From an optimization exercise on the open Yosys and OpenROAD flow, aimed at small area; shortcuts taken in it are not production practice. Only simulation tests tie the RTL to the original design; equivalence was not proved. The series may have gaps, and a smaller design here may also do less where the tests do not look. The clock port is modelled as an ideal driver; clocking choices that lean on that would not hold on a real chip.

[flow/design.v]
module apb_master #(parameter 
			ADDR_WIDTH = 16,
			DATA_WIDTH = 32 )
(
	input 	logic						pclk,
	input 	logic						preset_n,
	input 	logic						tx_valid,
	input 	logic	[1:0] 				tx_encode,
	input 	logic	[ADDR_WIDTH-1:0] 	tx_addr,
	input 	logic	[DATA_WIDTH-1:0] 	tx_wdata,
	output 	logic	[DATA_WIDTH-1:0] 	tx_rdata,
	output 	logic						tx_rvalid,
	output 	logic						psel,
	output 	logic						penable,
	output 	logic						pwrite,
	output 	logic	[ADDR_WIDTH-1:0] 	paddr,
	output 	logic	[DATA_WIDTH-1:0] 	pwdata,
	input  	logic	[DATA_WIDTH-1:0] 	prdata,
    input  	logic						pready,
	input  	logic						pslverr
	);
	typedef enum logic [1:0] {IDLE, SETUP, ACCESS} states;
	states state; 
	wire tx_bit;		
	assign tx_bit = (tx_valid && (tx_encode == 2'b01 || tx_encode==2'b00)) ;
	always @(posedge pclk or negedge preset_n)
	begin
		if(~preset_n) begin
			state 	<= IDLE;
			psel  	<= 1'b0;
			penable	<= 1'b0;
			pwrite 	<= 1'b0;
			paddr 	<= 'b0;
			pwdata 	<= 'b0;
			tx_rdata <= 'b0;
			tx_rvalid <= 1'b0;
		end
		else begin
			case(state)
			IDLE: begin
				psel	<= 1'b0;
				penable <= 1'b0;
				paddr	<= tx_addr;
				tx_rvalid <= 1'b0;
				if(tx_bit) begin
					state	<= SETUP;
					psel	<= 1'b1;
					penable	<= 1'b0;
					if(tx_encode==2'b00) begin
						pwrite <= 1'b0;		 
					end
					else begin
						pwrite <= 1'b1;		 
						pwdata <= tx_wdata;
					end
				end
			end
			SETUP: begin
				psel	<= 1'b1;
				penable	<= 1'b1;
				tx_rvalid <= 1'b0;			
				state	<= ACCESS;				 
			end
			ACCESS: begin
				if(pready) begin				 
					if (~pwrite && ~pslverr) begin			 
						tx_rdata	<= prdata;
						tx_rvalid	<= 1'b1;
					end
					penable <= 1'b0;
					if(tx_bit) begin
						state	<= SETUP;		 
						paddr <= tx_addr;		 
						if(tx_encode==2'b00) begin		 
							pwrite <= 1'b0;
						end
						else if(tx_encode == 2'b01) begin	 
							pwrite 	<= 1'b1;
							pwdata <= tx_wdata;
						end
					end
					else begin
						state	<= IDLE;		 
						psel 	<= 1'b0;
					end	
				end
				else begin
					state	<= ACCESS;
				end	
			end
			default: state	<= IDLE;
			endcase
		end
	end
endmodule
module CSR #(parameter 
            ADDR_WIDTH = 16, 
            DATA_WIDTH = 32
            )
(
    input   logic                       pclk,
    input   logic                       preset_n,
    input   logic                       psel,       
    input   logic                       penable,
    input   logic                       pwrite, 
    input   logic     [ADDR_WIDTH-1:0]  paddr,
    input   logic     [DATA_WIDTH-1:0]  pwdata,
    output  logic     [DATA_WIDTH-1:0]  prdata,
    output  logic                       pready,
    output  logic                       pslverr,
    output  logic                       Intr,             
    input   logic                       Tx_done_i,       
    input   logic                       Rx_done_i,
    input   logic                       Arb_done_i
);    
    localparam [(8-4+1)*ADDR_WIDTH-1:0] CFG_REG_ADDR = {16'h0010, 16'h0014, 16'h0018, 16'h001C, 16'h0020};
    reg [16:0]    config_reg0; 
    reg [20:0]    config_reg1; 
    reg [2:0]     status_reg;
    reg [2:0]     Interrupt_EN;
    reg [DATA_WIDTH-1:0]    config_reg[8:4];
    reg [DATA_WIDTH-1:0]   prdata_o;
    wire write_op = psel && penable && pwrite;
    wire read_op  = psel && penable && ~pwrite;
    wire pHigh;
    assign pready = psel && penable;
    assign Intr = |(status_reg[2:0] & Interrupt_EN[2:0]) ;       
    assign prdata = prdata_o;
    assign pHigh = psel && penable && pready ;                   
    always @(posedge pclk or negedge preset_n) begin
        if(~preset_n) begin  
            config_reg0 <= 'b0;
            config_reg1 <= 'b0;
            Interrupt_EN<= 'b0;
            for (int i = 4; i <= 8; i++) begin       
                config_reg[i] <= 16'b0;
            end
        end
        else if(write_op) begin
                if(paddr == 16'h0000) begin
                    config_reg0 <= {pwdata[24:16],pwdata[7:0]};
                end
                else if(paddr == 16'h0004) begin
                    config_reg1 <= pwdata[20:0];
                end
                else if(paddr == 16'h000C) begin
                    Interrupt_EN  <= pwdata[2:0];
                end
                else begin
                    for (int i = 4; i <= 8; i++) begin
                        if (paddr == CFG_REG_ADDR[(i-4)*ADDR_WIDTH +: ADDR_WIDTH]) begin
                            config_reg[i] <= pwdata ;
                        end
                    end
                end
        end
    end
    always @(*) begin
    prdata_o  = 'b0;
            case (paddr)
                16'h0000 : begin prdata_o = {7'b0, config_reg0[16:8], 8'b0, config_reg0[7:0]}; end
                16'h0004 : begin prdata_o = {11'b0, config_reg1[20:0]}; end
                16'h0008 : begin prdata_o  = {29'b0, status_reg[2:0]} ; end
                16'h000C : begin prdata_o = {29'b0, Interrupt_EN[2:0]}; end
                default : begin
                     for (int i = 4; i <= 8; i++) begin
                        if (paddr == CFG_REG_ADDR[(i-4)*ADDR_WIDTH +: ADDR_WIDTH]) begin
                            prdata_o = config_reg[i];
                        end
                    end
                end                  
            endcase
    end
    always @(posedge pclk or negedge preset_n) begin
      if(~preset_n) begin
        status_reg  <= 'b0;
      end else begin
        status_reg  <= {Arb_done_i, Rx_done_i, Tx_done_i}; 
        if(paddr == 16'h0008) begin
            if(write_op) begin
                    status_reg[2:0] <= status_reg[2:0] & ~pwdata[2:0];
            end else if(read_op) begin
                status_reg[2:0] <= 'b0;      
            end
        end
      end
    end
    always @(*) begin
       if(pHigh && (paddr > 16'h0020)) begin
            pslverr = 1'b1;
        end
        else begin
            pslverr = 1'b0;
        end
    end
endmodule
module apb_wrapper #(parameter 
            ADDR_WIDTH = 16,
            DATA_WIDTH = 32 )
(
    input   logic                       pclk,
    input   logic                       preset_n,
    input   logic                       tx_valid,
    input   logic   [1:0]               tx_encode,
    input   logic   [ADDR_WIDTH-1:0]    tx_addr,
    input   logic   [DATA_WIDTH-1:0]    tx_wdata,
    output  logic   [DATA_WIDTH-1:0]    tx_rdata,
    output  logic                       tx_rvalid, 
    output  logic                       Intr ,            
    input   logic                       Tx_done_i,       
    input   logic                       Rx_done_i,
    input   logic                       Arb_done_i
    );
    reg                    psel;
    reg                    penable;
    reg                    pwrite;
    reg[ADDR_WIDTH-1:0]    paddr;
    reg[DATA_WIDTH-1:0]    pwdata;
    reg[DATA_WIDTH-1:0]    prdata;
    reg                    pready;
    reg                    pslverr;
    apb_master master(.pclk(pclk), .preset_n(preset_n) , .tx_valid(tx_valid), .tx_encode(tx_encode), .tx_addr(tx_addr),
        .tx_wdata (tx_wdata), .tx_rdata(tx_rdata), .tx_rvalid(tx_rvalid), .psel(psel), .penable(penable), 
        .pwrite(pwrite), .paddr(paddr), .pwdata(pwdata), .prdata(prdata), .pready(pready) , .pslverr(pslverr));
    CSR slave(.pclk(pclk), .preset_n(preset_n), .psel(psel), .penable(penable), .pwrite(pwrite), .paddr(paddr), 
        .pwdata(pwdata), .prdata(prdata), .pready(pready), .pslverr(pslverr), .Intr(Intr), .Tx_done_i(Tx_done_i),
        .Rx_done_i (Rx_done_i), .Arb_done_i(Arb_done_i) );
endmodule
[flow/run.sh]
#!/bin/bash
# synth_recipe.tcl (not shown) runs the flow's synth.tcl, then flattens the netlist and writes it again
# the make line also repeats each setting of config.mk as NAME=value (left out here)
make -C /OpenROAD-flow-scripts/flow DESIGN_CONFIG=/design/flow/config.mk WORK_HOME=/design/flow/orfs CLKGATE_MAP_FILE= SYNTH_SCRIPT=/design/flow/synth_recipe.tcl finish
[flow/config.mk]
export PLATFORM = sky130hd
export DESIGN_NAME = apb_wrapper
export DESIGN_NICKNAME = apb_wrapper
export VERILOG_FILES = /design/flow/design.v
export SDC_FILE = /design/flow/constraint.sdc
export NUM_CORES = 4
export LEC_CHECK = 0
export CAP_MARGIN = 20
export CORE_MARGIN = 2
export CORE_UTILIZATION = 40
export SLEW_MARGIN = 20
[flow/constraint.sdc]
create_clock -name core_clock -period 5.0 [get_ports {pclk}]
set_input_delay 1.0000 -clock core_clock [delete_from_list [all_inputs] [get_ports {pclk}]]
set_output_delay 1.0000 -clock core_clock [all_outputs]
set_load 0.01 [all_outputs]
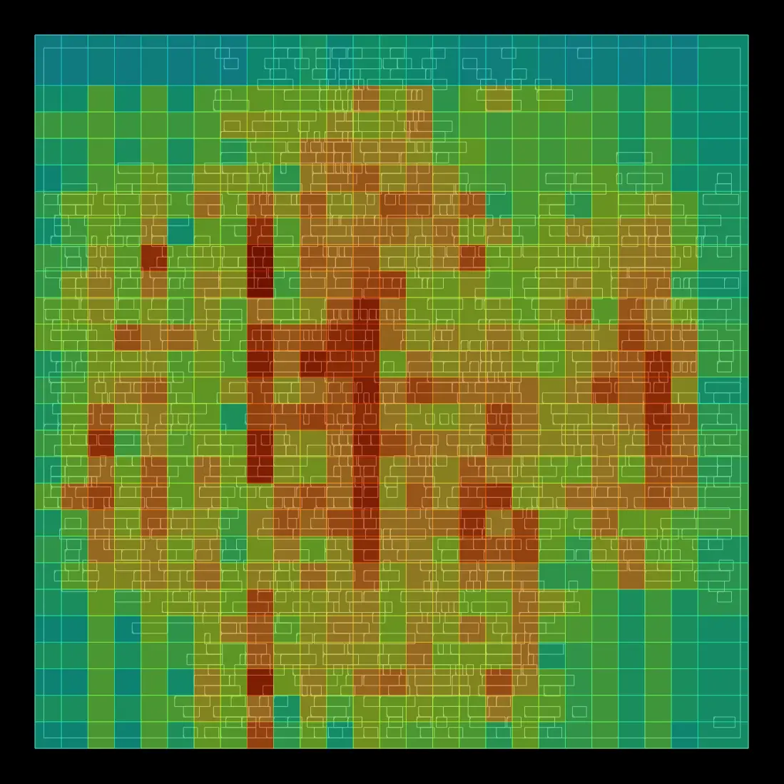
*Track usage over the die, run 1*
Util after Layout: 48.0%
routed length per instance: 22.3 um
all-layer global routing usage: 20.3%
gr busiest metal: met2

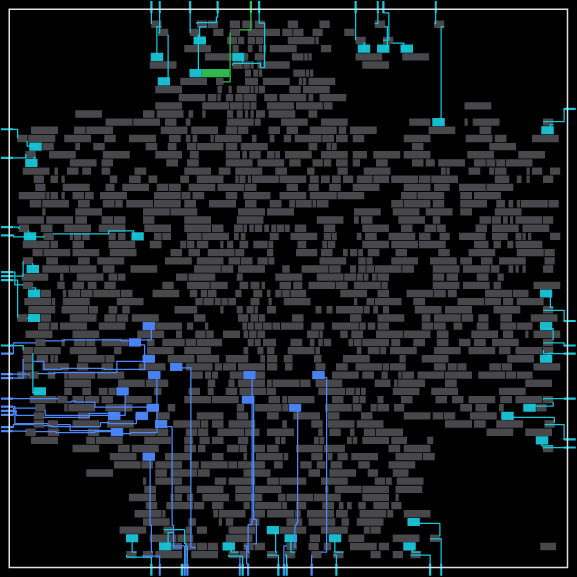
*Nets reached from selected ports, run 1*
Drawn at 3 px/um.
Cyan shows tx_wdata, bits 32, direction input, edge 9 top, 8 bottom, 8 left, 7 right, end cells 32, buffers 32, wire 570 um. Green shows tx_rvalid, bits 1, direction output, edge top, end cells 1, buffers 1, wire 29.0 um. Blue shows tx_addr, bits 16, direction input, edge 9 left, 7 bottom, end cells 16, buffers 16, wire 859 um.
# IOs: 90
I/O Buffers: 89

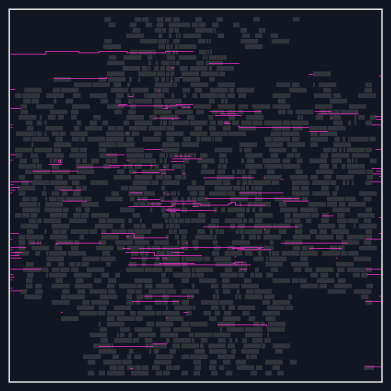
*The metal 3 layer, run 1*
Drawn at 2 px/um. Cells faint in the background.
The layer holds 4.2% of the routed length. The layer carries 1440 um of wire. The longest straight run is 61.2 um. The wires run mostly horizontal. 93 nets have wire on it.
via count: 8580
met3 Use GR: 2.97%

==> impl_metrics.py, run 1 <==
metrics = {
    "status": {
        "status": "no timing/DRC/antenna violations",
    },
    "route": {
        "ant_nets": 0,
        "drt_iter0_markers": 471,
        "drt-pass1-iter-count": 5,
        "via_per_inst": 5.63,
        "drc": 0,
        "drt-total-wl_um": 34000,
    },
    "logic_synthesis": {
        "synth_edf_count": 0,
        "syn_inst": 971,
        "async_flop_share_pct": 100,
        "ys_seq_elements": 290,
        "syn_nets": 1032,
        "synth_compound_area_share_pct": 9.92,
        "synth_top_family_by_area": "multiplexers",
        "seq_area_frac_synth_pct": 55.0,
        "synth_flop_cell": "dfrtp_1",
        "synthXorXnorAreaFrac_pct": 0,
        "synthAdderAreaFrac_pct": 0.474,
        "synth_simple_gate_area_share_pct": 8.14,
        "yosysWarningCount": 3,
        "netlist_area_sq_um": 13200,
        "muxShareOfSynthArea_pct": 23.6,
        "synth_cell_types": 68,
        "syn_area_per_cell_sq_um": 13.6,
    },
    "placement": {
        "dp_slack_ps": 1580,
        "place_area_sq_um": 14500,
        "gp_congestion": 0.791,
        "detailed_place_hpwl_um": 22000,
    },
    "clock_network": {
        "cts_buffers": 34,
        "cts_root_buffer": "clkbuf_16",
        "post-cts-setup-buffer-count": 0,
        "postCtsHoldBufs": 0,
        "clk_pin_slew_ps": 60,
        "tritoncts": "done",
        "cts_sinks": 290,
        "post_cts_resized": 0,
        "clk_latency_ps": 510,
        "cts.htree.levels": 2,
        "clockBufferDepth": 3,
    },
    "die": {
        "coreArea_sq_um": 32500,
        "dieArea_sq_um": 34500,
        "die_w_um": 186,
        "die_height_um": 186,
        "initial_core_util_pct": 40.6,
        "fp-row-count": 66,
    },
    "critical_path": {
        "r2r_slack_ps": 1620,
        "worstPathCellList": "or4_1 > nor3_2 > buf_4 > nand3_1 > nor2_2 > buf_4 > mux2_2",
        "max_stage_delay_ps": 960,
        "cp.required_ps": 5370,
        "worstSetupPathType": "reg -> reg",
        "critPathCaptureType": "flip-flop",
        "crit_top_cell": "buf_4",
        "critPathTopFamily": "simple AND/OR/NAND/NOR gates",
        "cp.arrival_ps": 3750,
        "cp.buffers_inverters": 2,
        "crit_fanout": 23,
        "startpoint_type": "flip-flop",
        "cpMaxStageDelayCell": "or4_1",
    },
    "final_layout": {
        "largest_register_ffs": 160,
        "area_growth_pct": 18.4,
        "nets": 1120,
        "diodes": 0,
        "drive_gt1_share_pct": 31.0,
        "fin_area_sq_um": 15600,
    },
    "timing": {
        "timing.final.ws_setup_ps": 1620,
        "tightest_slew_ps": 1100,
        "clock_skew_ps": 19.8,
        "setup_viol": 0,
        "max_slew_margin_pct": 26.3,
        "hold_viol": 0,
        "drv_slew": 0,
        "rsz0062_at_grt": "no",
        "max_freq_ghz": 0.296,
        "setup_tns_ps": 0,
        "period_minus_slack_ps": 3380,
        "fin_crit_sh_pct": 67.6,
    },
    "grt": {
        "antenna_found_initial": 0,
        "grt_pass1_vias": 8829,
        "grt_overflow": 0,
        "grt_pass1_wl_um": 53200,
        "grt_max_degree": 91,
    },
    "flow_run": {
        "drv_cap": 0,
    },
    "min_path": {
        "min_path_type": "reg -> reg",
    },
}
==> run 1: cell usage after synthesis (all sizes together), types with 2 or more instances <==
cell type  instances  area share, %
and3b              3           0.20
a21o              15           0.85
and3               8           0.38
o22ai              5           0.24
o21ai             21           0.91
a21bo              2           0.15
mux2i             13           0.99
mux2             258             23
ha                 5           0.47
o211ai             2           0.11
o31ai             15           0.85
or4                5           0.37
a22oi             11           0.63
or4b               3           0.23
nor4              13            1.5
a32o               3           0.23
clkbuf            22           0.64
inv                4           0.11
a221oi            17            1.1
nor2b              8           0.38
nand3             19           0.76
a2111oi            4           0.36
nor4b              2           0.25
nand4              8           0.38
nand2b             8           0.38
o221ai             4           0.27
and2              12           0.57
a22o              21            1.4
o32a               2           0.15
nor2              38            1.2
a31oi              8           0.38
and4               5           0.33
a222oi             8           0.61
o22a               3           0.20
buf               42            2.1
a211oi             4           0.23
a21oi             21           0.80
dfrtp            290             55
nor3               8           0.46
a32oi              3           0.20
nand2             22           0.64
==> run 1: metrics by stage <==
| stage | std cells | hold WS [ps] |
|---|---|---|
| floorplan | 971 | 449 |
| global placement | 1465 | 470 |
| detailed placement | 1465 | 471 |
| CTS | 1524 | 489 |
| global route | 1524 | 507 |
| finish | 1524 | 483 |
==> run 1: per-layer routing <==
layer / vias up / GRT usage (%) / wire [um]
li1: 3829 / - / -
met1: 4485 / 27.8 / 15200
met2: 205 / 33.3 / 16300
met3: 61 / 2.97 / 1440
met4: 0 / 6.39 / 998
met5: - / 0 / 0
==> run 1: cell type report <==
class                      instances  area, sq um
clock inverter                     8         75.1
timing repair buffer             116         1140
inverter                           4         15.0
multi-input combinational        613         5580
clock buffer                      51         1020
tap                              442          553
fill                            2937        16900
sequential                       290         7260
==> run 1: cells by family after synthesis <==
family	after synthesis
compound gates	173
buf+inv	68
flops	290
fa+ha+maj	5
mux	271
simple gates	164
==> run 1: worst paths after layout <==
path	cells after the start	to	from
hold / removal	1	master.tx_rdata[26]$_DFFE_PN0P_	master.tx_rdata[26]$_DFFE_PN0P_
setup reg to reg	7	slave.config_reg[5][5]$_DFFE_PN0P_	master.paddr[6]$_DFFE_PN0P_
min in group asynchronous	1	master.pwdata[10]$_DFFE_PN0P_	preset_n
max in group asynchronous	2	slave.config_reg[6][31]$_DFFE_PN0P_	preset_n
hold reg to reg	1	master.tx_rdata[26]$_DFFE_PN0P_	master.tx_rdata[26]$_DFFE_PN0P_
setup / recovery	7	slave.config_reg[5][5]$_DFFE_PN0P_	master.paddr[6]$_DFFE_PN0P_
==> run 1: placed cells by master (no fill, tap or decap), drive strengths merged, types with 4 or more instances in the layout <==
master         netlist  final
and4                 5      5
a21o                15     15
a221oi              17     17
a21oi               21     21
nand2               22     22
clkbuf              22     51
buf                 42     28
a2111oi              4      4
nor4                13     13
nand2b               8      8
inv                  4      6
or4                  5      5
nor2                38     38
nand3               19     19
and2                12     12
clkinv               0      4
o221ai               4      4
a211oi               4      4
dfrtp              290    290
o21ai               21     21
nor3                 8      8
a22o                21     21
o31ai               15     15
ha                   5      5
mux2i               13     13
o22ai                5      5
and3                 8      8
nand4                8      8
mux2               258    258
a222oi               8      8
clkdlybuf4s50        0     88
a31oi                8      8
a22oi               11     11
nor2b                8      8
### Gate-type map, run 1

Drawn at 2 px/um.
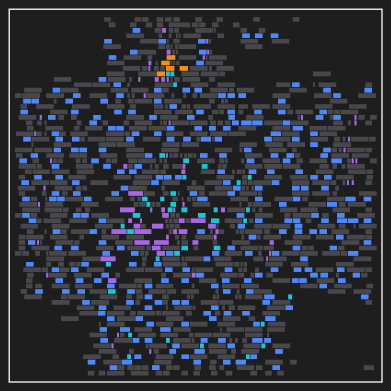

## Run 2: what changed since run 1
==> flow/design.v (replaced) <==
module apb_wrapper #(parameter
            ADDR_WIDTH = 16,
            DATA_WIDTH = 32 )
(
    input   logic                       pclk,
    input   logic                       preset_n,
    input   logic                       tx_valid,
    input   logic   [1:0]               tx_encode,
    input   logic   [ADDR_WIDTH-1:0]    tx_addr,
    input   logic   [DATA_WIDTH-1:0]    tx_wdata,
    output  logic   [DATA_WIDTH-1:0]    tx_rdata,
    output  logic                       tx_rvalid,
    output  logic                       Intr ,            
    input   logic                       Tx_done_i,       
    input   logic                       Rx_done_i,
    input   logic                       Arb_done_i
    );
    localparam [3:0] OP_RZERO = 4'd9;
    localparam [3:0] OP_WST   = 4'd10;
    localparam [3:0] OP_WIE   = 4'd11;
    localparam [3:0] OP_NONE  = 4'd15;
    reg         s_setup;
    reg         s_acc;
    reg  [3:0]  op;
    reg  [2:0]  wd3;
    reg  [16:0] cfg0;
    reg  [20:0] cfg1;
    reg  [31:0] cfg4, cfg5, cfg6, cfg7, cfg8;
    reg  [6:0]  vld;             
    reg  [2:0]  status_reg;
    reg  [2:0]  intr_en;
    wire        req    = tx_valid & ~tx_encode[1];
    wire        take   = req & ~s_setup;
    wire        is_wr  = tx_encode[0];
    wire        in_map = (tx_addr[15:6] == 10'd0) && (tx_addr[1:0] == 2'b00)
                         && (~tx_addr[5] || (tx_addr[4:2] == 3'b000));
    wire [3:0]  idx    = tx_addr[5:2];
    wire        err    = (tx_addr > 16'h0020);
    wire        wtake  = take & is_wr & in_map;
    wire        we0 = wtake && (idx == 4'd0);
    wire        we1 = wtake && (idx == 4'd1);
    wire        we4 = wtake && (idx == 4'd4);
    wire        we5 = wtake && (idx == 4'd5);
    wire        we6 = wtake && (idx == 4'd6);
    wire        we7 = wtake && (idx == 4'd7);
    wire        we8 = wtake && (idx == 4'd8);
    reg  [3:0]  op_next;
    always @(*) begin
        if (is_wr) begin
            if (in_map && idx == 4'd2)      op_next = OP_WST;
            else if (in_map && idx == 4'd3) op_next = OP_WIE;
            else                            op_next = OP_NONE;
        end else begin
            if (in_map)                     op_next = idx;
            else if (err)                   op_next = OP_NONE;
            else                            op_next = OP_RZERO;
        end
    end
    always @(posedge pclk or negedge preset_n) begin
        if (~preset_n) begin
            s_setup <= 1'b0;
            s_acc   <= 1'b0;
        end else begin
            s_setup <= take;
            s_acc   <= s_setup;
        end
    end
    always @(posedge pclk) begin
        if (~s_setup) begin
            op  <= op_next;
            wd3 <= tx_wdata[2:0];
        end
    end
    always @(posedge pclk) begin
        if (we0) cfg0 <= {tx_wdata[24:16], tx_wdata[7:0]};
        if (we1) cfg1 <= tx_wdata[20:0];
        if (we4) cfg4 <= tx_wdata;
        if (we5) cfg5 <= tx_wdata;
        if (we6) cfg6 <= tx_wdata;
        if (we7) cfg7 <= tx_wdata;
        if (we8) cfg8 <= tx_wdata;
    end
    always @(posedge pclk or negedge preset_n) begin
        if (~preset_n) vld <= 7'b0;
        else           vld <= vld | {we8, we7, we6, we5, we4, we1, we0};
    end
    wire acc_rst = s_acc && (op == 4'd2);
    wire acc_wst = s_acc && (op == OP_WST);
    wire acc_wie = s_acc && (op == OP_WIE);
    always @(posedge pclk or negedge preset_n) begin
        if (~preset_n) begin
            status_reg <= 3'b0;
            intr_en    <= 3'b0;
        end else begin
            if (acc_rst)      status_reg <= 3'b0;
            else if (acc_wst) status_reg <= status_reg & ~wd3;
            else              status_reg <= {Arb_done_i, Rx_done_i, Tx_done_i};
            if (acc_wie)      intr_en    <= wd3;
        end
    end
    assign Intr = |(status_reg & intr_en);
    wire [31:0] rmux =
          ({32{op == 4'd0 && vld[0]}} & {7'b0, cfg0[16:8], 8'b0, cfg0[7:0]})
        | ({32{op == 4'd1 && vld[1]}} & {11'b0, cfg1})
        | ({32{op == 4'd2}}           & {29'b0, status_reg})
        | ({32{op == 4'd3}}           & {29'b0, intr_en})
        | ({32{op == 4'd4 && vld[2]}} & cfg4)
        | ({32{op == 4'd5 && vld[3]}} & cfg5)
        | ({32{op == 4'd6 && vld[4]}} & cfg6)
        | ({32{op == 4'd7 && vld[5]}} & cfg7)
        | ({32{op == 4'd8 && vld[6]}} & cfg8);
    always @(posedge pclk) begin
        tx_rdata <= rmux;
    end
    always @(posedge pclk or negedge preset_n) begin
        if (~preset_n) tx_rvalid <= 1'b0;
        else           tx_rvalid <= s_acc && !(op[3] && op[1]);
    end
endmodule
--- a/flow/config.mk
+++ b/flow/config.mk
@@ -6,4 +6,5 @@
 export NUM_CORES = 4
 export LEC_CHECK = 0
+export ABC_AREA = 1
 export CAP_MARGIN = 20
 export CORE_MARGIN = 2
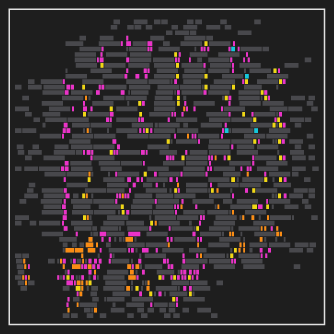
*Gate-type map, run 2*
Drawn at 2 px/um.
Cyan shows and/or cells, cells 4, most used and3_1. Orange shows nor cells, cells 68, most used nor2_1. Yellow shows aoi and oai cells, cells 63, most used a21oi_1, where widely spread. Magenta shows nand cells, cells 247, most used nand2_1.
final cell count without fillers: 1171
fraction of area in multi-input gates: 15.7%
commonest non-fill, non-tap cell in the layout: edfxtp_1

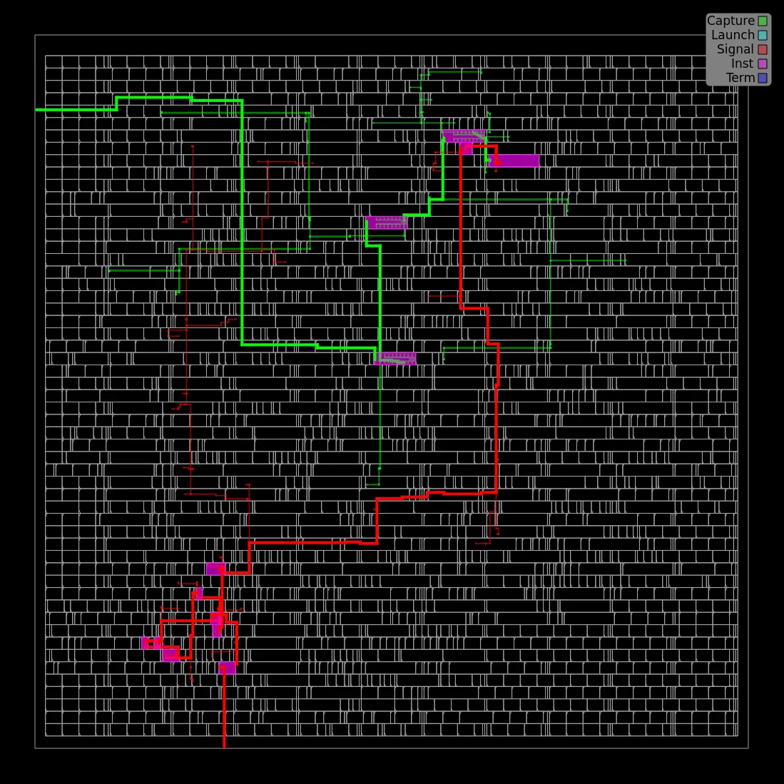
*Worst path highlighted, run 2*
setup tns final: 0 ps
minimum clock period: 3220 ps
Util after Layout: 50.1%

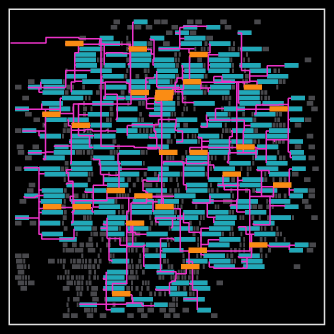
*Clock network drawn from the DEF, run 2*
Drawn at 2 px/um.
Magenta shows clock wires, length 2730 um. Orange shows clock-net drivers, count 26. Cyan shows flip-flops, count 253.
Position of the flops: widely spread.
Setup Skew: 5.88 ps
clock latency on the worst-skew pair: 510 ps

==> impl_metrics.py, run 2 <==
metrics = {
    "logic_synthesis": {
        "yosysWarningCount": 1,
        "yosysMostFrequentCell": "edfxtp_1",
        "synth_flop_cell": "edfxtp_1",
        "synth_top_cell_by_area": "edfxtp_1",
        "synth_cell_types": 28,
        "async_flop_share_pct": 6.32,
        "synth.area.top_cells": "edfxtp_1 (66%), dfxtp_1 (6.9%), nand2_1 (6.3%), dfrtp_1 (4.3%), nand3_1 (3.3%)",
        "netlist_area_sq_um": 9350,
        "syn_area_per_cell_sq_um": 12.7,
        "syn_inst": 734,
        "seq_area_frac_synth_pct": 77.0,
        "synth_common_cells": "edfxtp_1 (205), nand2_1 (158), inv_1 (71)",
        "ys_seq_elements": 253,
        "syn_nets": 790,
        "synth_top_area_share_pct": 65.9,
        "synth_edf_count": 205,
    },
    "timing": {
        "setup_viol": 0,
        "timing.final.ws_setup_ps": 1780,
        "max_slew_margin_pct": 33.4,
        "fin_crit_sh_pct": 64.4,
        "drv_slew": 0,
        "tightest_slew_ps": 997,
        "hold_viol": 0,
        "max_freq_ghz": 0.311,
        "holdWs_ps": 405,
        "rsz0062_at_grt": "no",
    },
    "die": {
        "die_height_um": 157,
        "boundaryPins": 90,
        "initial_core_util_pct": 41.0,
        "die_w_um": 157,
        "coreArea_sq_um": 22800,
        "fp-row-count": 55,
        "dieArea_sq_um": 24600,
    },
    "placement": {
        "dp.cells": 1123,
        "gp_congestion": 0.800,
        "dp_slack_ps": 1260,
        "detailed_place_hpwl_um": 11100,
        "io_buffer_count": 89,
        "place_area_sq_um": 10600,
    },
    "final_layout": {
        "final_cell_mix": "edfxtp_1 (205), nand2_1 (158), clkdlybuf4s50_1 (89)",
        "fin_area_sq_um": 11400,
        "nets": 894,
        "diodes": 0,
        "area_growth_pct": 22.0,
        "nFillCells": 2032,
        "drive_gt1_share_pct": 8.16,
    },
    "route": {
        "drt_iter0_markers": 383,
        "vias": 5678,
        "top_layer": "met4",
        "wl_per_cell_um": 16.5,
        "wl_met2_um": 9110,
        "drt-pass1-iter-count": 5,
        "via_per_inst": 4.85,
        "drc": 0,
        "drt-total-wl_um": 19300,
        "wl_met3_um": 1110,
        "met1_length_um": 8820,
        "ant_nets": 0,
    },
    "critical_path": {
        "crit_fanout": 25,
        "r2r_slack_ps": 2220,
        "r2r-start": "op[3]$_SDFFCE_PP1N_",
        "startpoint_type": "input pin",
        "worstSetupStartpoint": "tx_addr[2]",
        "timing.rr.end": "tx_rdata[16]$_DFF_P_",
        "cp.arrival_ps": 3440,
        "critPathCaptureType": "flip-flop",
        "cp.required_ps": 5220,
        "worstSetupPathType": "in -> reg",
        "crit_end": "cfg5[9]$_DFFE_PP_",
        "r2r_cells": 6,
    },
    "clock_network": {
        "cts_sinks": 253,
        "clk_pin_slew_ps": 60,
        "cts_root_buffer": "clkbuf_16",
        "tritoncts": "done",
        "post-cts-setup-buffer-count": 0,
        "postCtsHoldBufs": 0,
        "clockBufferDepth": 3,
        "cts.htree.levels": 1,
        "cts_buffers": 26,
        "post_cts_resized": 0,
    },
    "grt": {
        "grt_pass1_vias": 5560,
        "grt_max_degree": 34,
        "grt_util_all_layers_pct": 16.1,
        "grt_overflow": 0,
        "antenna_found_initial": 0,
        "grt_pass1_wl_um": 30300,
    },
    "status": {
        "status": "no timing/DRC/antenna violations",
    },
    "flow_run": {
        "drv_cap": 0,
    },
    "min_path": {
        "holdPathStages": 0,
        "min_path_type": "reg -> reg",
    },
}
## run 2: cell type report
cell class                 instances  area [sq um]  share of cell area [%]
timing repair buffer              97           951                    8.34
inverter                          77           289                    2.53
tap                              313           392                    3.43
multi-input combinational        383          1790                    15.7
clock inverter                    11          56.3                   0.494
clock buffer                      37           733                    6.43
sequential                       253          7200                    63.1
## run 2: worst min path at each step
stage,start,end,slack [ps]
global route,s_setup$_DFF_PN0_,s_acc$_DFF_PN0_,430
finish,s_setup$_DFF_PN0_,s_acc$_DFF_PN0_,400
detailed placement,s_setup$_DFF_PN0_,s_acc$_DFF_PN0_,390
global placement,s_setup$_DFF_PN0_,s_acc$_DFF_PN0_,390
CTS,s_setup$_DFF_PN0_,s_acc$_DFF_PN0_,410
floorplan,s_setup$_DFF_PN0_,s_acc$_DFF_PN0_,370
## run 2: stage by stage
stage	setup TNS [ps]
2_1_floorplan	-12230
3_3_place_gp	0
3_5_place_dp	0
4_1_cts	0
5_1_grt	0
6_report	0
## run 2: worst max-delay path, cell delays in order
cell	delay, ps
clkdlybuf4s50_1	480
nor2_2	240
nand2_1	90
nand2_1	90
nand3_2	180
nor2_1	200
nand3_1	180
nor2_4	700
buf_4	270
## run 2: kinds of logic after synthesis
logic type / Yosys count / share of synthesized area [%]
buffers and inverters: 98 / 4.34
and+or+nand+nor: 319 / 15.2
DFF: 253 / 77.0
AOI/OAI and AO/OA: 64 / 3.52
## run 2: per-layer routing
metal / global-route usage (%) / vias to the layer above
met3: 2.69 / 21
met5: 0 / -
met2: 25.8 / 162
met1: 22.7 / 2750
met4: 4.67 / 0
li1: - / 2745
### The metal 3 layer, run 2

Drawn at 2 px/um. Cells faint in the background.
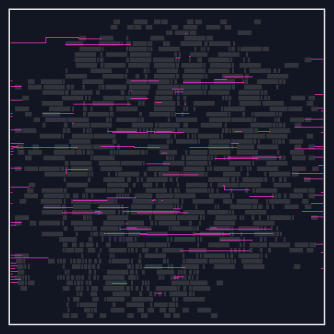

## Run 3: what changed since run 2
--- a/flow/config.mk
+++ b/flow/config.mk
@@ -6,5 +6,4 @@
 export NUM_CORES = 4
 export LEC_CHECK = 0
-export ABC_AREA = 1
 export CAP_MARGIN = 20
 export CORE_MARGIN = 2
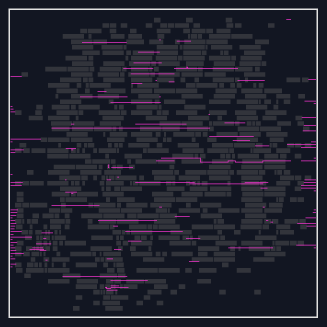
*The metal 3 layer, run 3*
Drawn at 2 px/um. Cells faint in the background.
The wires run mostly horizontal. The layer holds 5.3% of the routed length. The longest straight run is 78.9 um.
WL final: 18800 um
met3 Use GR: 2.50%
via count: 4976

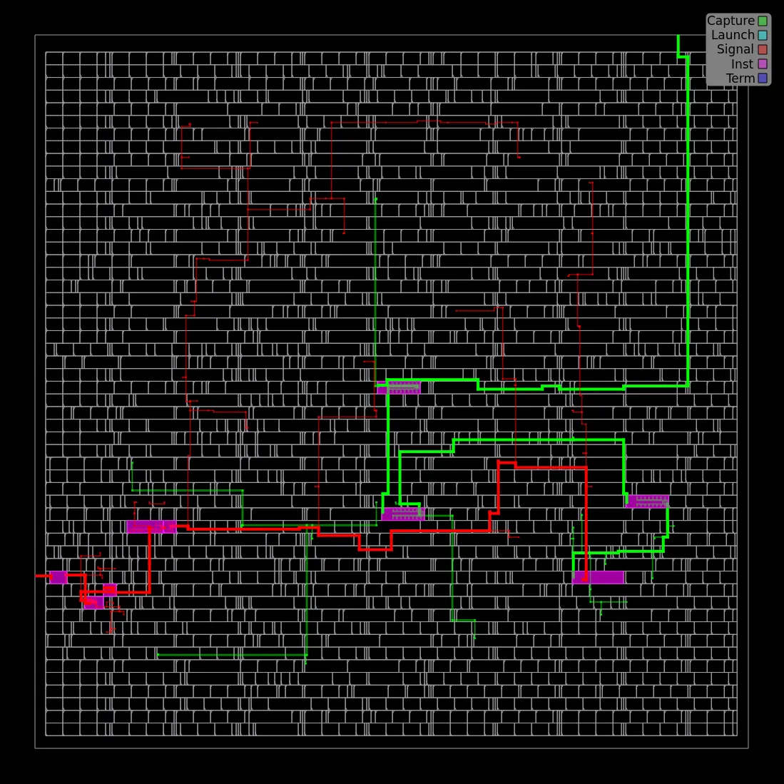
*Worst path highlighted, run 3*
minimum clock period: 3180 ps
final cell count without fillers: 907
final worst slack: 1820 ps
Util after Layout: 50.5%

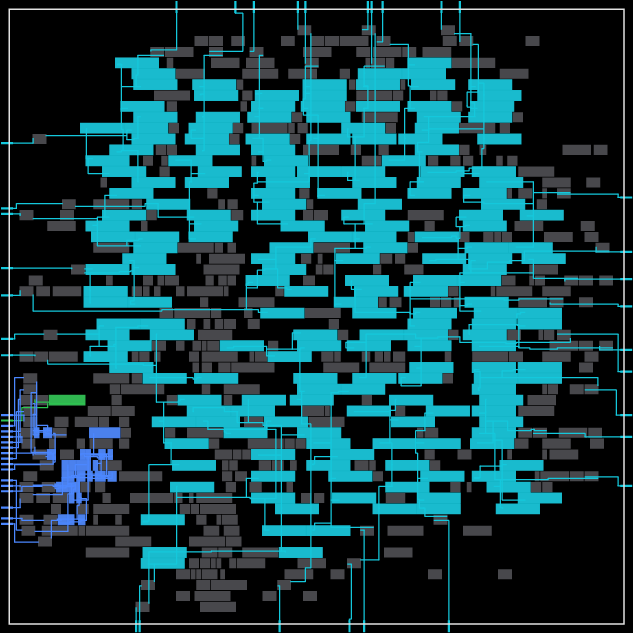
*Nets reached from selected ports, run 3*
Drawn at 4 px/um.
Cyan shows tx_wdata, bits 32, direction input, edge 10 top, 9 right, 7 left, 6 bottom, end cells 201, buffers 32, wire 2610 um. Blue shows tx_addr, bits 16, direction input, edge left, end cells 25, buffers 16, wire 426 um. Green shows tx_rvalid, bits 1, direction output, edge left, end cells 1, buffers 1, wire 26.7 um.

==> impl_metrics.py, run 3 <==
metrics = {
    "logic_synthesis": {
        "syn_area_per_cell_sq_um": 17.7,
        "ys_seq_elements": 253,
        "synth_edf_count": 205,
        "synth_cell_types": 48,
        "yosysWarningCount": 1,
        "synth_top_area_share_pct": 69.1,
        "synth_common_cells": "edfxtp_1 (205), a22oi_1 (67), dfxtp_1 (32), nand3_1 (32), buf_2 (19)",
        "netlist_area_sq_um": 8910,
        "synth.area.top_cells": "edfxtp_1 (69%), dfxtp_1 (7.2%), a22oi_1 (5.6%), dfrtp_1 (4.5%), nand3_1 (1.8%)",
        "async_flop_share_pct": 6.32,
        "syn_inst": 503,
        "synth_top_cell_by_area": "edfxtp_1",
        "syn_nets": 559,
        "seq_area_frac_synth_pct": 80.7,
        "synth_flop_cell": "edfxtp_1",
        "yosysMostFrequentCell": "edfxtp_1",
    },
    "critical_path": {
        "worstPathCellList": "clkdlybuf4s50_1 > nand4bb_1 > or4_1 > nor4_4 > buf_4",
        "startpoint_type": "input pin",
        "crit_fanout": 33,
        "cp.arrival_ps": 3340,
        "worstSetupStartpoint": "tx_encode[0]",
        "cpMaxStageDelayCell": "or4_1",
        "critPathCaptureType": "flip-flop",
        "cp.required_ps": 5160,
        "r2r-start": "op[3]$_SDFFCE_PP1N_",
        "worstSetupPathType": "in -> reg",
        "max_stage_delay_ps": 720,
    },
    "final_layout": {
        "nets": 663,
        "diodes": 0,
        "drive_gt1_share_pct": 11.3,
        "final_common_cell": "edfxtp_1",
        "area_growth_pct": 23.6,
        "final_cell_mix": "edfxtp_1 (205), clkdlybuf4s50_1 (89), a22oi_1 (67)",
    },
    "status": {
        "status": "no timing/DRC/antenna violations",
    },
    "min_path": {
        "min-delay-start": "s_setup$_DFF_PN0_",
        "min_path_type": "reg -> reg",
    },
    "grt": {
        "grt_pass1_vias": 5182,
        "grt_util_all_layers_pct": 16.0,
        "grt_overflow": 0,
        "grt_pass1_wl_um": 29100,
        "antenna_found_initial": 0,
        "grt_max_degree": 34,
    },
    "clock_network": {
        "cts_root_buffer": "clkbuf_16",
        "clk_latency_ps": 530,
        "clk_pin_slew_ps": 60,
        "postCtsHoldBufs": 0,
        "cts.htree.levels": 1,
        "cts_sinks": 253,
        "cts_buffers": 26,
        "post_cts_resized": 0,
        "clockBufferDepth": 3,
        "tritoncts": "done",
        "post-cts-setup-buffer-count": 0,
    },
    "timing": {
        "setup_tns_ps": 0,
        "clock_skew_ps": 9.15,
        "max_freq_ghz": 0.314,
        "rsz0062_at_grt": "no",
        "drv_slew": 0,
        "tightest_slew_ps": 1060,
        "fin_crit_sh_pct": 63.7,
        "max_slew_margin_pct": 29.0,
        "hold_viol": 0,
        "setup_viol": 0,
    },
    "die": {
        "coreArea_sq_um": 21800,
        "boundaryPins": 90,
        "fp-row-count": 54,
        "die_w_um": 153,
        "die_height_um": 153,
        "dieArea_sq_um": 23500,
        "initial_core_util_pct": 40.8,
    },
    "route": {
        "via_per_inst": 5.49,
        "wl_per_cell_um": 20.7,
        "drc": 0,
        "ant_nets": 0,
        "drt-pass1-iter-count": 5,
        "drt_iter0_markers": 481,
    },
    "placement": {
        "gp_congestion": 0.769,
        "io_buffer_count": 89,
        "detailed_place_hpwl_um": 10800,
    },
    "flow_run": {
        "drv_cap": 0,
    },
}
## run 3: cell count changes after synthesis, moves of 9 or more
cell | before | now
nand2_1 | 158 | 18
inv_1 | 71 | 3
a22oi_1 | 1 | 67
nor2_1 | 52 | 7
a21oi_1 | 33 | 1
nand3_1 | 62 | 32
o21ai_0 | 26 | 1
nand4_1 | 20 | 2
a222oi_1 | 0 | 11
buf_2 | 8 | 19
a221oi_1 | 0 | 9
## run 3: final cells by class
type | instances | area, sq um
clock inverter | 10 | 136
fill | 1791 | 10800
inverter | 3 | 11.3
tap | 280 | 350
timing repair buffer | 102 | 988
clock buffer | 38 | 736
sequential | 253 | 7200
multi-input combinational | 221 | 1600
## run 3: path summary, 6_finish.rpt
| kind | slack [ps] | depth (start not counted) | end |
|---|---|---|---|
| worst max-delay path | 1820 | 5 | cfg6[26]$_DFFE_PP_ |
| worst min-delay path | 440 | 0 | s_acc$_DFF_PN0_ |
| worst max register to register | 2350 | 5 | tx_rdata[6]$_DFF_P_ |
| worst min register to register | 440 | 0 | s_acc$_DFF_PN0_ |
| max in group asynchronous | 3460 | 1 | status_reg[1]$_DFF_PN0_ |
| min in group asynchronous | 980 | 1 | vld[3]$_DFF_PN0_ |
## run 3: critical path, delay by kind of cell
| family | cells | cell delay [ps] |
|---|---|---|
| and+or+nand+nor | 3 | 1210 |
| buffers and inverters | 2 | 1120 |
## run 3: per-stage QoR
| stage | std cells | area (sq um) | setup WS (ps) | hold slack (ps) |
|---|---|---|---|---|
| 2_1_floorplan | 503 | 8910 | 623 | 388 |
| 3_3_place_gp | 859 | 10100 | 1370 | 426 |
| 3_5_place_dp | 859 | 10100 | 1320 | 417 |
| 4_1_cts | 907 | 11000 | 1860 | 430 |
| 5_1_grt | 907 | 11000 | 1670 | 457 |
| 6_report | 907 | 11000 | 1820 | 439 |
## run 3: routing by layer
metal / track usage [%] / up-vias / part of all wire [%]
met5: 0 / - / 0
met4: 4.63 / 0 / 1.8
met3: 2.50 / 30 / 5.3
met2: 27.0 / 176 / 49
met1: 21.6 / 2515 / 44
li1: - / 2255 / -
## run 3: cell families (layout without fill, tap and decap cells)
kind of cell / after synthesis / in the layout / share of synthesized area [%]
buffers and inverters: 29 / 153 / 1.74
AO/OA/AOI/OAI: 103 / 103 / 9.18
flip-flops: 253 / 253 / 80.7
AND/OR/NAND/NOR: 112 / 112 / 7.59
multiplexers: 6 / 6 / 0.758
### Track usage over the die, run 3

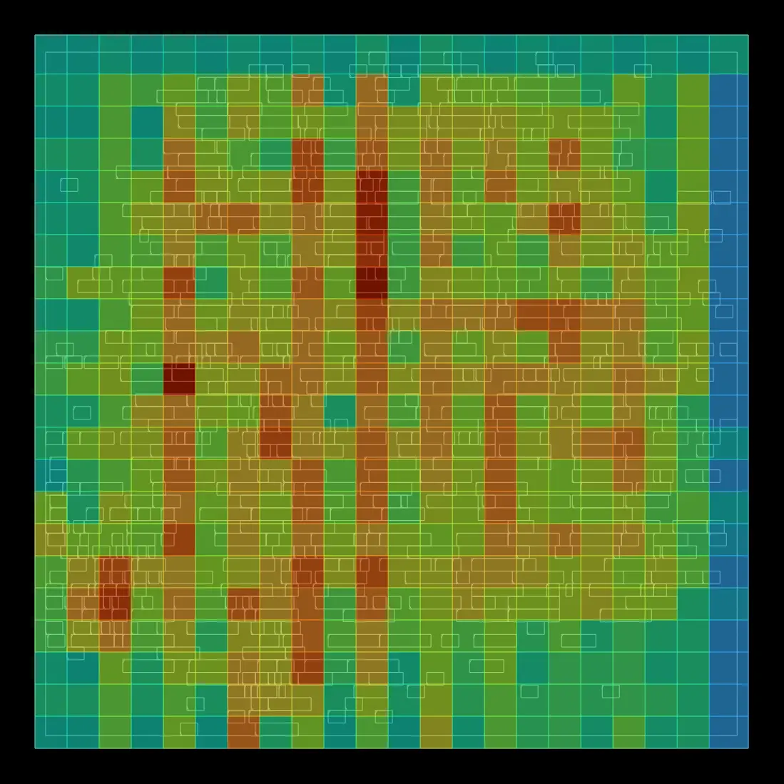

## Run 4: what changed since run 3
--- a/flow/config.mk
+++ b/flow/config.mk
@@ -8,4 +8,7 @@
 export CAP_MARGIN = 20
 export CORE_MARGIN = 2
-export CORE_UTILIZATION = 40
+export CORE_UTILIZATION = 70
+export CTS_BUF_LIST = sky130_fd_sc_hd__clkbuf_8
+export CTS_CLUSTER_DIAMETER = 60
+export CTS_CLUSTER_SIZE = 16
 export SLEW_MARGIN = 20
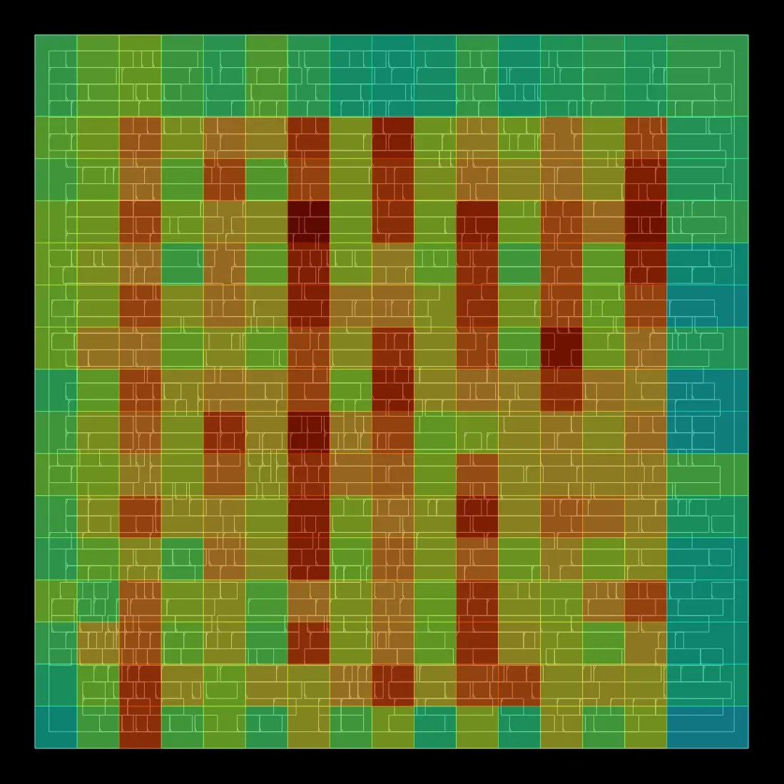
*Track usage over the die, run 4*
met3 Use GR: 3.76%
met2 Use GR: 42.4%
routed length per instance: 21.4 um
all-layer global routing usage: 25.3%

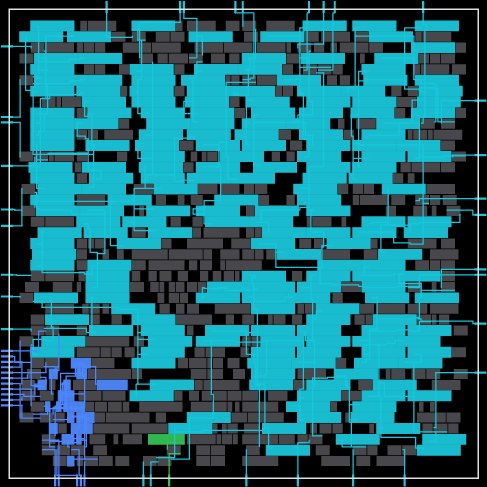
*Nets reached from selected ports, run 4*
Drawn at 4 px/um.
Green shows tx_rvalid, bits 1, direction output, edge bottom, end cells 1, buffers 1, wire 14.2 um. Blue shows tx_addr, bits 16, direction input, edge 11 left, 5 bottom, end cells 25, buffers 16, wire 380 um. Cyan shows tx_wdata, bits 32, direction input, edge 9 top, 9 left, 8 right, 6 bottom, end cells 201, buffers 32, wire 2330 um.

==> impl_metrics.py, run 4 <==
metrics = {
    "logic_synthesis": {
        "synth_edf_count": 205,
        "synth_top_cell_by_area": "edfxtp_1",
        "ys_seq_elements": 253,
        "synth_top_area_share_pct": 69.1,
        "syn_nets": 559,
        "synth.area.top_cells": "edfxtp_1 (69%), dfxtp_1 (7.2%), a22oi_1 (5.6%), dfrtp_1 (4.5%), nand3_1 (1.8%)",
        "yosysMostFrequentCell": "edfxtp_1",
        "synth_common_cells": "edfxtp_1 (205), a22oi_1 (67), dfxtp_1 (32), nand3_1 (32), buf_2 (19)",
        "async_flop_share_pct": 6.32,
        "synth_cell_types": 48,
        "synth_flop_cell": "edfxtp_1",
        "syn_area_per_cell_sq_um": 17.7,
        "seq_area_frac_synth_pct": 80.7,
        "netlist_area_sq_um": 8910,
        "yosysWarningCount": 1,
        "syn_inst": 503,
    },
    "timing": {
        "tightest_slew_ps": 991,
        "max_freq_ghz": 0.315,
        "rsz0062_at_grt": "no",
        "fin_crit_sh_pct": 63.5,
        "max_slew_margin_pct": 33.9,
        "timing.final.ws_setup_ps": 1820,
        "clock_skew_ps": 7.53,
        "hold_viol": 0,
        "period_minus_slack_ps": 3180,
        "setup_tns_ps": 0,
        "setup_viol": 0,
        "drv_slew": 0,
    },
    "route": {
        "ant_nets": 0,
        "via_per_inst": 6.26,
        "vias": 4916,
        "drt_iter0_markers": 709,
        "drc": 0,
        "drt-pass1-iter-count": 7,
        "drt-total-wl_um": 16800,
    },
    "critical_path": {
        "worstSetupPathType": "in -> reg",
        "r2r_cells": 5,
        "r2r_slack_ps": 2390,
        "cp.arrival_ps": 3380,
        "cpMaxStageDelayCell": "or4_1",
        "worstSetupStartpoint": "tx_encode[0]",
        "crit_end": "cfg5[0]$_DFFE_PP_",
        "cp.required_ps": 5210,
        "r2r-start": "op[0]$_DFFE_PN_",
        "worstPathCellList": "clkdlybuf4s50_1 > nand4bb_1 > or4_1 > nor3_4 > buf_12",
        "critPathCaptureType": "flip-flop",
        "crit_fanout": 26,
        "startpoint_type": "input pin",
        "max_stage_delay_ps": 710,
        "timing.rr.end": "tx_rdata[7]$_DFF_P_",
    },
    "clock_network": {
        "post-cts-setup-buffer-count": 0,
        "clk_pin_slew_ps": 90,
        "postCtsHoldBufs": 0,
        "cts_root_buffer": "clkbuf_8",
        "cts_buffers": 19,
        "cts_sinks": 253,
        "tritoncts": "done",
        "cts.htree.levels": 1,
        "clockBufferDepth": 3,
        "clk_latency_ps": 500,
        "post_cts_resized": 0,
    },
    "die": {
        "fp-row-count": 41,
        "boundaryPins": 90,
        "initial_core_util_pct": 71.2,
        "die_w_um": 117,
        "die_height_um": 117,
        "coreArea_sq_um": 12500,
        "dieArea_sq_um": 13700,
    },
    "grt": {
        "grt_pass1_wl_um": 26000,
        "grt_overflow": 0,
        "antenna_found_initial": 0,
        "grt_max_degree": 34,
        "grt_pass1_vias": 4979,
    },
    "final_layout": {
        "diodes": 0,
        "nFillCells": 644,
        "final_util_pct": 82.7,
        "final_cell_mix": "edfxtp_1 (205), clkdlybuf4s50_1 (89), a22oi_1 (67)",
        "fin_area_sq_um": 10300,
        "drive_gt1_share_pct": 8.48,
        "area_growth_pct": 16.1,
        "final-seq-area_sq_um": 7200,
        "multi_input_comb_area_sq_um": 1600,
        "final_common_cell": "edfxtp_1",
        "nets": 656,
    },
    "status": {
        "status": "no timing/DRC/antenna violations",
    },
    "flow_run": {
        "drv_cap": 0,
    },
    "min_path": {
        "min_path_type": "reg -> reg",
        "min-delay-start": "s_setup$_DFF_PN0_",
    },
    "placement": {
        "dp_slack_ps": 1320,
        "place_area_sq_um": 10000,
        "gp_congestion": 0.823,
        "dp.cells": 751,
        "io_buffer_count": 89,
        "detailed_place_hpwl_um": 9980,
    },
}
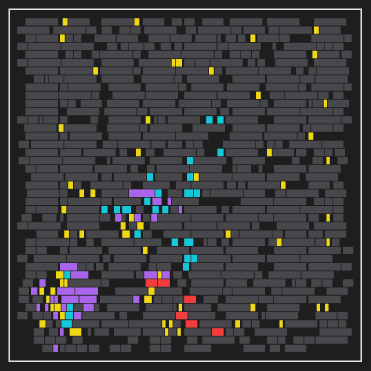
*Gate-type map, run 4*
Drawn at 3 px/um.
Yellow shows nand cells, cells 59, most used nand3_1, where widely spread. Purple shows nor cells, cells 28, most used nor2_1, where bottom left. Cyan shows and/or cells, cells 25. Red shows mux cells, cells 6, most used mux2_2, where bottom middle.
final cell count without fillers: 785
fraction of area in multi-input gates: 15.5%

[run 4: cell families (layout without fill, tap and decap cells)]
| logic type | Yosys count | count (layout) | share of synthesized area [%] |
|---|---|---|---|
| flops | 253 | 253 | 80.7 |
| simple gates | 112 | 112 | 7.59 |
| compound gates | 103 | 103 | 9.18 |
| buf+inv | 29 | 139 | 1.74 |
| mux | 6 | 6 | 0.758 |
[run 4: worst max-delay path: cells and delay by family]
family | cells | cell delay, ps
and+or+nand+nor | 3 | 1460
buffers and inverters | 2 | 900
[run 4: metal layers]
layer / track usage (%) / up-vias / part of all wire [%]
met2: 42.4 / 217 / 51
met1: 35.6 / 2445 / 40
li1: - / 2226 / -
met5: 0 / - / 0
met3: 3.76 / 28 / 7.3
met4: 7.22 / 0 / 1.9
[run 4: cell type report]
cell class | instances | share of cell area [%]
Tap cell | 172 | 2.08
Inverter | 3 | 0.109
Timing Repair Buffer | 102 | 9.67
Multi-Input combinational cell | 221 | 15.5
Clock buffer | 19 | 2.53
Clock inverter | 15 | 0.593
Sequential cell | 253 | 69.6
[run 4: worst min path at each step]
stage	to	cells past startpoint
final	s_acc$_DFF_PN0_	0
after global routing	s_acc$_DFF_PN0_	0
after CTS	s_acc$_DFF_PN0_	0
after detailed placement	s_acc$_DFF_PN0_	0
after global placement	s_acc$_DFF_PN0_	0
after floorplan	s_acc$_DFF_PN0_	0
[run 4: through the flow]
stage	hold slack, ps
after floorplan	388
after global placement	418
after detailed placement	412
after CTS	438
after global routing	460
final	441
### The metal 3 layer, run 4

Drawn at 3 px/um. Cells faint in the background.
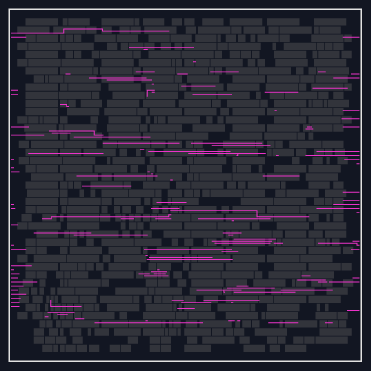

## Run 5: what changed since run 4
--- a/flow/config.mk
+++ b/flow/config.mk
@@ -9,6 +9,6 @@
 export CORE_MARGIN = 2
 export CORE_UTILIZATION = 70
-export CTS_BUF_LIST = sky130_fd_sc_hd__clkbuf_8
-export CTS_CLUSTER_DIAMETER = 60
-export CTS_CLUSTER_SIZE = 16
+export CTS_BUF_LIST = sky130_fd_sc_hd__clkbuf_4
+export CTS_CLUSTER_DIAMETER = 40
+export CTS_CLUSTER_SIZE = 8
 export SLEW_MARGIN = 20
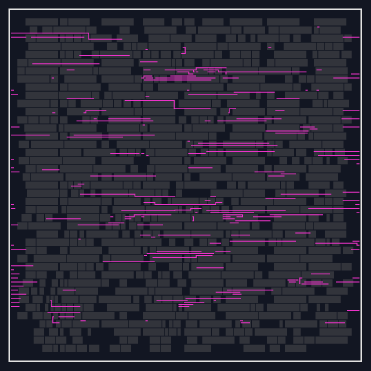
*The metal 3 layer, run 5*
Drawn at 3 px/um. Cells faint in the background.
The wires run mostly horizontal. The layer holds 7.9% of the routed length.
met3 Use GR: 5.51%
WL final: 17700 um
via count: 5140

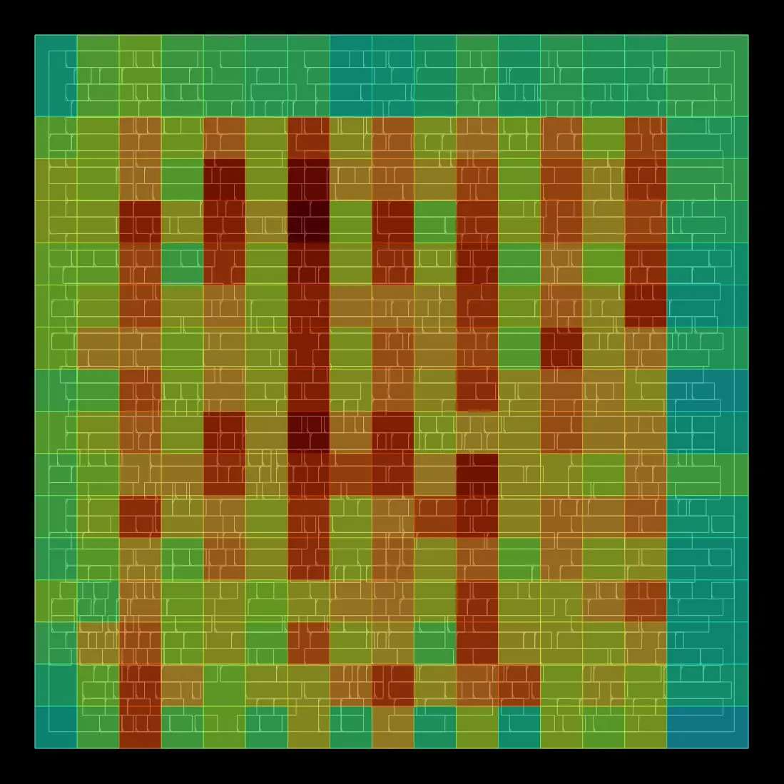
*Track usage over the die, run 5*
met2 Use GR: 45.0%
GR Layer Usage met1: 35.8%
routed length per instance: 21.6 um
Util after Layout: 84.2%
all-layer global routing usage: 27.0%

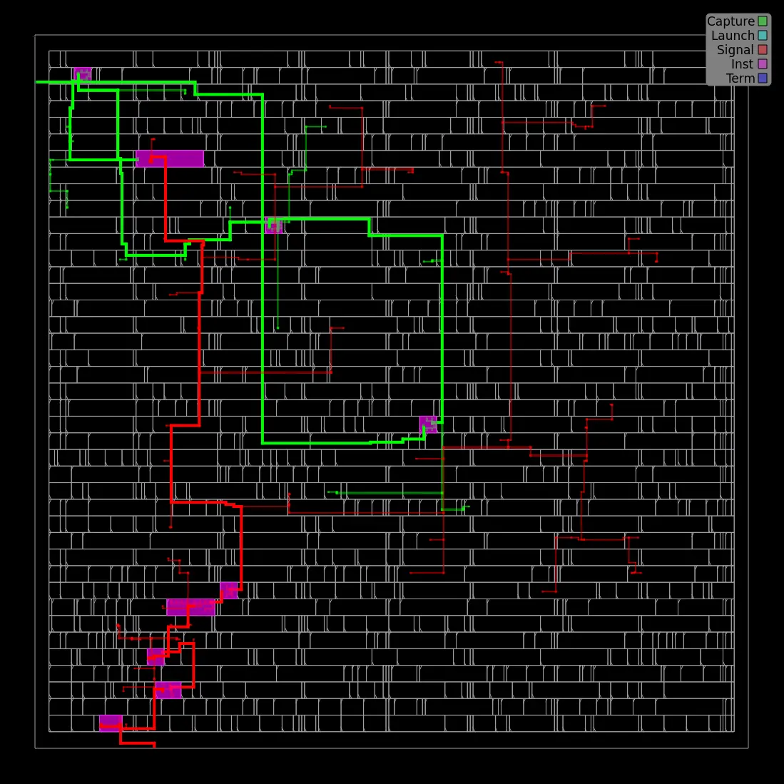
*Worst path highlighted, run 5*
final worst slack: 1890 ps
final cell count without fillers: 817
minimum clock period: 3110 ps

==> impl_metrics.py, run 5 <==
metrics = {
    "timing": {
        "tightest_slew_ps": 1010,
        "max_slew_margin_pct": 32.9,
        "clock_skew_ps": 33.8,
        "holdWs_ps": 442,
        "fin_crit_sh_pct": 62.3,
        "max_freq_ghz": 0.321,
        "hold_viol": 0,
        "setup_tns_ps": 0,
        "rsz0062_at_grt": "no",
        "setup_viol": 0,
        "drv_slew": 0,
    },
    "clock_network": {
        "tritoncts": "done",
        "clockBufferDepth": 3,
        "clk_latency_ps": 590,
        "post_cts_resized": 0,
        "cts_buffers": 37,
        "clk_pin_slew_ps": 90,
        "cts_root_buffer": "clkbuf_4",
        "cts_sinks": 253,
        "post-cts-setup-buffer-count": 0,
        "cts.htree.levels": 2,
        "postCtsHoldBufs": 0,
    },
    "final_layout": {
        "final_common_cell": "edfxtp_1",
        "multi_input_comb_area_sq_um": 1600,
        "drive_gt1_share_pct": 14.9,
        "nFillCells": 618,
        "area_growth_pct": 18.2,
        "final-seq-area_sq_um": 7200,
        "final_cell_mix": "edfxtp_1 (205), clkdlybuf4s50_1 (89), a22oi_1 (67)",
        "nets": 674,
        "fin_area_sq_um": 10500,
    },
    "critical_path": {
        "worstSetupPathType": "in -> reg",
        "cp.buffers_inverters": 2,
        "critPathCaptureType": "flip-flop",
        "critPathTopFamily": "simple AND/OR/NAND/NOR gates",
        "cp.required_ps": 5210,
        "startpoint_type": "input pin",
        "crit_fanout": 33,
        "cpMaxStageDelayCell": "or4_1",
        "worstPathCellList": "clkdlybuf4s50_1 > nand4bb_1 > or4_1 > nor4_4 > buf_4",
        "cp.arrival_ps": 3320,
        "max_stage_delay_ps": 710,
    },
    "flow_run": {
        "drv_cap": 0,
    },
    "logic_synthesis": {
        "synth_flop_cell": "edfxtp_1",
        "seq_area_frac_synth_pct": 80.7,
        "syn_nets": 559,
        "yosysWarningCount": 1,
        "synth_top_cell_by_area": "edfxtp_1",
        "syn_area_per_cell_sq_um": 17.7,
        "yosysMostFrequentCell": "edfxtp_1",
        "async_flop_share_pct": 6.32,
        "synth.area.top_cells": "edfxtp_1 (69%), dfxtp_1 (7.2%), a22oi_1 (5.6%), dfrtp_1 (4.5%), nand3_1 (1.8%)",
        "syn_inst": 503,
        "synth_common_cells": "edfxtp_1 (205), a22oi_1 (67), dfxtp_1 (32), nand3_1 (32), buf_2 (19)",
        "synth_top_area_share_pct": 69.1,
        "netlist_area_sq_um": 8910,
        "ys_seq_elements": 253,
        "synth_cell_types": 48,
        "synth_edf_count": 205,
    },
    "min_path": {
        "min_path_type": "reg -> reg",
    },
    "die": {
        "initial_core_util_pct": 71.2,
        "coreArea_sq_um": 12500,
        "die_height_um": 117,
        "die_w_um": 117,
        "dieArea_sq_um": 13700,
        "fp-row-count": 41,
        "boundaryPins": 90,
    },
    "route": {
        "drt-pass1-iter-count": 7,
        "ant_nets": 0,
        "drt_iter0_markers": 648,
        "drc": 0,
        "via_per_inst": 6.29,
    },
    "status": {
        "status": "no timing/DRC/antenna violations",
    },
    "placement": {
        "detailed_place_hpwl_um": 9980,
        "io_buffer_count": 89,
        "place_area_sq_um": 10000,
        "gp_congestion": 0.823,
    },
    "grt": {
        "grt_overflow": 0,
        "grt_busiest_layer": "met2",
        "grt_max_degree": 34,
        "antenna_found_initial": 1,
        "grt_pass1_wl_um": 27400,
        "grt_pass1_vias": 5312,
    },
}
-- run 5: changes by cell type in the layout (fill, tap and decap cells not counted), sizes merged --
cell / previous run / this run
clkinv: 1 / 0
diode: 0 / 1
clkinvlp: 1 / 0
bufinv: 0 / 1
clkbuf: 19 / 64
inv: 16 / 3
-- run 5: cell type report --
| type | instances | share of cell area, % |
|---|---|---|
| Antenna cell | 1 | 0.0238 |
| Tap cell | 172 | 2.04 |
| Clock inverter | 1 | 0.285 |
| Sequential cell | 253 | 68.3 |
| Inverter | 3 | 0.107 |
| Clock buffer | 64 | 4.56 |
| Timing Repair Buffer | 102 | 9.50 |
| Multi-Input combinational cell | 221 | 15.2 |
-- run 5: worst paths after layout --
path / cells past startpoint / slack, ps / to / start
setup reg to reg: 5 / 2380 / tx_rdata[7]$_DFF_P_ / op[0]$_DFFE_PN_
max in group asynchronous: 1 / 3640 / vld[5]$_DFF_PN0_ / preset_n
hold / removal: 0 / 440 / s_acc$_DFF_PN0_ / s_setup$_DFF_PN0_
hold reg to reg: 0 / 440 / s_acc$_DFF_PN0_ / s_setup$_DFF_PN0_
setup / recovery: 5 / 1890 / cfg6[12]$_DFFE_PP_ / tx_encode[0]
min in group asynchronous: 1 / 860 / vld[2]$_DFF_PN0_ / preset_n
-- run 5: per-layer routing --
layer	vias to the layer above	share of wire [%]	routed length [um]
met2	295	51	9050
met3	46	7.9	1400
li1	2282	-	-
met4	0	2.6	465
met5	-	0	0
met1	2517	38	6770
-- run 5: worst reg2reg max path, delay by kind of cell (launching register included) --
kind                   cells  cell delay, ps
and+or+nand+nor            3            1320
DFF                        1             680
buffers and inverters      1             410
AOI/OAI and AO/OA          1             160
-- run 5: kinds of logic after synthesis --
| family | count (synthesis) | share of synthesized area, % |
|---|---|---|
| flip-flops | 253 | 80.7 |
| AND/OR/NAND/NOR | 112 | 7.59 |
| AO/OA/AOI/OAI | 103 | 9.18 |
| buffers and inverters | 29 | 1.74 |
| multiplexers | 6 | 0.758 |
-- run 5: through the flow --
stage,cells,setup WS [ps],utilization (%)
finish,817,1890,84.2
global route,817,1840,84.2
CTS,816,1930,84.2
detailed placement,751,1320,80.1
global placement,751,1400,80.1
floorplan,503,623,-
### Clock network drawn from the DEF, run 5

Drawn at 3 px/um.
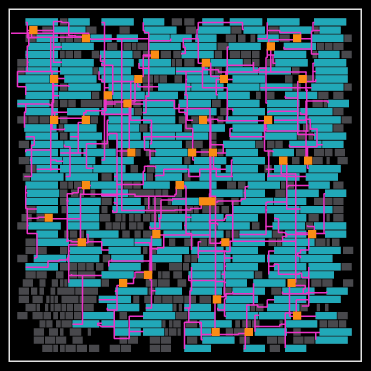

## Run 6: what changed since run 5
==> flow/flow/run.sh (new file) <==
#!/bin/bash
# The standard layout (standard.sh, unchanged synthesis and steps), with one
# change: the input and output port buffers that global placement inserts are
# made from the smallest buffer cell (sky130_fd_sc_hd__buf_1) instead of the one
# buffer_ports picks by default. Every port still gets its own buffer.
# make's full output (all ORFS steps) goes to flow_make.log here; each ORFS step
# also keeps its own log under orfs/logs/.
set -euo pipefail
export BUFFER_PORTS_ARGS="-buffer_cell sky130_fd_sc_hd__buf_1"
bash standard.sh > flow_make.log 2>&1
==> flow/standard.sh (new file) <==
#!/bin/bash
# synth_recipe.tcl (not shown) runs the flow's synth.tcl, then flattens the netlist and writes it again
# the make line also repeats each setting of config.mk as NAME=value (left out here)
make -C /OpenROAD-flow-scripts/flow DESIGN_CONFIG=/design/flow/config.mk WORK_HOME=/design/flow/orfs CLKGATE_MAP_FILE= SYNTH_SCRIPT=/design/flow/synth_recipe.tcl "${@:-finish}"
--- a/flow/config.mk
+++ b/flow/config.mk
@@ -9,6 +9,6 @@
 export CORE_MARGIN = 2
 export CORE_UTILIZATION = 70
-export CTS_BUF_LIST = sky130_fd_sc_hd__clkbuf_4
-export CTS_CLUSTER_DIAMETER = 40
-export CTS_CLUSTER_SIZE = 8
+export CTS_BUF_LIST = sky130_fd_sc_hd__clkbuf_8
+export CTS_CLUSTER_DIAMETER = 60
+export CTS_CLUSTER_SIZE = 16
 export SLEW_MARGIN = 20
removed: flow/run.sh
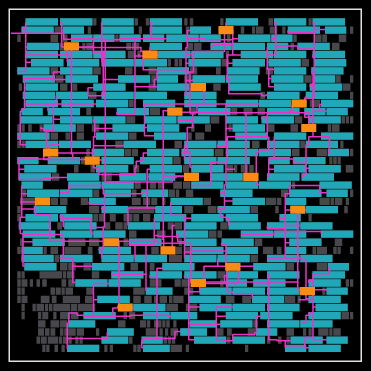
*Clock network drawn from the DEF, run 6*
Drawn at 3 px/um.
Magenta shows clock wires, length 2370 um. Orange shows clock-net drivers, count 19. Cyan shows flip-flops, count 253.
Position of the flops: widely spread.
Setup Skew: 21.6 ps
clock latency on the worst-skew pair: 520 ps

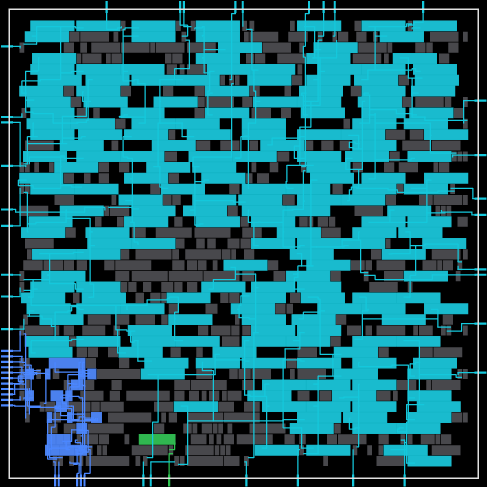
*Nets reached from selected ports, run 6*
Drawn at 4 px/um.
Green shows tx_rvalid, bits 1, direction output, edge bottom, end cells 1, buffers 1, wire 9.60 um. Cyan shows tx_wdata, bits 32, direction input, edge 9 top, 9 left, 8 right, 6 bottom, end cells 201, buffers 32, wire 2160 um. Blue shows tx_addr, bits 16, direction input, edge 11 left, 5 bottom, end cells 25, buffers 16, wire 370 um.

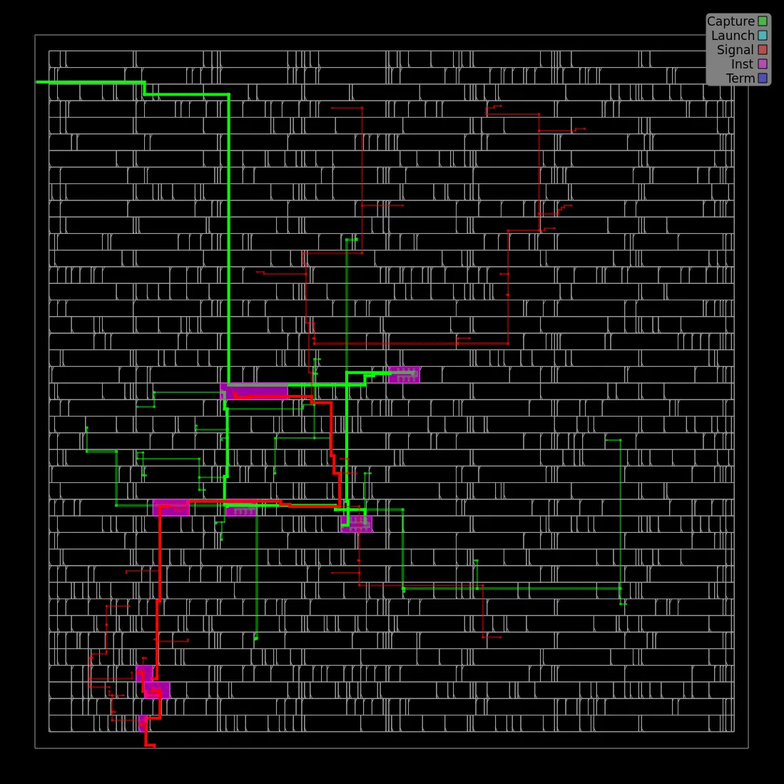
*Worst path highlighted, run 6*
minimum clock period: 2990 ps
final cell count without fillers: 785
Util after Layout: 78.2%
final worst slack: 2010 ps

==> impl_metrics.py, run 6 <==
metrics = {
    "status": {
        "status": "no timing/DRC/antenna violations",
    },
    "route": {
        "drt-total-wl_um": 17000,
        "drc": 0,
        "via_per_inst": 6.21,
        "wl_per_cell_um": 21.7,
        "drt_iter0_markers": 469,
        "ant_nets": 0,
        "drt-pass1-iter-count": 7,
        "vias": 4875,
    },
    "clock_network": {
        "cts.htree.levels": 1,
        "postCtsHoldBufs": 0,
        "cts_sinks": 253,
        "cts_buffers": 19,
        "tritoncts": "done",
        "clk_pin_slew_ps": 100,
        "post_cts_resized": 0,
        "cts_root_buffer": "clkbuf_8",
        "post-cts-setup-buffer-count": 0,
        "clockBufferDepth": 3,
    },
    "timing": {
        "drv_slew": 0,
        "tightest_slew_ps": 1070,
        "setup_viol": 0,
        "fin_crit_sh_pct": 59.7,
        "rsz0062_at_grt": "no",
        "hold_viol": 0,
        "max_freq_ghz": 0.335,
        "setup_tns_ps": 0,
        "max_slew_margin_pct": 28.7,
    },
    "final_layout": {
        "nFillCells": 735,
        "drive_gt1_share_pct": 8.48,
        "fin_area_sq_um": 9790,
        "final_common_cell": "edfxtp_1",
        "area_growth_pct": 9.77,
        "diodes": 0,
        "final_cell_mix": "edfxtp_1 (205), buf_1 (89), a22oi_1 (67)",
        "nets": 656,
    },
    "die": {
        "die_height_um": 117,
        "initial_core_util_pct": 71.2,
        "coreArea_sq_um": 12500,
        "die_w_um": 117,
        "boundaryPins": 90,
        "dieArea_sq_um": 13700,
        "fp-row-count": 41,
    },
    "logic_synthesis": {
        "netlist_area_sq_um": 8910,
        "synth_cell_types": 48,
        "syn_area_per_cell_sq_um": 17.7,
        "yosysMostFrequentCell": "edfxtp_1",
        "ys_seq_elements": 253,
        "synth_flop_cell": "edfxtp_1",
        "syn_nets": 559,
        "yosysWarningCount": 1,
        "syn_inst": 503,
        "synth_edf_count": 205,
        "synth.area.top_cells": "edfxtp_1 (69%), dfxtp_1 (7.2%), a22oi_1 (5.6%), dfrtp_1 (4.5%), nand3_1 (1.8%)",
        "seq_area_frac_synth_pct": 80.7,
        "synth_top_area_share_pct": 69.1,
        "synth_common_cells": "edfxtp_1 (205), a22oi_1 (67), dfxtp_1 (32), nand3_1 (32), buf_2 (19)",
        "synth_top_cell_by_area": "edfxtp_1",
        "async_flop_share_pct": 6.32,
    },
    "min_path": {
        "hold_end": "s_acc$_DFF_PN0_",
        "min-delay-start": "s_setup$_DFF_PN0_",
        "holdPathStages": 0,
        "min_path_type": "reg -> reg",
    },
    "placement": {
        "detailed_place_hpwl_um": 10000,
        "dp.cells": 751,
        "place_area_sq_um": 9450,
        "gp_congestion": 0.834,
        "io_buffer_count": 89,
    },
    "flow_run": {
        "drv_cap": 0,
    },
    "critical_path": {
        "timing.rr.end": "tx_rdata[8]$_DFF_P_",
        "worstSetupPathType": "in -> reg",
        "r2r_slack_ps": 2260,
        "critPathCaptureType": "flip-flop",
        "cp.arrival_ps": 3120,
        "startpoint_type": "input pin",
        "crit_fanout": 18,
        "r2r-start": "op[0]$_DFFE_PN_",
        "cp.required_ps": 5140,
        "r2r_cells": 5,
    },
    "grt": {
        "antenna_found_initial": 0,
        "grt_util_all_layers_pct": 25.5,
        "grt_max_degree": 34,
        "grt_pass1_wl_um": 25700,
        "grt_pass1_vias": 4874,
        "grt_overflow": 0,
    },
}
-- run 6: changes by cell type in the layout (fill, tap and decap cells not counted), sizes merged --
cell | before | now
inv | 3 | 16
diode | 1 | 0
clkbuf | 64 | 20
clkdlybuf4s50 | 89 | 0
bufinv | 1 | 0
buf | 13 | 102
clkinvlp | 0 | 1
-- run 6: layout make-up --
class	count	area, sq um	area share (%)
Sequential cell	253	7200	73.5
Multi-Input combinational cell	221	1600	16.3
Timing Repair Buffer	102	432	4.41
Clock buffer	20	275	2.81
Tap cell	172	215	2.20
Clock inverter	14	56.3	0.575
Inverter	3	11.3	0.115
-- run 6: through the flow --
| stage | utilization (%) | hold WS [ps] | setup slack (ps) |
|---|---|---|---|
| detailed placement | 75.5 | 414 | 1500 |
| floorplan | - | 388 | 623 |
| CTS | 78.2 | 437 | 2050 |
| global route | 78.2 | 461 | 1920 |
| global placement | 75.5 | 412 | 1590 |
| finish | 78.2 | 434 | 2010 |
-- run 6: worst max-delay path by stage --
stage	depth (start not counted)	slack (ps)	end	startpoint
floorplan	4	620	cfg8[0]$_DFFE_PP_	tx_addr[11]
global placement	4	1590	cfg0[14]$_DFFE_PP_	tx_encode[0]
detailed placement	4	1500	cfg0[13]$_DFFE_PP_	tx_encode[0]
CTS	4	2050	cfg0[5]$_DFFE_PP_	tx_encode[0]
global route	4	1920	cfg0[13]$_DFFE_PP_	tx_encode[0]
finish	4	2010	cfg0[5]$_DFFE_PP_	tx_encode[0]
-- run 6: worst max-delay path, cell delays in order --
cell	delay (ps)
buf_1	260
nand4bb_1	180
or4_1	710
nor3_4	950
-- run 6: layer usage --
layer | vias up | global-route usage, % | routed length [um]
li1 | 2224 | - | -
met1 | 2428 | 34.8 | 6830
met2 | 202 | 43.0 | 8690
met3 | 21 | 4.48 | 1300
met4 | 0 | 7.84 | 211
met5 | - | 0 | 0
-- run 6: cell families (layout without fill, tap and decap cells) --
family,Yosys count,in the layout,share of synthesized area [%]
flops,253,253,80.7
mux,6,6,0.758
simple gates,112,112,7.59
compound gates,103,103,9.18
buf+inv,29,139,1.74
### The metal 3 layer, run 6

Drawn at 3 px/um. Cells faint in the background.
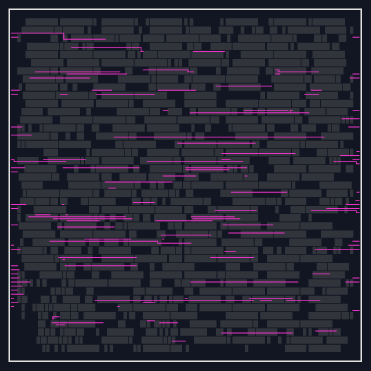

## Run 7: what changed since run 6
--- a/flow/design.v
+++ b/flow/design.v
@@ -22,6 +22,5 @@
     reg         s_setup;
     reg         s_acc;
-    reg  [3:0]  op;
-    reg  [2:0]  wd3;
+    reg  [4:0]  op;
     reg  [16:0] cfg0;
     reg  [20:0] cfg1;
@@ -45,14 +44,13 @@
     wire        we7 = wtake && (idx == 4'd7);
     wire        we8 = wtake && (idx == 4'd8);
-    reg  [3:0]  op_next;
+    reg  [4:0]  op_next;
     always @(*) begin
         if (is_wr) begin
-            if (in_map && idx == 4'd2)      op_next = OP_WST;
-            else if (in_map && idx == 4'd3) op_next = OP_WIE;
-            else                            op_next = OP_NONE;
+            if (in_map && idx[3:1] == 3'd1) op_next = {1'b1, idx[0], tx_wdata[2:0]};
+            else                            op_next = {1'b0, OP_NONE};
         end else begin
-            if (in_map)                     op_next = idx;
-            else if (err)                   op_next = OP_NONE;
-            else                            op_next = OP_RZERO;
+            if (in_map)                     op_next = {1'b0, idx};
+            else if (err)                   op_next = {1'b0, OP_NONE};
+            else                            op_next = {1'b0, OP_RZERO};
         end
     end
@@ -69,5 +67,4 @@
         if (~s_setup) begin
             op  <= op_next;
-            wd3 <= tx_wdata[2:0];
         end
     end
@@ -85,7 +82,8 @@
         else           vld <= vld | {we8, we7, we6, we5, we4, we1, we0};
     end
-    wire acc_rst = s_acc && (op == 4'd2);
-    wire acc_wst = s_acc && (op == OP_WST);
-    wire acc_wie = s_acc && (op == OP_WIE);
+    wire acc_rst = s_acc && (op == 5'd2);
+    wire acc_wst = s_acc && op[4] && !op[3];
+    wire acc_wie = s_acc && op[4] && op[3];
+    wire [2:0] wd3 = op[2:0];
     always @(posedge pclk or negedge preset_n) begin
         if (~preset_n) begin
@@ -100,14 +98,24 @@
     end
     assign Intr = |(status_reg & intr_en);
+    wire lo   = ~op[3];
+    wire sel0 = lo && op[2:0] == 3'd0 && vld[0];
+    wire sel1 = lo && op[2:0] == 3'd1 && vld[1];
+    wire sel2 = lo && op[2:0] == 3'd2;
+    wire sel3 = lo && op[2:0] == 3'd3;
+    wire sel4 = lo && op[2:0] == 3'd4 && vld[2];
+    wire sel5 = lo && op[2:0] == 3'd5 && vld[3];
+    wire sel6 = lo && op[2:0] == 3'd6 && vld[4];
+    wire sel7 = lo && op[2:0] == 3'd7 && vld[5];
+    wire sel8 = op[3] && !op[0] && vld[6];
     wire [31:0] rmux =
-          ({32{op == 4'd0 && vld[0]}} & {7'b0, cfg0[16:8], 8'b0, cfg0[7:0]})
-        | ({32{op == 4'd1 && vld[1]}} & {11'b0, cfg1})
-        | ({32{op == 4'd2}}           & {29'b0, status_reg})
-        | ({32{op == 4'd3}}           & {29'b0, intr_en})
-        | ({32{op == 4'd4 && vld[2]}} & cfg4)
-        | ({32{op == 4'd5 && vld[3]}} & cfg5)
-        | ({32{op == 4'd6 && vld[4]}} & cfg6)
-        | ({32{op == 4'd7 && vld[5]}} & cfg7)
-        | ({32{op == 4'd8 && vld[6]}} & cfg8);
+          ({32{sel0}} & {7'b0, cfg0[16:8], 8'b0, cfg0[7:0]})
+        | ({32{sel1}} & {11'b0, cfg1})
+        | ({32{sel2}} & {29'b0, status_reg})
+        | ({32{sel3}} & {29'b0, intr_en})
+        | ({32{sel4}} & cfg4)
+        | ({32{sel5}} & cfg5)
+        | ({32{sel6}} & cfg6)
+        | ({32{sel7}} & cfg7)
+        | ({32{sel8}} & cfg8);
     always @(posedge pclk) begin
         tx_rdata <= rmux;
@@ -115,5 +123,5 @@
     always @(posedge pclk or negedge preset_n) begin
         if (~preset_n) tx_rvalid <= 1'b0;
-        else           tx_rvalid <= s_acc && !(op[3] && op[1]);
+        else           tx_rvalid <= s_acc && !op[4] && !(op[3] && op[1]);
     end
 endmodule
==> flow/flow/run.sh (replaced) <==
#!/bin/bash
set -euo pipefail
export BUFFER_PORTS_ARGS="-buffer_cell sky130_fd_sc_hd__buf_1"
export CTS_ARGS="-sink_clustering_enable -repair_clock_nets -sink_clustering_size 30 -sink_clustering_max_diameter 80 -buf_list sky130_fd_sc_hd__clkbuf_16 -dont_use_dummy_load"
bash standard.sh > flow_make.log 2>&1
--- a/flow/config.mk
+++ b/flow/config.mk
@@ -9,6 +9,3 @@
 export CORE_MARGIN = 2
 export CORE_UTILIZATION = 70
-export CTS_BUF_LIST = sky130_fd_sc_hd__clkbuf_8
-export CTS_CLUSTER_DIAMETER = 60
-export CTS_CLUSTER_SIZE = 16
 export SLEW_MARGIN = 20
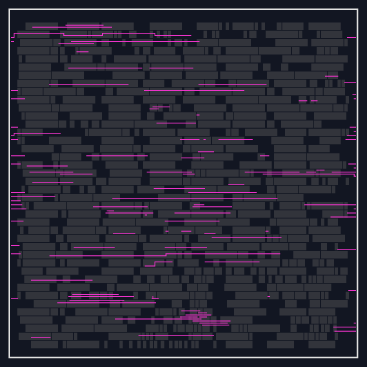
*The metal 3 layer, run 7*
Drawn at 3 px/um. Cells faint in the background.
The layer holds 7.5% of the routed length. 77 nets have wire on it.
WL final: 16300 um
met3 Use GR: 4.39%
via count: 4648

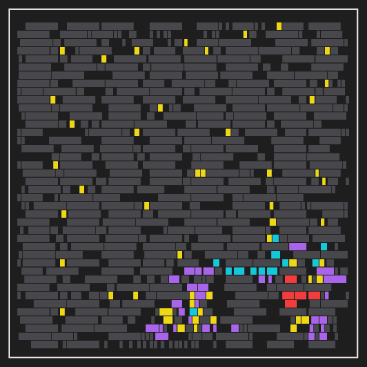
*Gate-type map, run 7*
Drawn at 3 px/um.
Cyan shows and/or cells, cells 12, most used or2_1, where bottom right. Yellow shows nand cells, cells 50, most used nand3_1, where widely spread. Red shows mux cells, cells 5, most used mux2_2, where bottom right. Purple shows nor cells, cells 30, most used nor2_1.
final cell count without fillers: 738
fraction of area in multi-input gates: 15.4%

==> impl_metrics.py, run 7 <==
metrics = {
    "status": {
        "status": "no timing/DRC/antenna violations",
    },
    "min_path": {
        "min_path_type": "reg -> reg",
    },
    "route": {
        "drt-pass1-iter-count": 8,
        "ant_nets": 0,
        "wl_met3_um": 1230,
        "via_per_inst": 6.30,
        "drt_iter0_markers": 584,
        "wl_per_cell_um": 22.1,
        "met1_length_um": 6640,
        "drc": 0,
        "top_layer": "met4",
        "wl_met2_um": 8200,
    },
    "logic_synthesis": {
        "synth_common_cells": "edfxtp_1 (203), a22oi_1 (66), dfxtp_1 (32)",
        "synth_compound_area_share_pct": 9.43,
        "ys_seq_elements": 251,
        "synth_top_cell_by_area": "edfxtp_1",
        "syn_nets": 537,
        "muxShareOfSynthArea_pct": 0.646,
        "synth_flop_cell": "edfxtp_1",
        "synthXorXnorAreaFrac_pct": 0,
        "yosysMostFrequentCell": "edfxtp_1",
        "yosysWarningCount": 1,
        "synth_cell_types": 41,
        "syn_area_per_cell_sq_um": 18.1,
        "synthAdderAreaFrac_pct": 0,
        "synth_simple_gate_area_share_pct": 6.19,
        "synth_top_family_by_area": "compound AO/OA/AOI/OAI gates",
        "syn_inst": 481,
        "synth.area.top_cells": "edfxtp_1 (70%), dfxtp_1 (7.3%), a22oi_1 (5.7%), dfrtp_1 (4.6%), a222oi_1 (2.4%)",
        "seq_area_frac_synth_pct": 81.9,
        "async_flop_share_pct": 6.37,
        "netlist_area_sq_um": 8720,
        "synth_edf_count": 203,
        "synth_top_area_share_pct": 69.9,
    },
    "critical_path": {
        "crit_fanout": 14,
        "worstSetupPathType": "in -> reg",
        "cp.arrival_ps": 2890,
        "startpoint_type": "input pin",
        "cp.required_ps": 5170,
        "r2r_slack_ps": 2610,
        "critPathCaptureType": "flip-flop",
    },
    "final_layout": {
        "final_common_cell": "edfxtp_1",
        "diodes": 0,
        "area_growth_pct": 9.82,
        "drive_gt1_share_pct": 7.89,
        "final_cell_mix": "edfxtp_1 (203), buf_1 (89), a22oi_1 (66)",
        "nets": 628,
    },
    "timing": {
        "max_slew_margin_pct": 29.6,
        "drv_slew": 0,
        "tightest_slew_ps": 1050,
        "setup_tns_ps": 0,
        "period_minus_slack_ps": 2720,
        "rsz0062_at_grt": "no",
        "fin_crit_sh_pct": 54.4,
        "clock_skew_ps": 47.3,
        "setup_viol": 0,
        "hold_viol": 0,
        "max_freq_ghz": 0.368,
    },
    "die": {
        "die_height_um": 116,
        "fp-row-count": 40,
        "coreArea_sq_um": 12100,
        "boundaryPins": 90,
        "dieArea_sq_um": 13400,
        "die_w_um": 116,
        "initial_core_util_pct": 72.3,
    },
    "clock_network": {
        "cts.htree.levels": 1,
        "postCtsHoldBufs": 0,
        "cts_root_buffer": "clkbuf_16",
        "tritoncts": "done",
        "post-cts-setup-buffer-count": 0,
        "clk_pin_slew_ps": 110,
        "cts_sinks": 251,
        "post_cts_resized": 0,
        "clockBufferDepth": 3,
        "clk_latency_ps": 460,
        "cts_buffers": 12,
    },
    "placement": {
        "gp_congestion": 0.802,
        "dp.cells": 726,
        "detailed_place_hpwl_um": 9110,
        "io_buffer_count": 89,
    },
    "flow_run": {
        "drv_cap": 0,
    },
    "grt": {
        "grt_max_degree": 34,
        "antenna_found_initial": 0,
        "grt_util_all_layers_pct": 25.3,
        "grt_pass1_vias": 4623,
        "grt_pass1_wl_um": 25100,
        "grt_overflow": 0,
    },
}
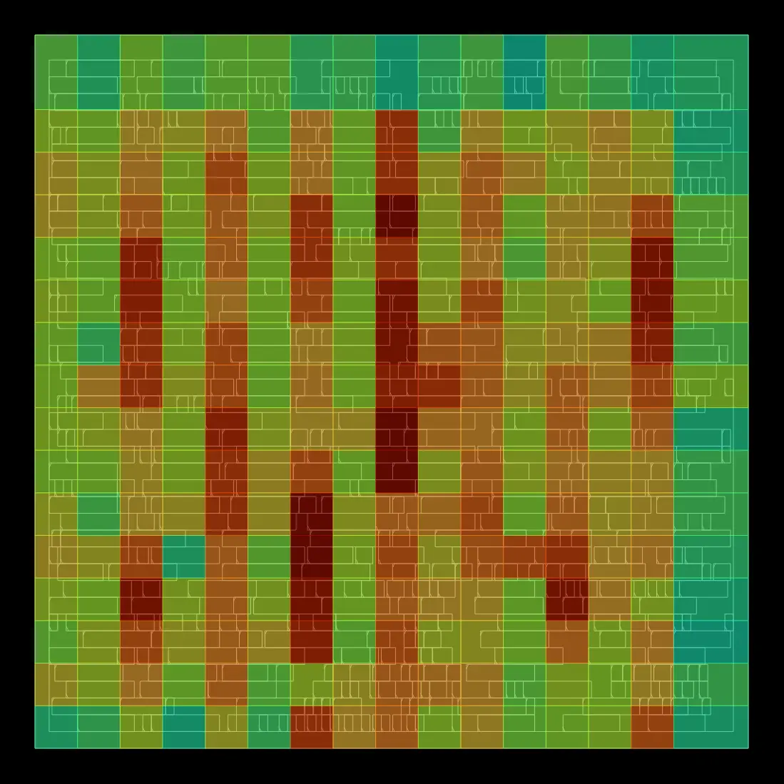
*Track usage over the die, run 7*
Util after Layout: 79.4%
GR Layer Usage met1: 35.2%

-- run 7: cell count changes after synthesis, sizes merged, moves of 3 or more --
cell | before | now
and3 | 6 | 1
and2 | 5 | 0
buf | 22 | 16
o31ai | 3 | 0
nand3 | 32 | 29
a221oi | 9 | 0
nand2 | 18 | 10
a222oi | 11 | 21
nor3b | 2 | 5
clkbuf | 4 | 9
a21oi | 1 | 6
-- run 7: per-layer routing --
layer / vias to the layer above / global-route usage (%)
met3: 25 / 4.39
met4: 0 / 7.55
met2: 192 / 42.0
li1: 2131 / -
met1: 2300 / 35.2
met5: - / 0
-- run 7: area by class of cell --
class,instances,area [sq um]
Fill cell,672,2490
Inverter,5,18.8
Timing Repair Buffer,102,432
Sequential cell,251,7140
Tap cell,168,210
Clock buffer,12,300
Multi-Input combinational cell,200,1470
-- run 7: cell families after synthesis --
kind of cell | Yosys count
and+or+nand+nor | 92
buffers and inverters | 30
AOI/OAI and AO/OA | 103
muxes | 5
DFF | 251
-- run 7: final timing paths --
path / startpoint / to / depth (start not counted)
setup / recovery: tx_addr[7] / cfg0[9]$_DFFE_PP_ / 5
hold reg to reg: s_setup$_DFF_PN0_ / s_acc$_DFF_PN0_ / 0
setup reg to reg: s_setup$_DFF_PN0_ / cfg0[9]$_DFFE_PP_ / 4
hold / removal: s_setup$_DFF_PN0_ / s_acc$_DFF_PN0_ / 0
min in group asynchronous: preset_n / status_reg[1]$_DFF_PN0_ / 1
max in group asynchronous: preset_n / vld[1]$_DFF_PN0_ / 1
-- run 7: metrics by stage --
stage / setup WS, ps / cell area [sq um] / hold slack, ps / util [%]
global route: 2110 / 9570 / 443 / 79.4
floorplan: 599 / 8720 / 375 / -
global placement: 1850 / 9270 / 386 / 76.9
detailed placement: 1800 / 9270 / 400 / 76.9
finish: 2280 / 9570 / 427 / 79.4
CTS: 2290 / 9570 / 425 / 79.4
-- run 7: worst max-delay path: stages --
cell     delay, ps
buf_1           80
nor4_2         330
nand4_2        420
nor3_2         730
buf_4          320
### Nets reached from selected ports, run 7

Drawn at 4 px/um.
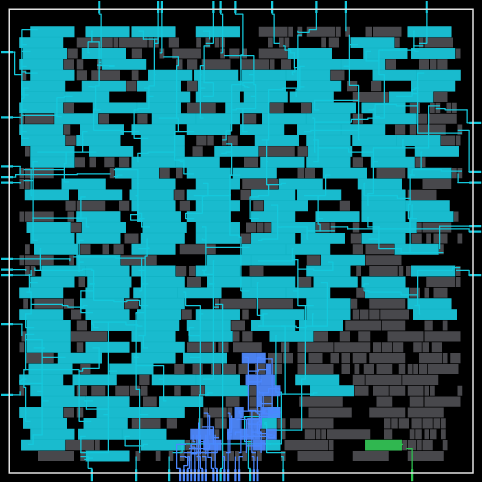

## Run 8: what changed since run 7
==> flow/flow/run.sh (replaced) <==
#!/bin/bash
set -euo pipefail
export BUFFER_PORTS_ARGS="-buffer_cell sky130_fd_sc_hd__buf_1"
export CTS_ARGS="-sink_clustering_enable -repair_clock_nets -sink_clustering_size 36 -sink_clustering_max_diameter 100 -buf_list sky130_fd_sc_hd__clkbuf_16 -dont_use_dummy_load"
bash standard.sh > flow_make.log 2>&1
--- a/flow/config.mk
+++ b/flow/config.mk
@@ -6,6 +6,6 @@
 export NUM_CORES = 4
 export LEC_CHECK = 0
-export CAP_MARGIN = 20
+export CAP_MARGIN = 0
 export CORE_MARGIN = 2
 export CORE_UTILIZATION = 70
-export SLEW_MARGIN = 20
+export SLEW_MARGIN = 0
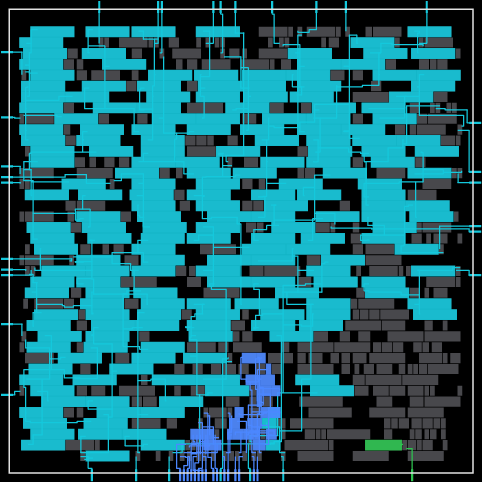
*Nets reached from selected ports, run 8*
Drawn at 4 px/um.
Cyan shows tx_wdata, bits 32, direction input, edge 10 left, 10 top, 6 bottom, 6 right, end cells 201, buffers 32, wire 2200 um. Green shows tx_rvalid, bits 1, direction output, edge bottom, end cells 1, buffers 1, wire 7.80 um. Blue shows tx_addr, bits 16, direction input, edge bottom, end cells 23, buffers 16, wire 359 um.

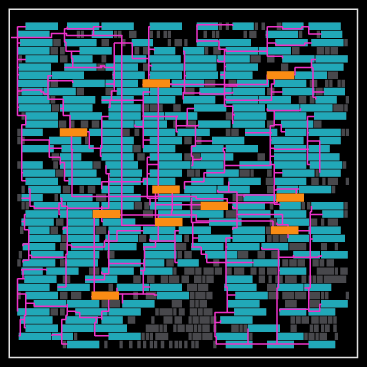
*Clock network drawn from the DEF, run 8*
Drawn at 3 px/um.
Cyan shows flip-flops, count 251. Magenta shows clock wires, length 2010 um. Orange shows clock-net drivers, count 10.
There are 11 routed clock nets. Position of the flops: widely spread.
clock latency on the worst-skew pair: 480 ps

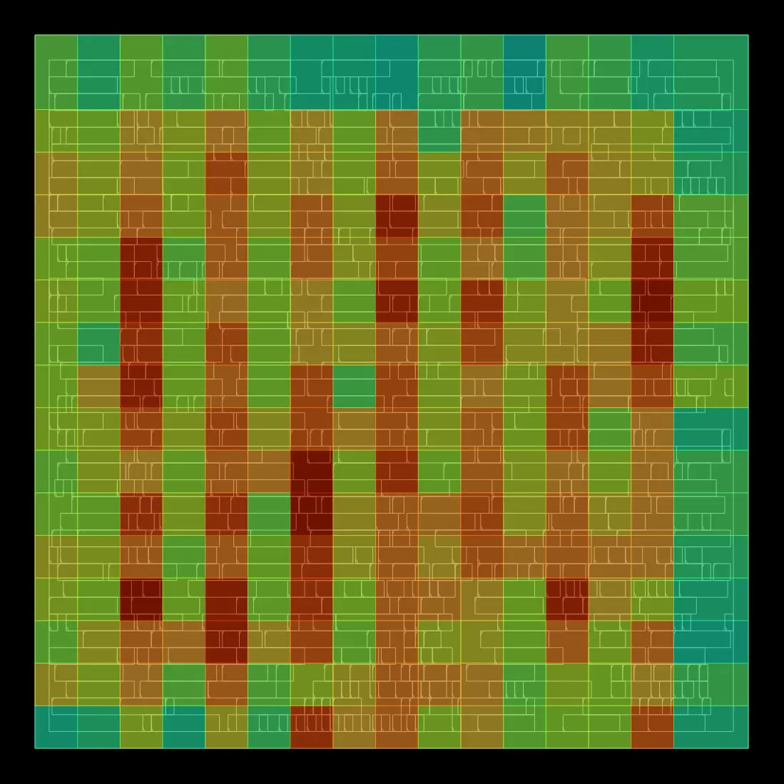
*Track usage over the die, run 8*
GR Layer Usage met1: 34.7%
met3 Use GR: 3.92%

==> impl_metrics.py, run 8 <==
metrics = {
    "die": {
        "coreArea_sq_um": 12100,
        "dieArea_sq_um": 13400,
        "fp-row-count": 40,
        "die_w_um": 116,
        "initial_core_util_pct": 72.3,
        "die_height_um": 116,
        "boundaryPins": 90,
    },
    "critical_path": {
        "cp.buffers_inverters": 2,
        "worstSetupStartpoint": "tx_addr[7]",
        "cp.required_ps": 5170,
        "critPathCaptureType": "flip-flop",
        "worstPathCellList": "buf_1 > nor4_2 > nand4_2 > nor3_2 > buf_4",
        "timing.rr.end": "cfg0[6]$_DFFE_PP_",
        "startpoint_type": "input pin",
        "max_stage_delay_ps": 740,
        "cpMaxStageDelayCell": "nor3_2",
        "cp.arrival_ps": 2900,
        "r2r_slack_ps": 2610,
        "critPathTopFamily": "simple AND/OR/NAND/NOR gates",
        "r2r_cells": 4,
        "worstSetupPathType": "in -> reg",
        "r2r-start": "s_setup$_DFF_PN0_",
        "crit_fanout": 14,
    },
    "final_layout": {
        "drive_gt1_share_pct": 7.57,
        "area_growth_pct": 9.24,
        "final_common_cell": "edfxtp_1",
        "final_cell_mix": "edfxtp_1 (203), buf_1 (89), a22oi_1 (66)",
        "nets": 626,
        "final_util_pct": 78.9,
        "diodes": 0,
    },
    "clock_network": {
        "post-cts-setup-buffer-count": 0,
        "cts_sinks": 251,
        "tritoncts": "done",
        "clk_pin_slew_ps": 120,
        "cts.htree.levels": 1,
        "post_cts_resized": 0,
        "cts_root_buffer": "clkbuf_16",
        "postCtsHoldBufs": 0,
        "cts_buffers": 10,
        "clockBufferDepth": 3,
    },
    "min_path": {
        "min_path_type": "reg -> reg",
        "holdPathStages": 0,
        "hold_end": "s_acc$_DFF_PN0_",
        "min-delay-start": "s_setup$_DFF_PN0_",
    },
    "logic_synthesis": {
        "netlist_area_sq_um": 8720,
        "synth_edf_count": 203,
        "yosysMostFrequentCell": "edfxtp_1",
        "syn_inst": 481,
        "syn_area_per_cell_sq_um": 18.1,
        "yosysWarningCount": 1,
        "synth_cell_types": 41,
        "synth.area.top_cells": "edfxtp_1 (70%), dfxtp_1 (7.3%), a22oi_1 (5.7%), dfrtp_1 (4.6%), a222oi_1 (2.4%)",
        "synth_common_cells": "edfxtp_1 (203), a22oi_1 (66), dfxtp_1 (32)",
        "seq_area_frac_synth_pct": 81.9,
        "syn_nets": 537,
        "async_flop_share_pct": 6.37,
        "synth_top_area_share_pct": 69.9,
        "ys_seq_elements": 251,
        "synth_flop_cell": "edfxtp_1",
        "synth_top_cell_by_area": "edfxtp_1",
    },
    "timing": {
        "max_slew_margin_pct": 31.0,
        "rsz0062_at_grt": "no",
        "clock_skew_ps": 26.0,
        "max_freq_ghz": 0.367,
        "drv_slew": 0,
        "setup_viol": 0,
        "fin_crit_sh_pct": 54.5,
        "period_minus_slack_ps": 2730,
        "tightest_slew_ps": 1030,
        "hold_viol": 0,
        "setup_tns_ps": 0,
    },
    "route": {
        "via_per_inst": 6.36,
        "top_layer": "met4",
        "drt-pass1-iter-count": 7,
        "drt-total-wl_um": 16000,
        "wl_met2_um": 8080,
        "vias": 4679,
        "met1_length_um": 6570,
        "drt_iter0_markers": 619,
        "ant_nets": 0,
        "wl_per_cell_um": 21.7,
        "drc": 0,
        "wl_met3_um": 1100,
    },
    "status": {
        "status": "no timing/DRC/antenna violations",
    },
    "grt": {
        "antenna_found_initial": 0,
        "grt_max_degree": 37,
        "grt_pass1_vias": 4672,
        "grt_pass1_wl_um": 25000,
        "grt_util_all_layers_pct": 24.9,
        "grt_overflow": 0,
    },
    "flow_run": {
        "drv_cap": 0,
    },
    "placement": {
        "io_buffer_count": 89,
        "detailed_place_hpwl_um": 9110,
        "gp_congestion": 0.802,
    },
}
[run 8: cell counts after synthesis]
Identical to the previous run, type by type.
[run 8: metal layers]
metal / up-vias / track usage (%)
met4: 0 / 7.23
met1: 2343 / 34.7
met5: - / 0
met2: 186 / 41.8
li1: 2125 / -
met3: 25 / 3.92
[run 8: cells by family after synthesis]
kind of cell,synth area share (%)
AOI/OAI and AO/OA,9.43
buffers and inverters,1.85
DFF,81.9
muxes,0.646
and+or+nand+nor,6.19
[run 8: area by class of cell]
class                           count  area [sq um]
Clock buffer                       10           250
Multi-Input combinational cell    200          1470
Timing Repair Buffer              102           432
Tap cell                          168           210
Fill cell                         674          2540
Inverter                            5          18.8
Sequential cell                   251          7140
[run 8: worst max path at each step]
stage / end / slack, ps / cells after the start
4_1_cts: cfg0[6]$_DFFE_PP_ / 2280 / 5
3_3_place_gp: cfg0[12]$_DFFE_PP_ / 1850 / 5
6_report: cfg0[6]$_DFFE_PP_ / 2270 / 5
2_1_floorplan: cfg4[0]$_DFFE_PP_ / 600 / 4
3_5_place_dp: cfg0[6]$_DFFE_PP_ / 1800 / 5
5_1_grt: cfg0[6]$_DFFE_PP_ / 2090 / 5
[run 8: stage by stage]
stage	setup WS, ps	hold slack (ps)	cells	area [sq um]
finish	2270	431	736	9520
global route	2090	445	736	9520
CTS	2280	428	736	9520
detailed placement	1800	400	726	9270
global placement	1850	386	726	9270
floorplan	599	375	481	8720
### The metal 3 layer, run 8

Drawn at 3 px/um. Cells faint in the background.
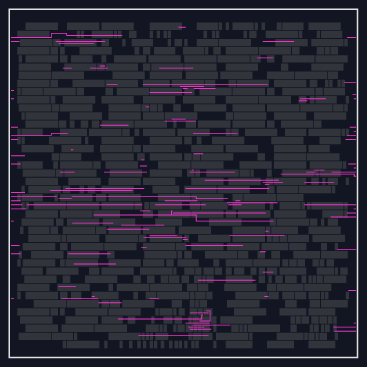

## Run 9: what changed since run 8
==> flow/flow/run.sh (replaced) <==
#!/bin/bash
set -euo pipefail
export BUFFER_PORTS_ARGS="-buffer_cell sky130_fd_sc_hd__buf_1"
export CTS_ARGS="-sink_clustering_enable -repair_clock_nets -sink_clustering_size 20 -sink_clustering_max_diameter 60 -buf_list sky130_fd_sc_hd__clkbuf_8 -dont_use_dummy_load"
bash standard.sh > flow_make.log 2>&1
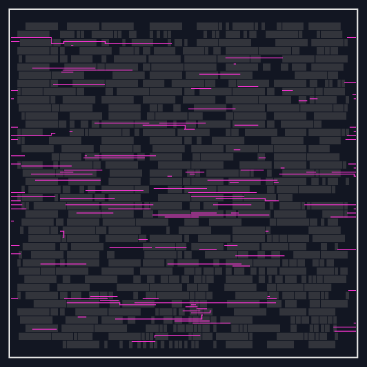
*The metal 3 layer, run 9*
Drawn at 3 px/um. Cells faint in the background.
The layer holds 7.1% of the routed length. The layer carries 1160 um of wire. The longest straight run is 46.9 um. The wires run mostly horizontal.
WL final: 16300 um
met3 Use GR: 3.09%
via count: 4708

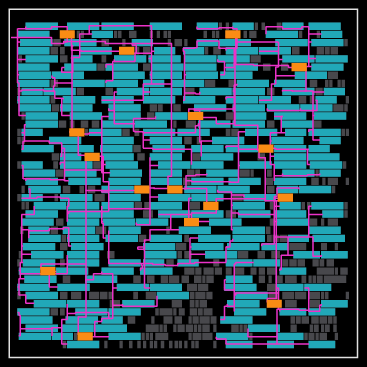
*Clock network drawn from the DEF, run 9*
Drawn at 3 px/um.
Orange shows clock-net drivers, count 16. Cyan shows flip-flops, count 251. Magenta shows clock wires, length 2150 um.
Position of the flops: widely spread. There are 17 routed clock nets.
Setup Skew: 32.8 ps

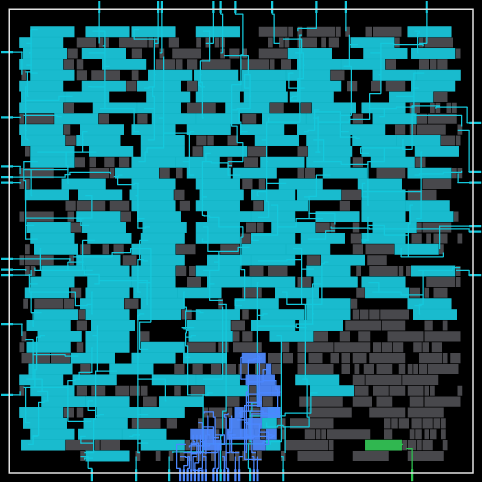
*Nets reached from selected ports, run 9*
Drawn at 4 px/um.
Green shows tx_rvalid, bits 1, direction output, edge bottom, end cells 1, buffers 1, wire 7.80 um. Cyan shows tx_wdata, bits 32, direction input, edge 10 left, 10 top, 6 bottom, 6 right, end cells 201, buffers 32, wire 2210 um. Blue shows tx_addr, bits 16, direction input, edge bottom, end cells 23, buffers 16, wire 371 um.

==> impl_metrics.py, run 9 <==
metrics = {
    "status": {
        "status": "no timing/DRC/antenna violations",
    },
    "route": {
        "drt_iter0_markers": 634,
        "drt-pass1-iter-count": 6,
        "ant_nets": 0,
    },
    "placement": {
        "io_buffer_count": 89,
        "place_area_sq_um": 9270,
        "dp_slack_ps": 1800,
        "gp_congestion": 0.802,
    },
    "die": {
        "die_height_um": 116,
        "boundaryPins": 90,
        "coreArea_sq_um": 12100,
        "fp-row-count": 40,
        "die_w_um": 116,
    },
    "timing": {
        "setup_viol": 0,
        "tightest_slew_ps": 1060,
        "period_minus_slack_ps": 2700,
        "setup_tns_ps": 0,
        "max_freq_ghz": 0.370,
        "fin_crit_sh_pct": 54.0,
        "rsz0062_at_grt": "no",
        "max_slew_margin_pct": 29.0,
    },
    "final_layout": {
        "final_common_cell": "edfxtp_1",
        "finalNonFillerCells": 742,
        "area_growth_pct": 8.90,
        "multi_input_comb_area_sq_um": 1470,
        "final-seq-area_sq_um": 7140,
        "final_cell_mix": "edfxtp_1 (203), buf_1 (89), a22oi_1 (66)",
        "fin_area_sq_um": 9490,
        "drive_gt1_share_pct": 8.54,
    },
    "logic_synthesis": {
        "synth_common_cells": "edfxtp_1 (203), a22oi_1 (66), dfxtp_1 (32)",
        "synth_cell_types": 41,
        "synth_edf_count": 203,
        "yosysWarningCount": 1,
        "async_flop_share_pct": 6.37,
        "syn_area_per_cell_sq_um": 18.1,
        "ys_seq_elements": 251,
        "synth_top_cell_by_area": "edfxtp_1",
        "synth_top_area_share_pct": 69.9,
    },
    "critical_path": {
        "cp.arrival_ps": 2880,
        "cp.required_ps": 5180,
        "startpoint_type": "input pin",
        "worstSetupPathType": "in -> reg",
        "critPathCaptureType": "flip-flop",
    },
    "min_path": {
        "min_path_type": "reg -> reg",
    },
    "clock_network": {
        "clk_pin_slew_ps": 100,
        "tritoncts": "done",
        "cts_sinks": 251,
        "postCtsHoldBufs": 0,
        "post-cts-setup-buffer-count": 0,
        "cts.htree.levels": 1,
    },
    "grt": {
        "antenna_found_initial": 0,
        "grt_pass1_vias": 4657,
        "grt_util_all_layers_pct": 25.1,
        "grt_max_degree": 34,
        "grt_pass1_wl_um": 25100,
    },
    "flow_run": {
        "drv_cap": 0,
    },
}
[run 9: cell counts after synthesis]
No cell type changed its count.
[run 9: logic make-up after synthesis]
kind of cell           Yosys count  share of synthesized area (%)
flip-flops                     251                           81.9
AO/OA/AOI/OAI                  103                           9.43
buffers and inverters           30                           1.85
multiplexers                     5                          0.646
AND/OR/NAND/NOR                 92                           6.19
[run 9: routing by layer]
metal / part of all wire (%) / global-route usage [%]
met5: 0 / 0
met4: 1.6 / 7.71
met2: 51 / 41.8
met3: 7.1 / 3.09
met1: 41 / 35.7
[run 9: per-stage QoR]
step           hold slack [ps]  util [%]
5_1_grt                    442      78.7
6_report                   426      78.7
2_1_floorplan              375         -
3_3_place_gp               386      76.9
4_1_cts                    425      78.7
3_5_place_dp               400      76.9
[run 9: cell type report]
class | count | share of cell area (%)
Multi-Input combinational cell | 200 | 15.5
Tap cell | 168 | 2.21
Inverter | 5 | 0.198
Clock buffer | 16 | 2.32
Timing Repair Buffer | 102 | 4.55
Sequential cell | 251 | 75.2
[run 9: critical path, cell delays in order]
cell,delay (ps)
buf_1,80
nor4_2,340
nand4_2,420
nor3_2,720
buf_4,320
[run 9: path summary, 6_finish.rpt]
check / start / end / slack (ps) / cells after the start
min reg2reg: s_setup$_DFF_PN0_ / s_acc$_DFF_PN0_ / 430 / 0
max in group asynchronous: preset_n / vld[1]$_DFF_PN0_ / 3900 / 1
max reg2reg: op[3]$_DFFE_PN_ / tx_rdata[5]$_DFF_P_ / 2620 / 4
max: tx_addr[7] / cfg0[8]$_DFFE_PP_ / 2300 / 5
min in group asynchronous: preset_n / vld[0]$_DFF_PN0_ / 570 / 1
min: s_setup$_DFF_PN0_ / s_acc$_DFF_PN0_ / 430 / 0
### Gate-type map, run 9

Drawn at 3 px/um.
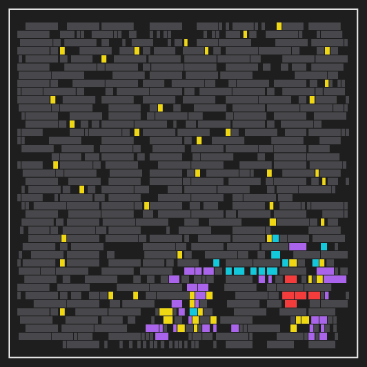

## Run 10: what changed since run 9
==> flow/flow/run.sh (replaced) <==
#!/bin/bash
# The standard layout (standard.sh, unchanged synthesis and steps), with one
# change: the input and output port buffers that global placement inserts are
# made from the smallest buffer cell (sky130_fd_sc_hd__buf_1) instead of the one
# buffer_ports picks by default. Every port still gets its own buffer.
# make's full output (all ORFS steps) goes to flow_make.log here; each ORFS step
# also keeps its own log under orfs/logs/.
set -euo pipefail
export BUFFER_PORTS_ARGS="-buffer_cell sky130_fd_sc_hd__buf_1"
bash standard.sh > flow_make.log 2>&1
--- a/flow/config.mk
+++ b/flow/config.mk
@@ -6,6 +6,9 @@
 export NUM_CORES = 4
 export LEC_CHECK = 0
-export CAP_MARGIN = 0
+export CAP_MARGIN = 20
 export CORE_MARGIN = 2
 export CORE_UTILIZATION = 70
-export SLEW_MARGIN = 0
+export CTS_BUF_LIST = sky130_fd_sc_hd__clkbuf_8
+export CTS_CLUSTER_DIAMETER = 60
+export CTS_CLUSTER_SIZE = 16
+export SLEW_MARGIN = 20
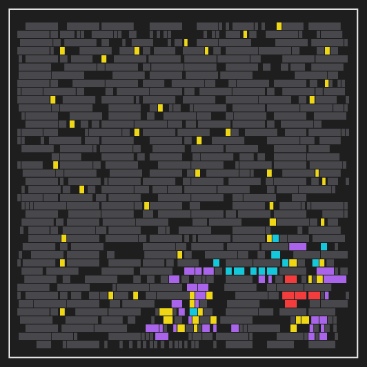
*Gate-type map, run 10*
Drawn at 3 px/um.
Yellow shows nand cells, cells 50, most used nand3_1, where widely spread. Purple shows nor cells, cells 30, most used nor2_1. Cyan shows and/or cells, cells 12, most used or2_1, where bottom right. Red shows mux cells, cells 5, most used mux2_2, where bottom right.
fraction of area in multi-input gates: 15.4%
final cell count without fillers: 758

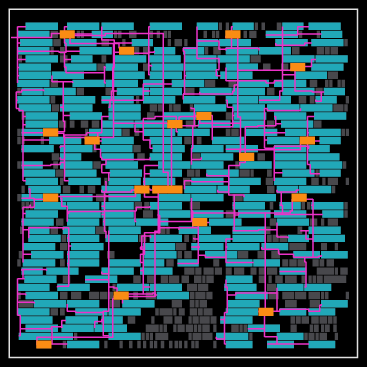
*Clock network drawn from the DEF, run 10*
Drawn at 3 px/um.
Magenta shows clock wires, length 2250 um. Orange shows clock-net drivers, count 19. Cyan shows flip-flops, count 251.
Position of the flops: widely spread.
clock latency on the worst-skew pair: 510 ps
Setup Skew: 14.3 ps

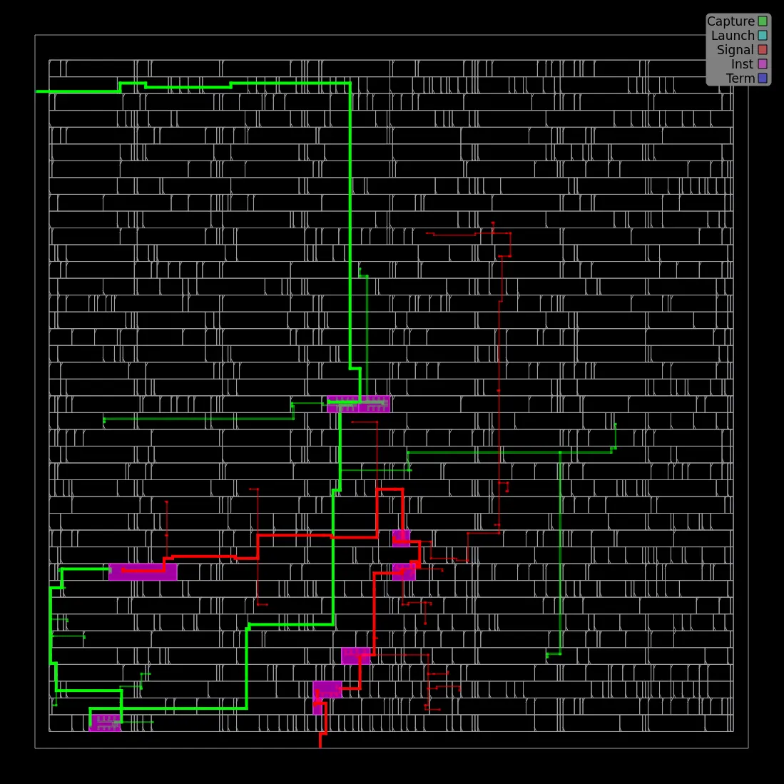
*Worst path highlighted, run 10*
final worst slack: 2340 ps
minimum clock period: 2660 ps
Util after Layout: 79.6%

==> impl_metrics.py, run 10 <==
metrics = {
    "status": {
        "status": "no timing/DRC/antenna violations",
    },
    "critical_path": {
        "worstSetupPathType": "in -> reg",
        "crit_end": "cfg0[8]$_DFFE_PP_",
        "startpoint_type": "input pin",
        "crit_fanout": 14,
        "worstSetupStartpoint": "tx_addr[7]",
        "r2r_slack_ps": 2610,
        "critPathCaptureType": "flip-flop",
        "timing.rr.end": "cfg0[8]$_DFFE_PP_",
        "r2r_cells": 4,
        "cp.required_ps": 5210,
        "cp.arrival_ps": 2880,
        "r2r-start": "s_setup$_DFF_PN0_",
    },
    "route": {
        "drt-total-wl_um": 16300,
        "ant_nets": 0,
        "drc": 0,
        "drt-pass1-iter-count": 8,
        "wl_per_cell_um": 21.5,
        "drt_iter0_markers": 596,
        "via_per_inst": 6.22,
        "vias": 4716,
    },
    "placement": {
        "io_buffer_count": 89,
        "detailed_place_hpwl_um": 9110,
        "gp_congestion": 0.802,
    },
    "grt": {
        "grt_overflow": 0,
        "grt_max_degree": 34,
        "grt_util_all_layers_pct": 25.2,
        "antenna_found_initial": 0,
        "grt_pass1_vias": 4722,
        "grt_pass1_wl_um": 25300,
    },
    "timing": {
        "drv_slew": 0,
        "fin_crit_sh_pct": 53.3,
        "hold_viol": 0,
        "rsz0062_at_grt": "no",
        "setup_viol": 0,
        "setup_tns_ps": 0,
        "holdWs_ps": 422,
        "tightest_slew_ps": 1040,
        "max_freq_ghz": 0.375,
        "max_slew_margin_pct": 30.4,
    },
    "die": {
        "die_height_um": 116,
        "initial_core_util_pct": 72.3,
        "die_w_um": 116,
        "dieArea_sq_um": 13400,
        "fp-row-count": 40,
        "boundaryPins": 90,
        "coreArea_sq_um": 12100,
    },
    "clock_network": {
        "post_cts_resized": 0,
        "cts_sinks": 251,
        "cts.htree.levels": 1,
        "cts_buffers": 19,
        "clk_pin_slew_ps": 90,
        "post-cts-setup-buffer-count": 0,
        "cts_root_buffer": "clkbuf_8",
        "clockBufferDepth": 3,
        "postCtsHoldBufs": 0,
        "tritoncts": "done",
    },
    "final_layout": {
        "nets": 635,
        "final_common_cell": "edfxtp_1",
        "diodes": 0,
        "area_growth_pct": 10.1,
        "drive_gt1_share_pct": 9.32,
        "final_cell_mix": "edfxtp_1 (203), buf_1 (89), a22oi_1 (66)",
    },
    "flow_run": {
        "drv_cap": 0,
    },
    "logic_synthesis": {
        "seq_area_frac_synth_pct": 81.9,
        "yosysWarningCount": 1,
        "synth_edf_count": 203,
        "ys_seq_elements": 251,
        "syn_area_per_cell_sq_um": 18.1,
        "synth_top_cell_by_area": "edfxtp_1",
        "synth_flop_cell": "edfxtp_1",
        "syn_nets": 537,
        "yosysMostFrequentCell": "edfxtp_1",
        "synth.area.top_cells": "edfxtp_1 (70%), dfxtp_1 (7.3%), a22oi_1 (5.7%), dfrtp_1 (4.6%), a222oi_1 (2.4%)",
        "syn_inst": 481,
        "synth_top_area_share_pct": 69.9,
        "netlist_area_sq_um": 8720,
        "synth_common_cells": "edfxtp_1 (203), a22oi_1 (66), dfxtp_1 (32)",
        "async_flop_share_pct": 6.37,
        "synth_cell_types": 41,
    },
    "min_path": {
        "min_path_type": "reg -> reg",
    },
}
==> run 10: changes by cell type in the layout (fill, tap and decap cells not counted) <==
cell        delta
inv_1         +10
clkbuf_8       +4
clkinv_2       +1
clkinvlp_4     +1
==> run 10: per-layer routing <==
layer	track usage (%)	share of wire, %
met2	41.7	50
met4	7.31	1.6
met1	35.5	41
met3	4.13	7.5
met5	0	0
==> run 10: how the worst min path moves through the flow <==
stage | slack [ps] | end | start | depth (start not counted)
2_1_floorplan | 370 | s_acc$_DFF_PN0_ | s_setup$_DFF_PN0_ | 0
3_3_place_gp | 390 | s_acc$_DFF_PN0_ | s_setup$_DFF_PN0_ | 0
3_5_place_dp | 400 | s_acc$_DFF_PN0_ | s_setup$_DFF_PN0_ | 0
4_1_cts | 420 | s_acc$_DFF_PN0_ | s_setup$_DFF_PN0_ | 0
5_1_grt | 440 | s_acc$_DFF_PN0_ | s_setup$_DFF_PN0_ | 0
6_report | 420 | s_acc$_DFF_PN0_ | s_setup$_DFF_PN0_ | 0
==> run 10: cells by family (layout without fill, tap and decap cells) <==
family	Yosys count	in the layout	share of synthesized area (%)
compound gates	103	103	9.43
buf+inv	30	139	1.85
flops	251	251	81.9
mux	5	5	0.646
simple gates	92	92	6.19
==> run 10: worst max-delay path, cell delays in order <==
cell     delay (ps)
buf_1            80
nor4_2          330
nand4_2         420
nor3_2          730
buf_4           320
==> run 10: layout make-up <==
cell class,count,area [sq um]
inverters,5,18.8
repair buffers,102,432
flip-flops and latches,251,7140
well taps,168,210
clock buffers,20,275
clock inverters,12,50.0
multi-input cells,200,1470
fillers,680,2460
==> run 10: stage by stage <==
stage	setup slack (ps)	std cells	area, sq um
after floorplan	599	481	8720
after global placement	1850	726	9270
after detailed placement	1800	726	9270
after CTS	2350	758	9600
after global routing	2150	758	9600
final	2340	758	9600

==> layout pictures side by side <==
Gate-type map.
picture 1
Drawn at 2 px/um.
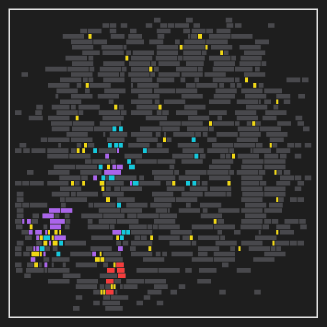
picture 2
Drawn at 3 px/um.
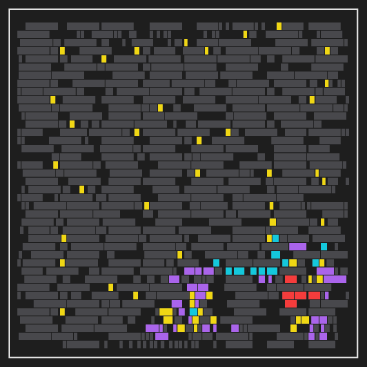
picture 3
Drawn at 3 px/um.
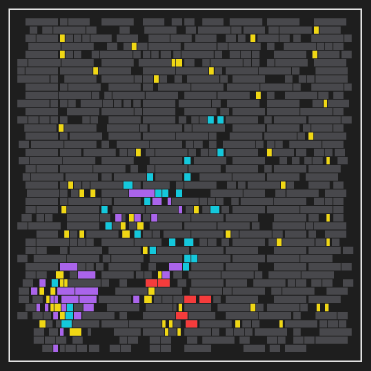
The one with the largest die is picture 1.
- run 3 = picture 1
- run 5 = picture 3
- run 8 = picture 2

Key to picture 3:
Purple shows nor cells, cells 28, most used nor2_1, where bottom left. Cyan shows and/or cells, cells 25. Yellow shows nand cells, cells 59, most used nand3_1, where widely spread. Red shows mux cells, cells 6, most used mux2_2, where bottom middle.


## Gallery

Track usage over the die.
Plate I
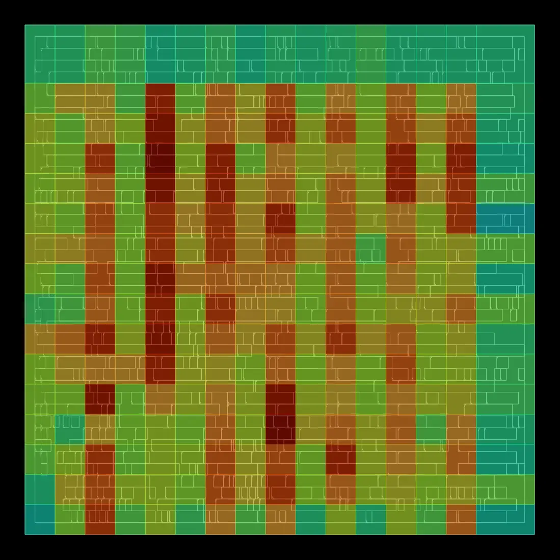
Plate II
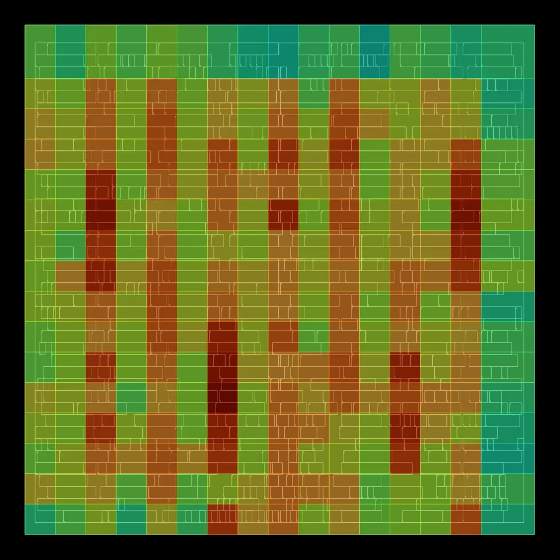
Plate III
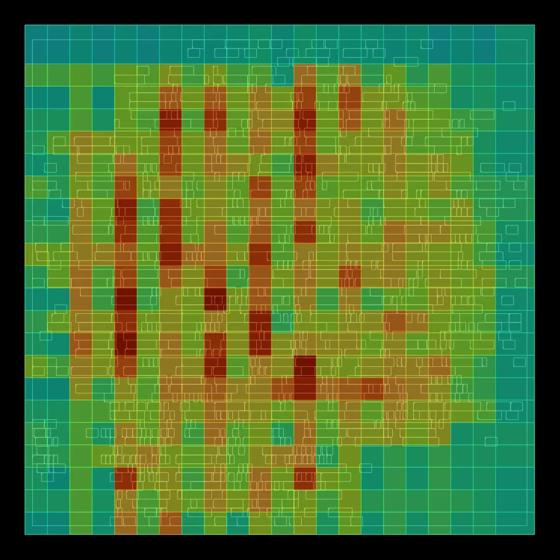
| from | picture |
|---|---|
| run 10 | Plate II |
| run 6 | Plate I |
| run 2 | Plate III |
- lowest utilization: Plate III
- lowest track usage: Plate III

port drivers added, routing unchanged:
Ports are ideal in the flow. The routed layouts listed here were re-timed in OpenROAD.
Step 1 (the two cells are an assumption about what drives the block):
set clk [get_ports {pclk}]
set_driving_cell -lib_cell sky130_fd_sc_hd__clkbuf_16 $clk
set_driving_cell -lib_cell sky130_fd_sc_hd__buf_2 [delete_from_list [all_inputs] $clk]
Step 2 moves the port delays by t, midway between the first and last clock arrival at a register: inputs arrive t later, outputs are due t later. That takes back most of the time a late clock gives input paths.
Slacks: no drivers / after step 1 / after step 2; pairs: no drivers / after step 1.
run	t (ns)	setup WS [ns]	worst data-port slew with drivers (ns)
run 1	0.546	1.618 / 1.618 / 1.618	0.05
run 2	0.556	1.780 / 1.796 / 1.241	0.05
run 3	0.567	1.817 / 1.841 / 1.274	0.04
run 4	0.534	1.825 / 1.831 / 1.297	0.04
run 5	0.615	1.887 / 1.898 / 1.282	0.05
run 6	0.546	2.013 / 2.027 / 1.481	0.05
run 7	0.496	2.281 / 2.306 / 1.810	0.06
run 8	0.503	2.273 / 2.290 / 1.787	0.06
run 9	0.516	2.301 / 2.310 / 1.794	0.05
run 10	0.544	2.335 / 2.347 / 1.804	0.05
After both steps every run listed still meets setup and hold. For run 5, which loses most, drivers alone change the setup slack by +0.011 ns; drivers and shift together by -0.605 ns.
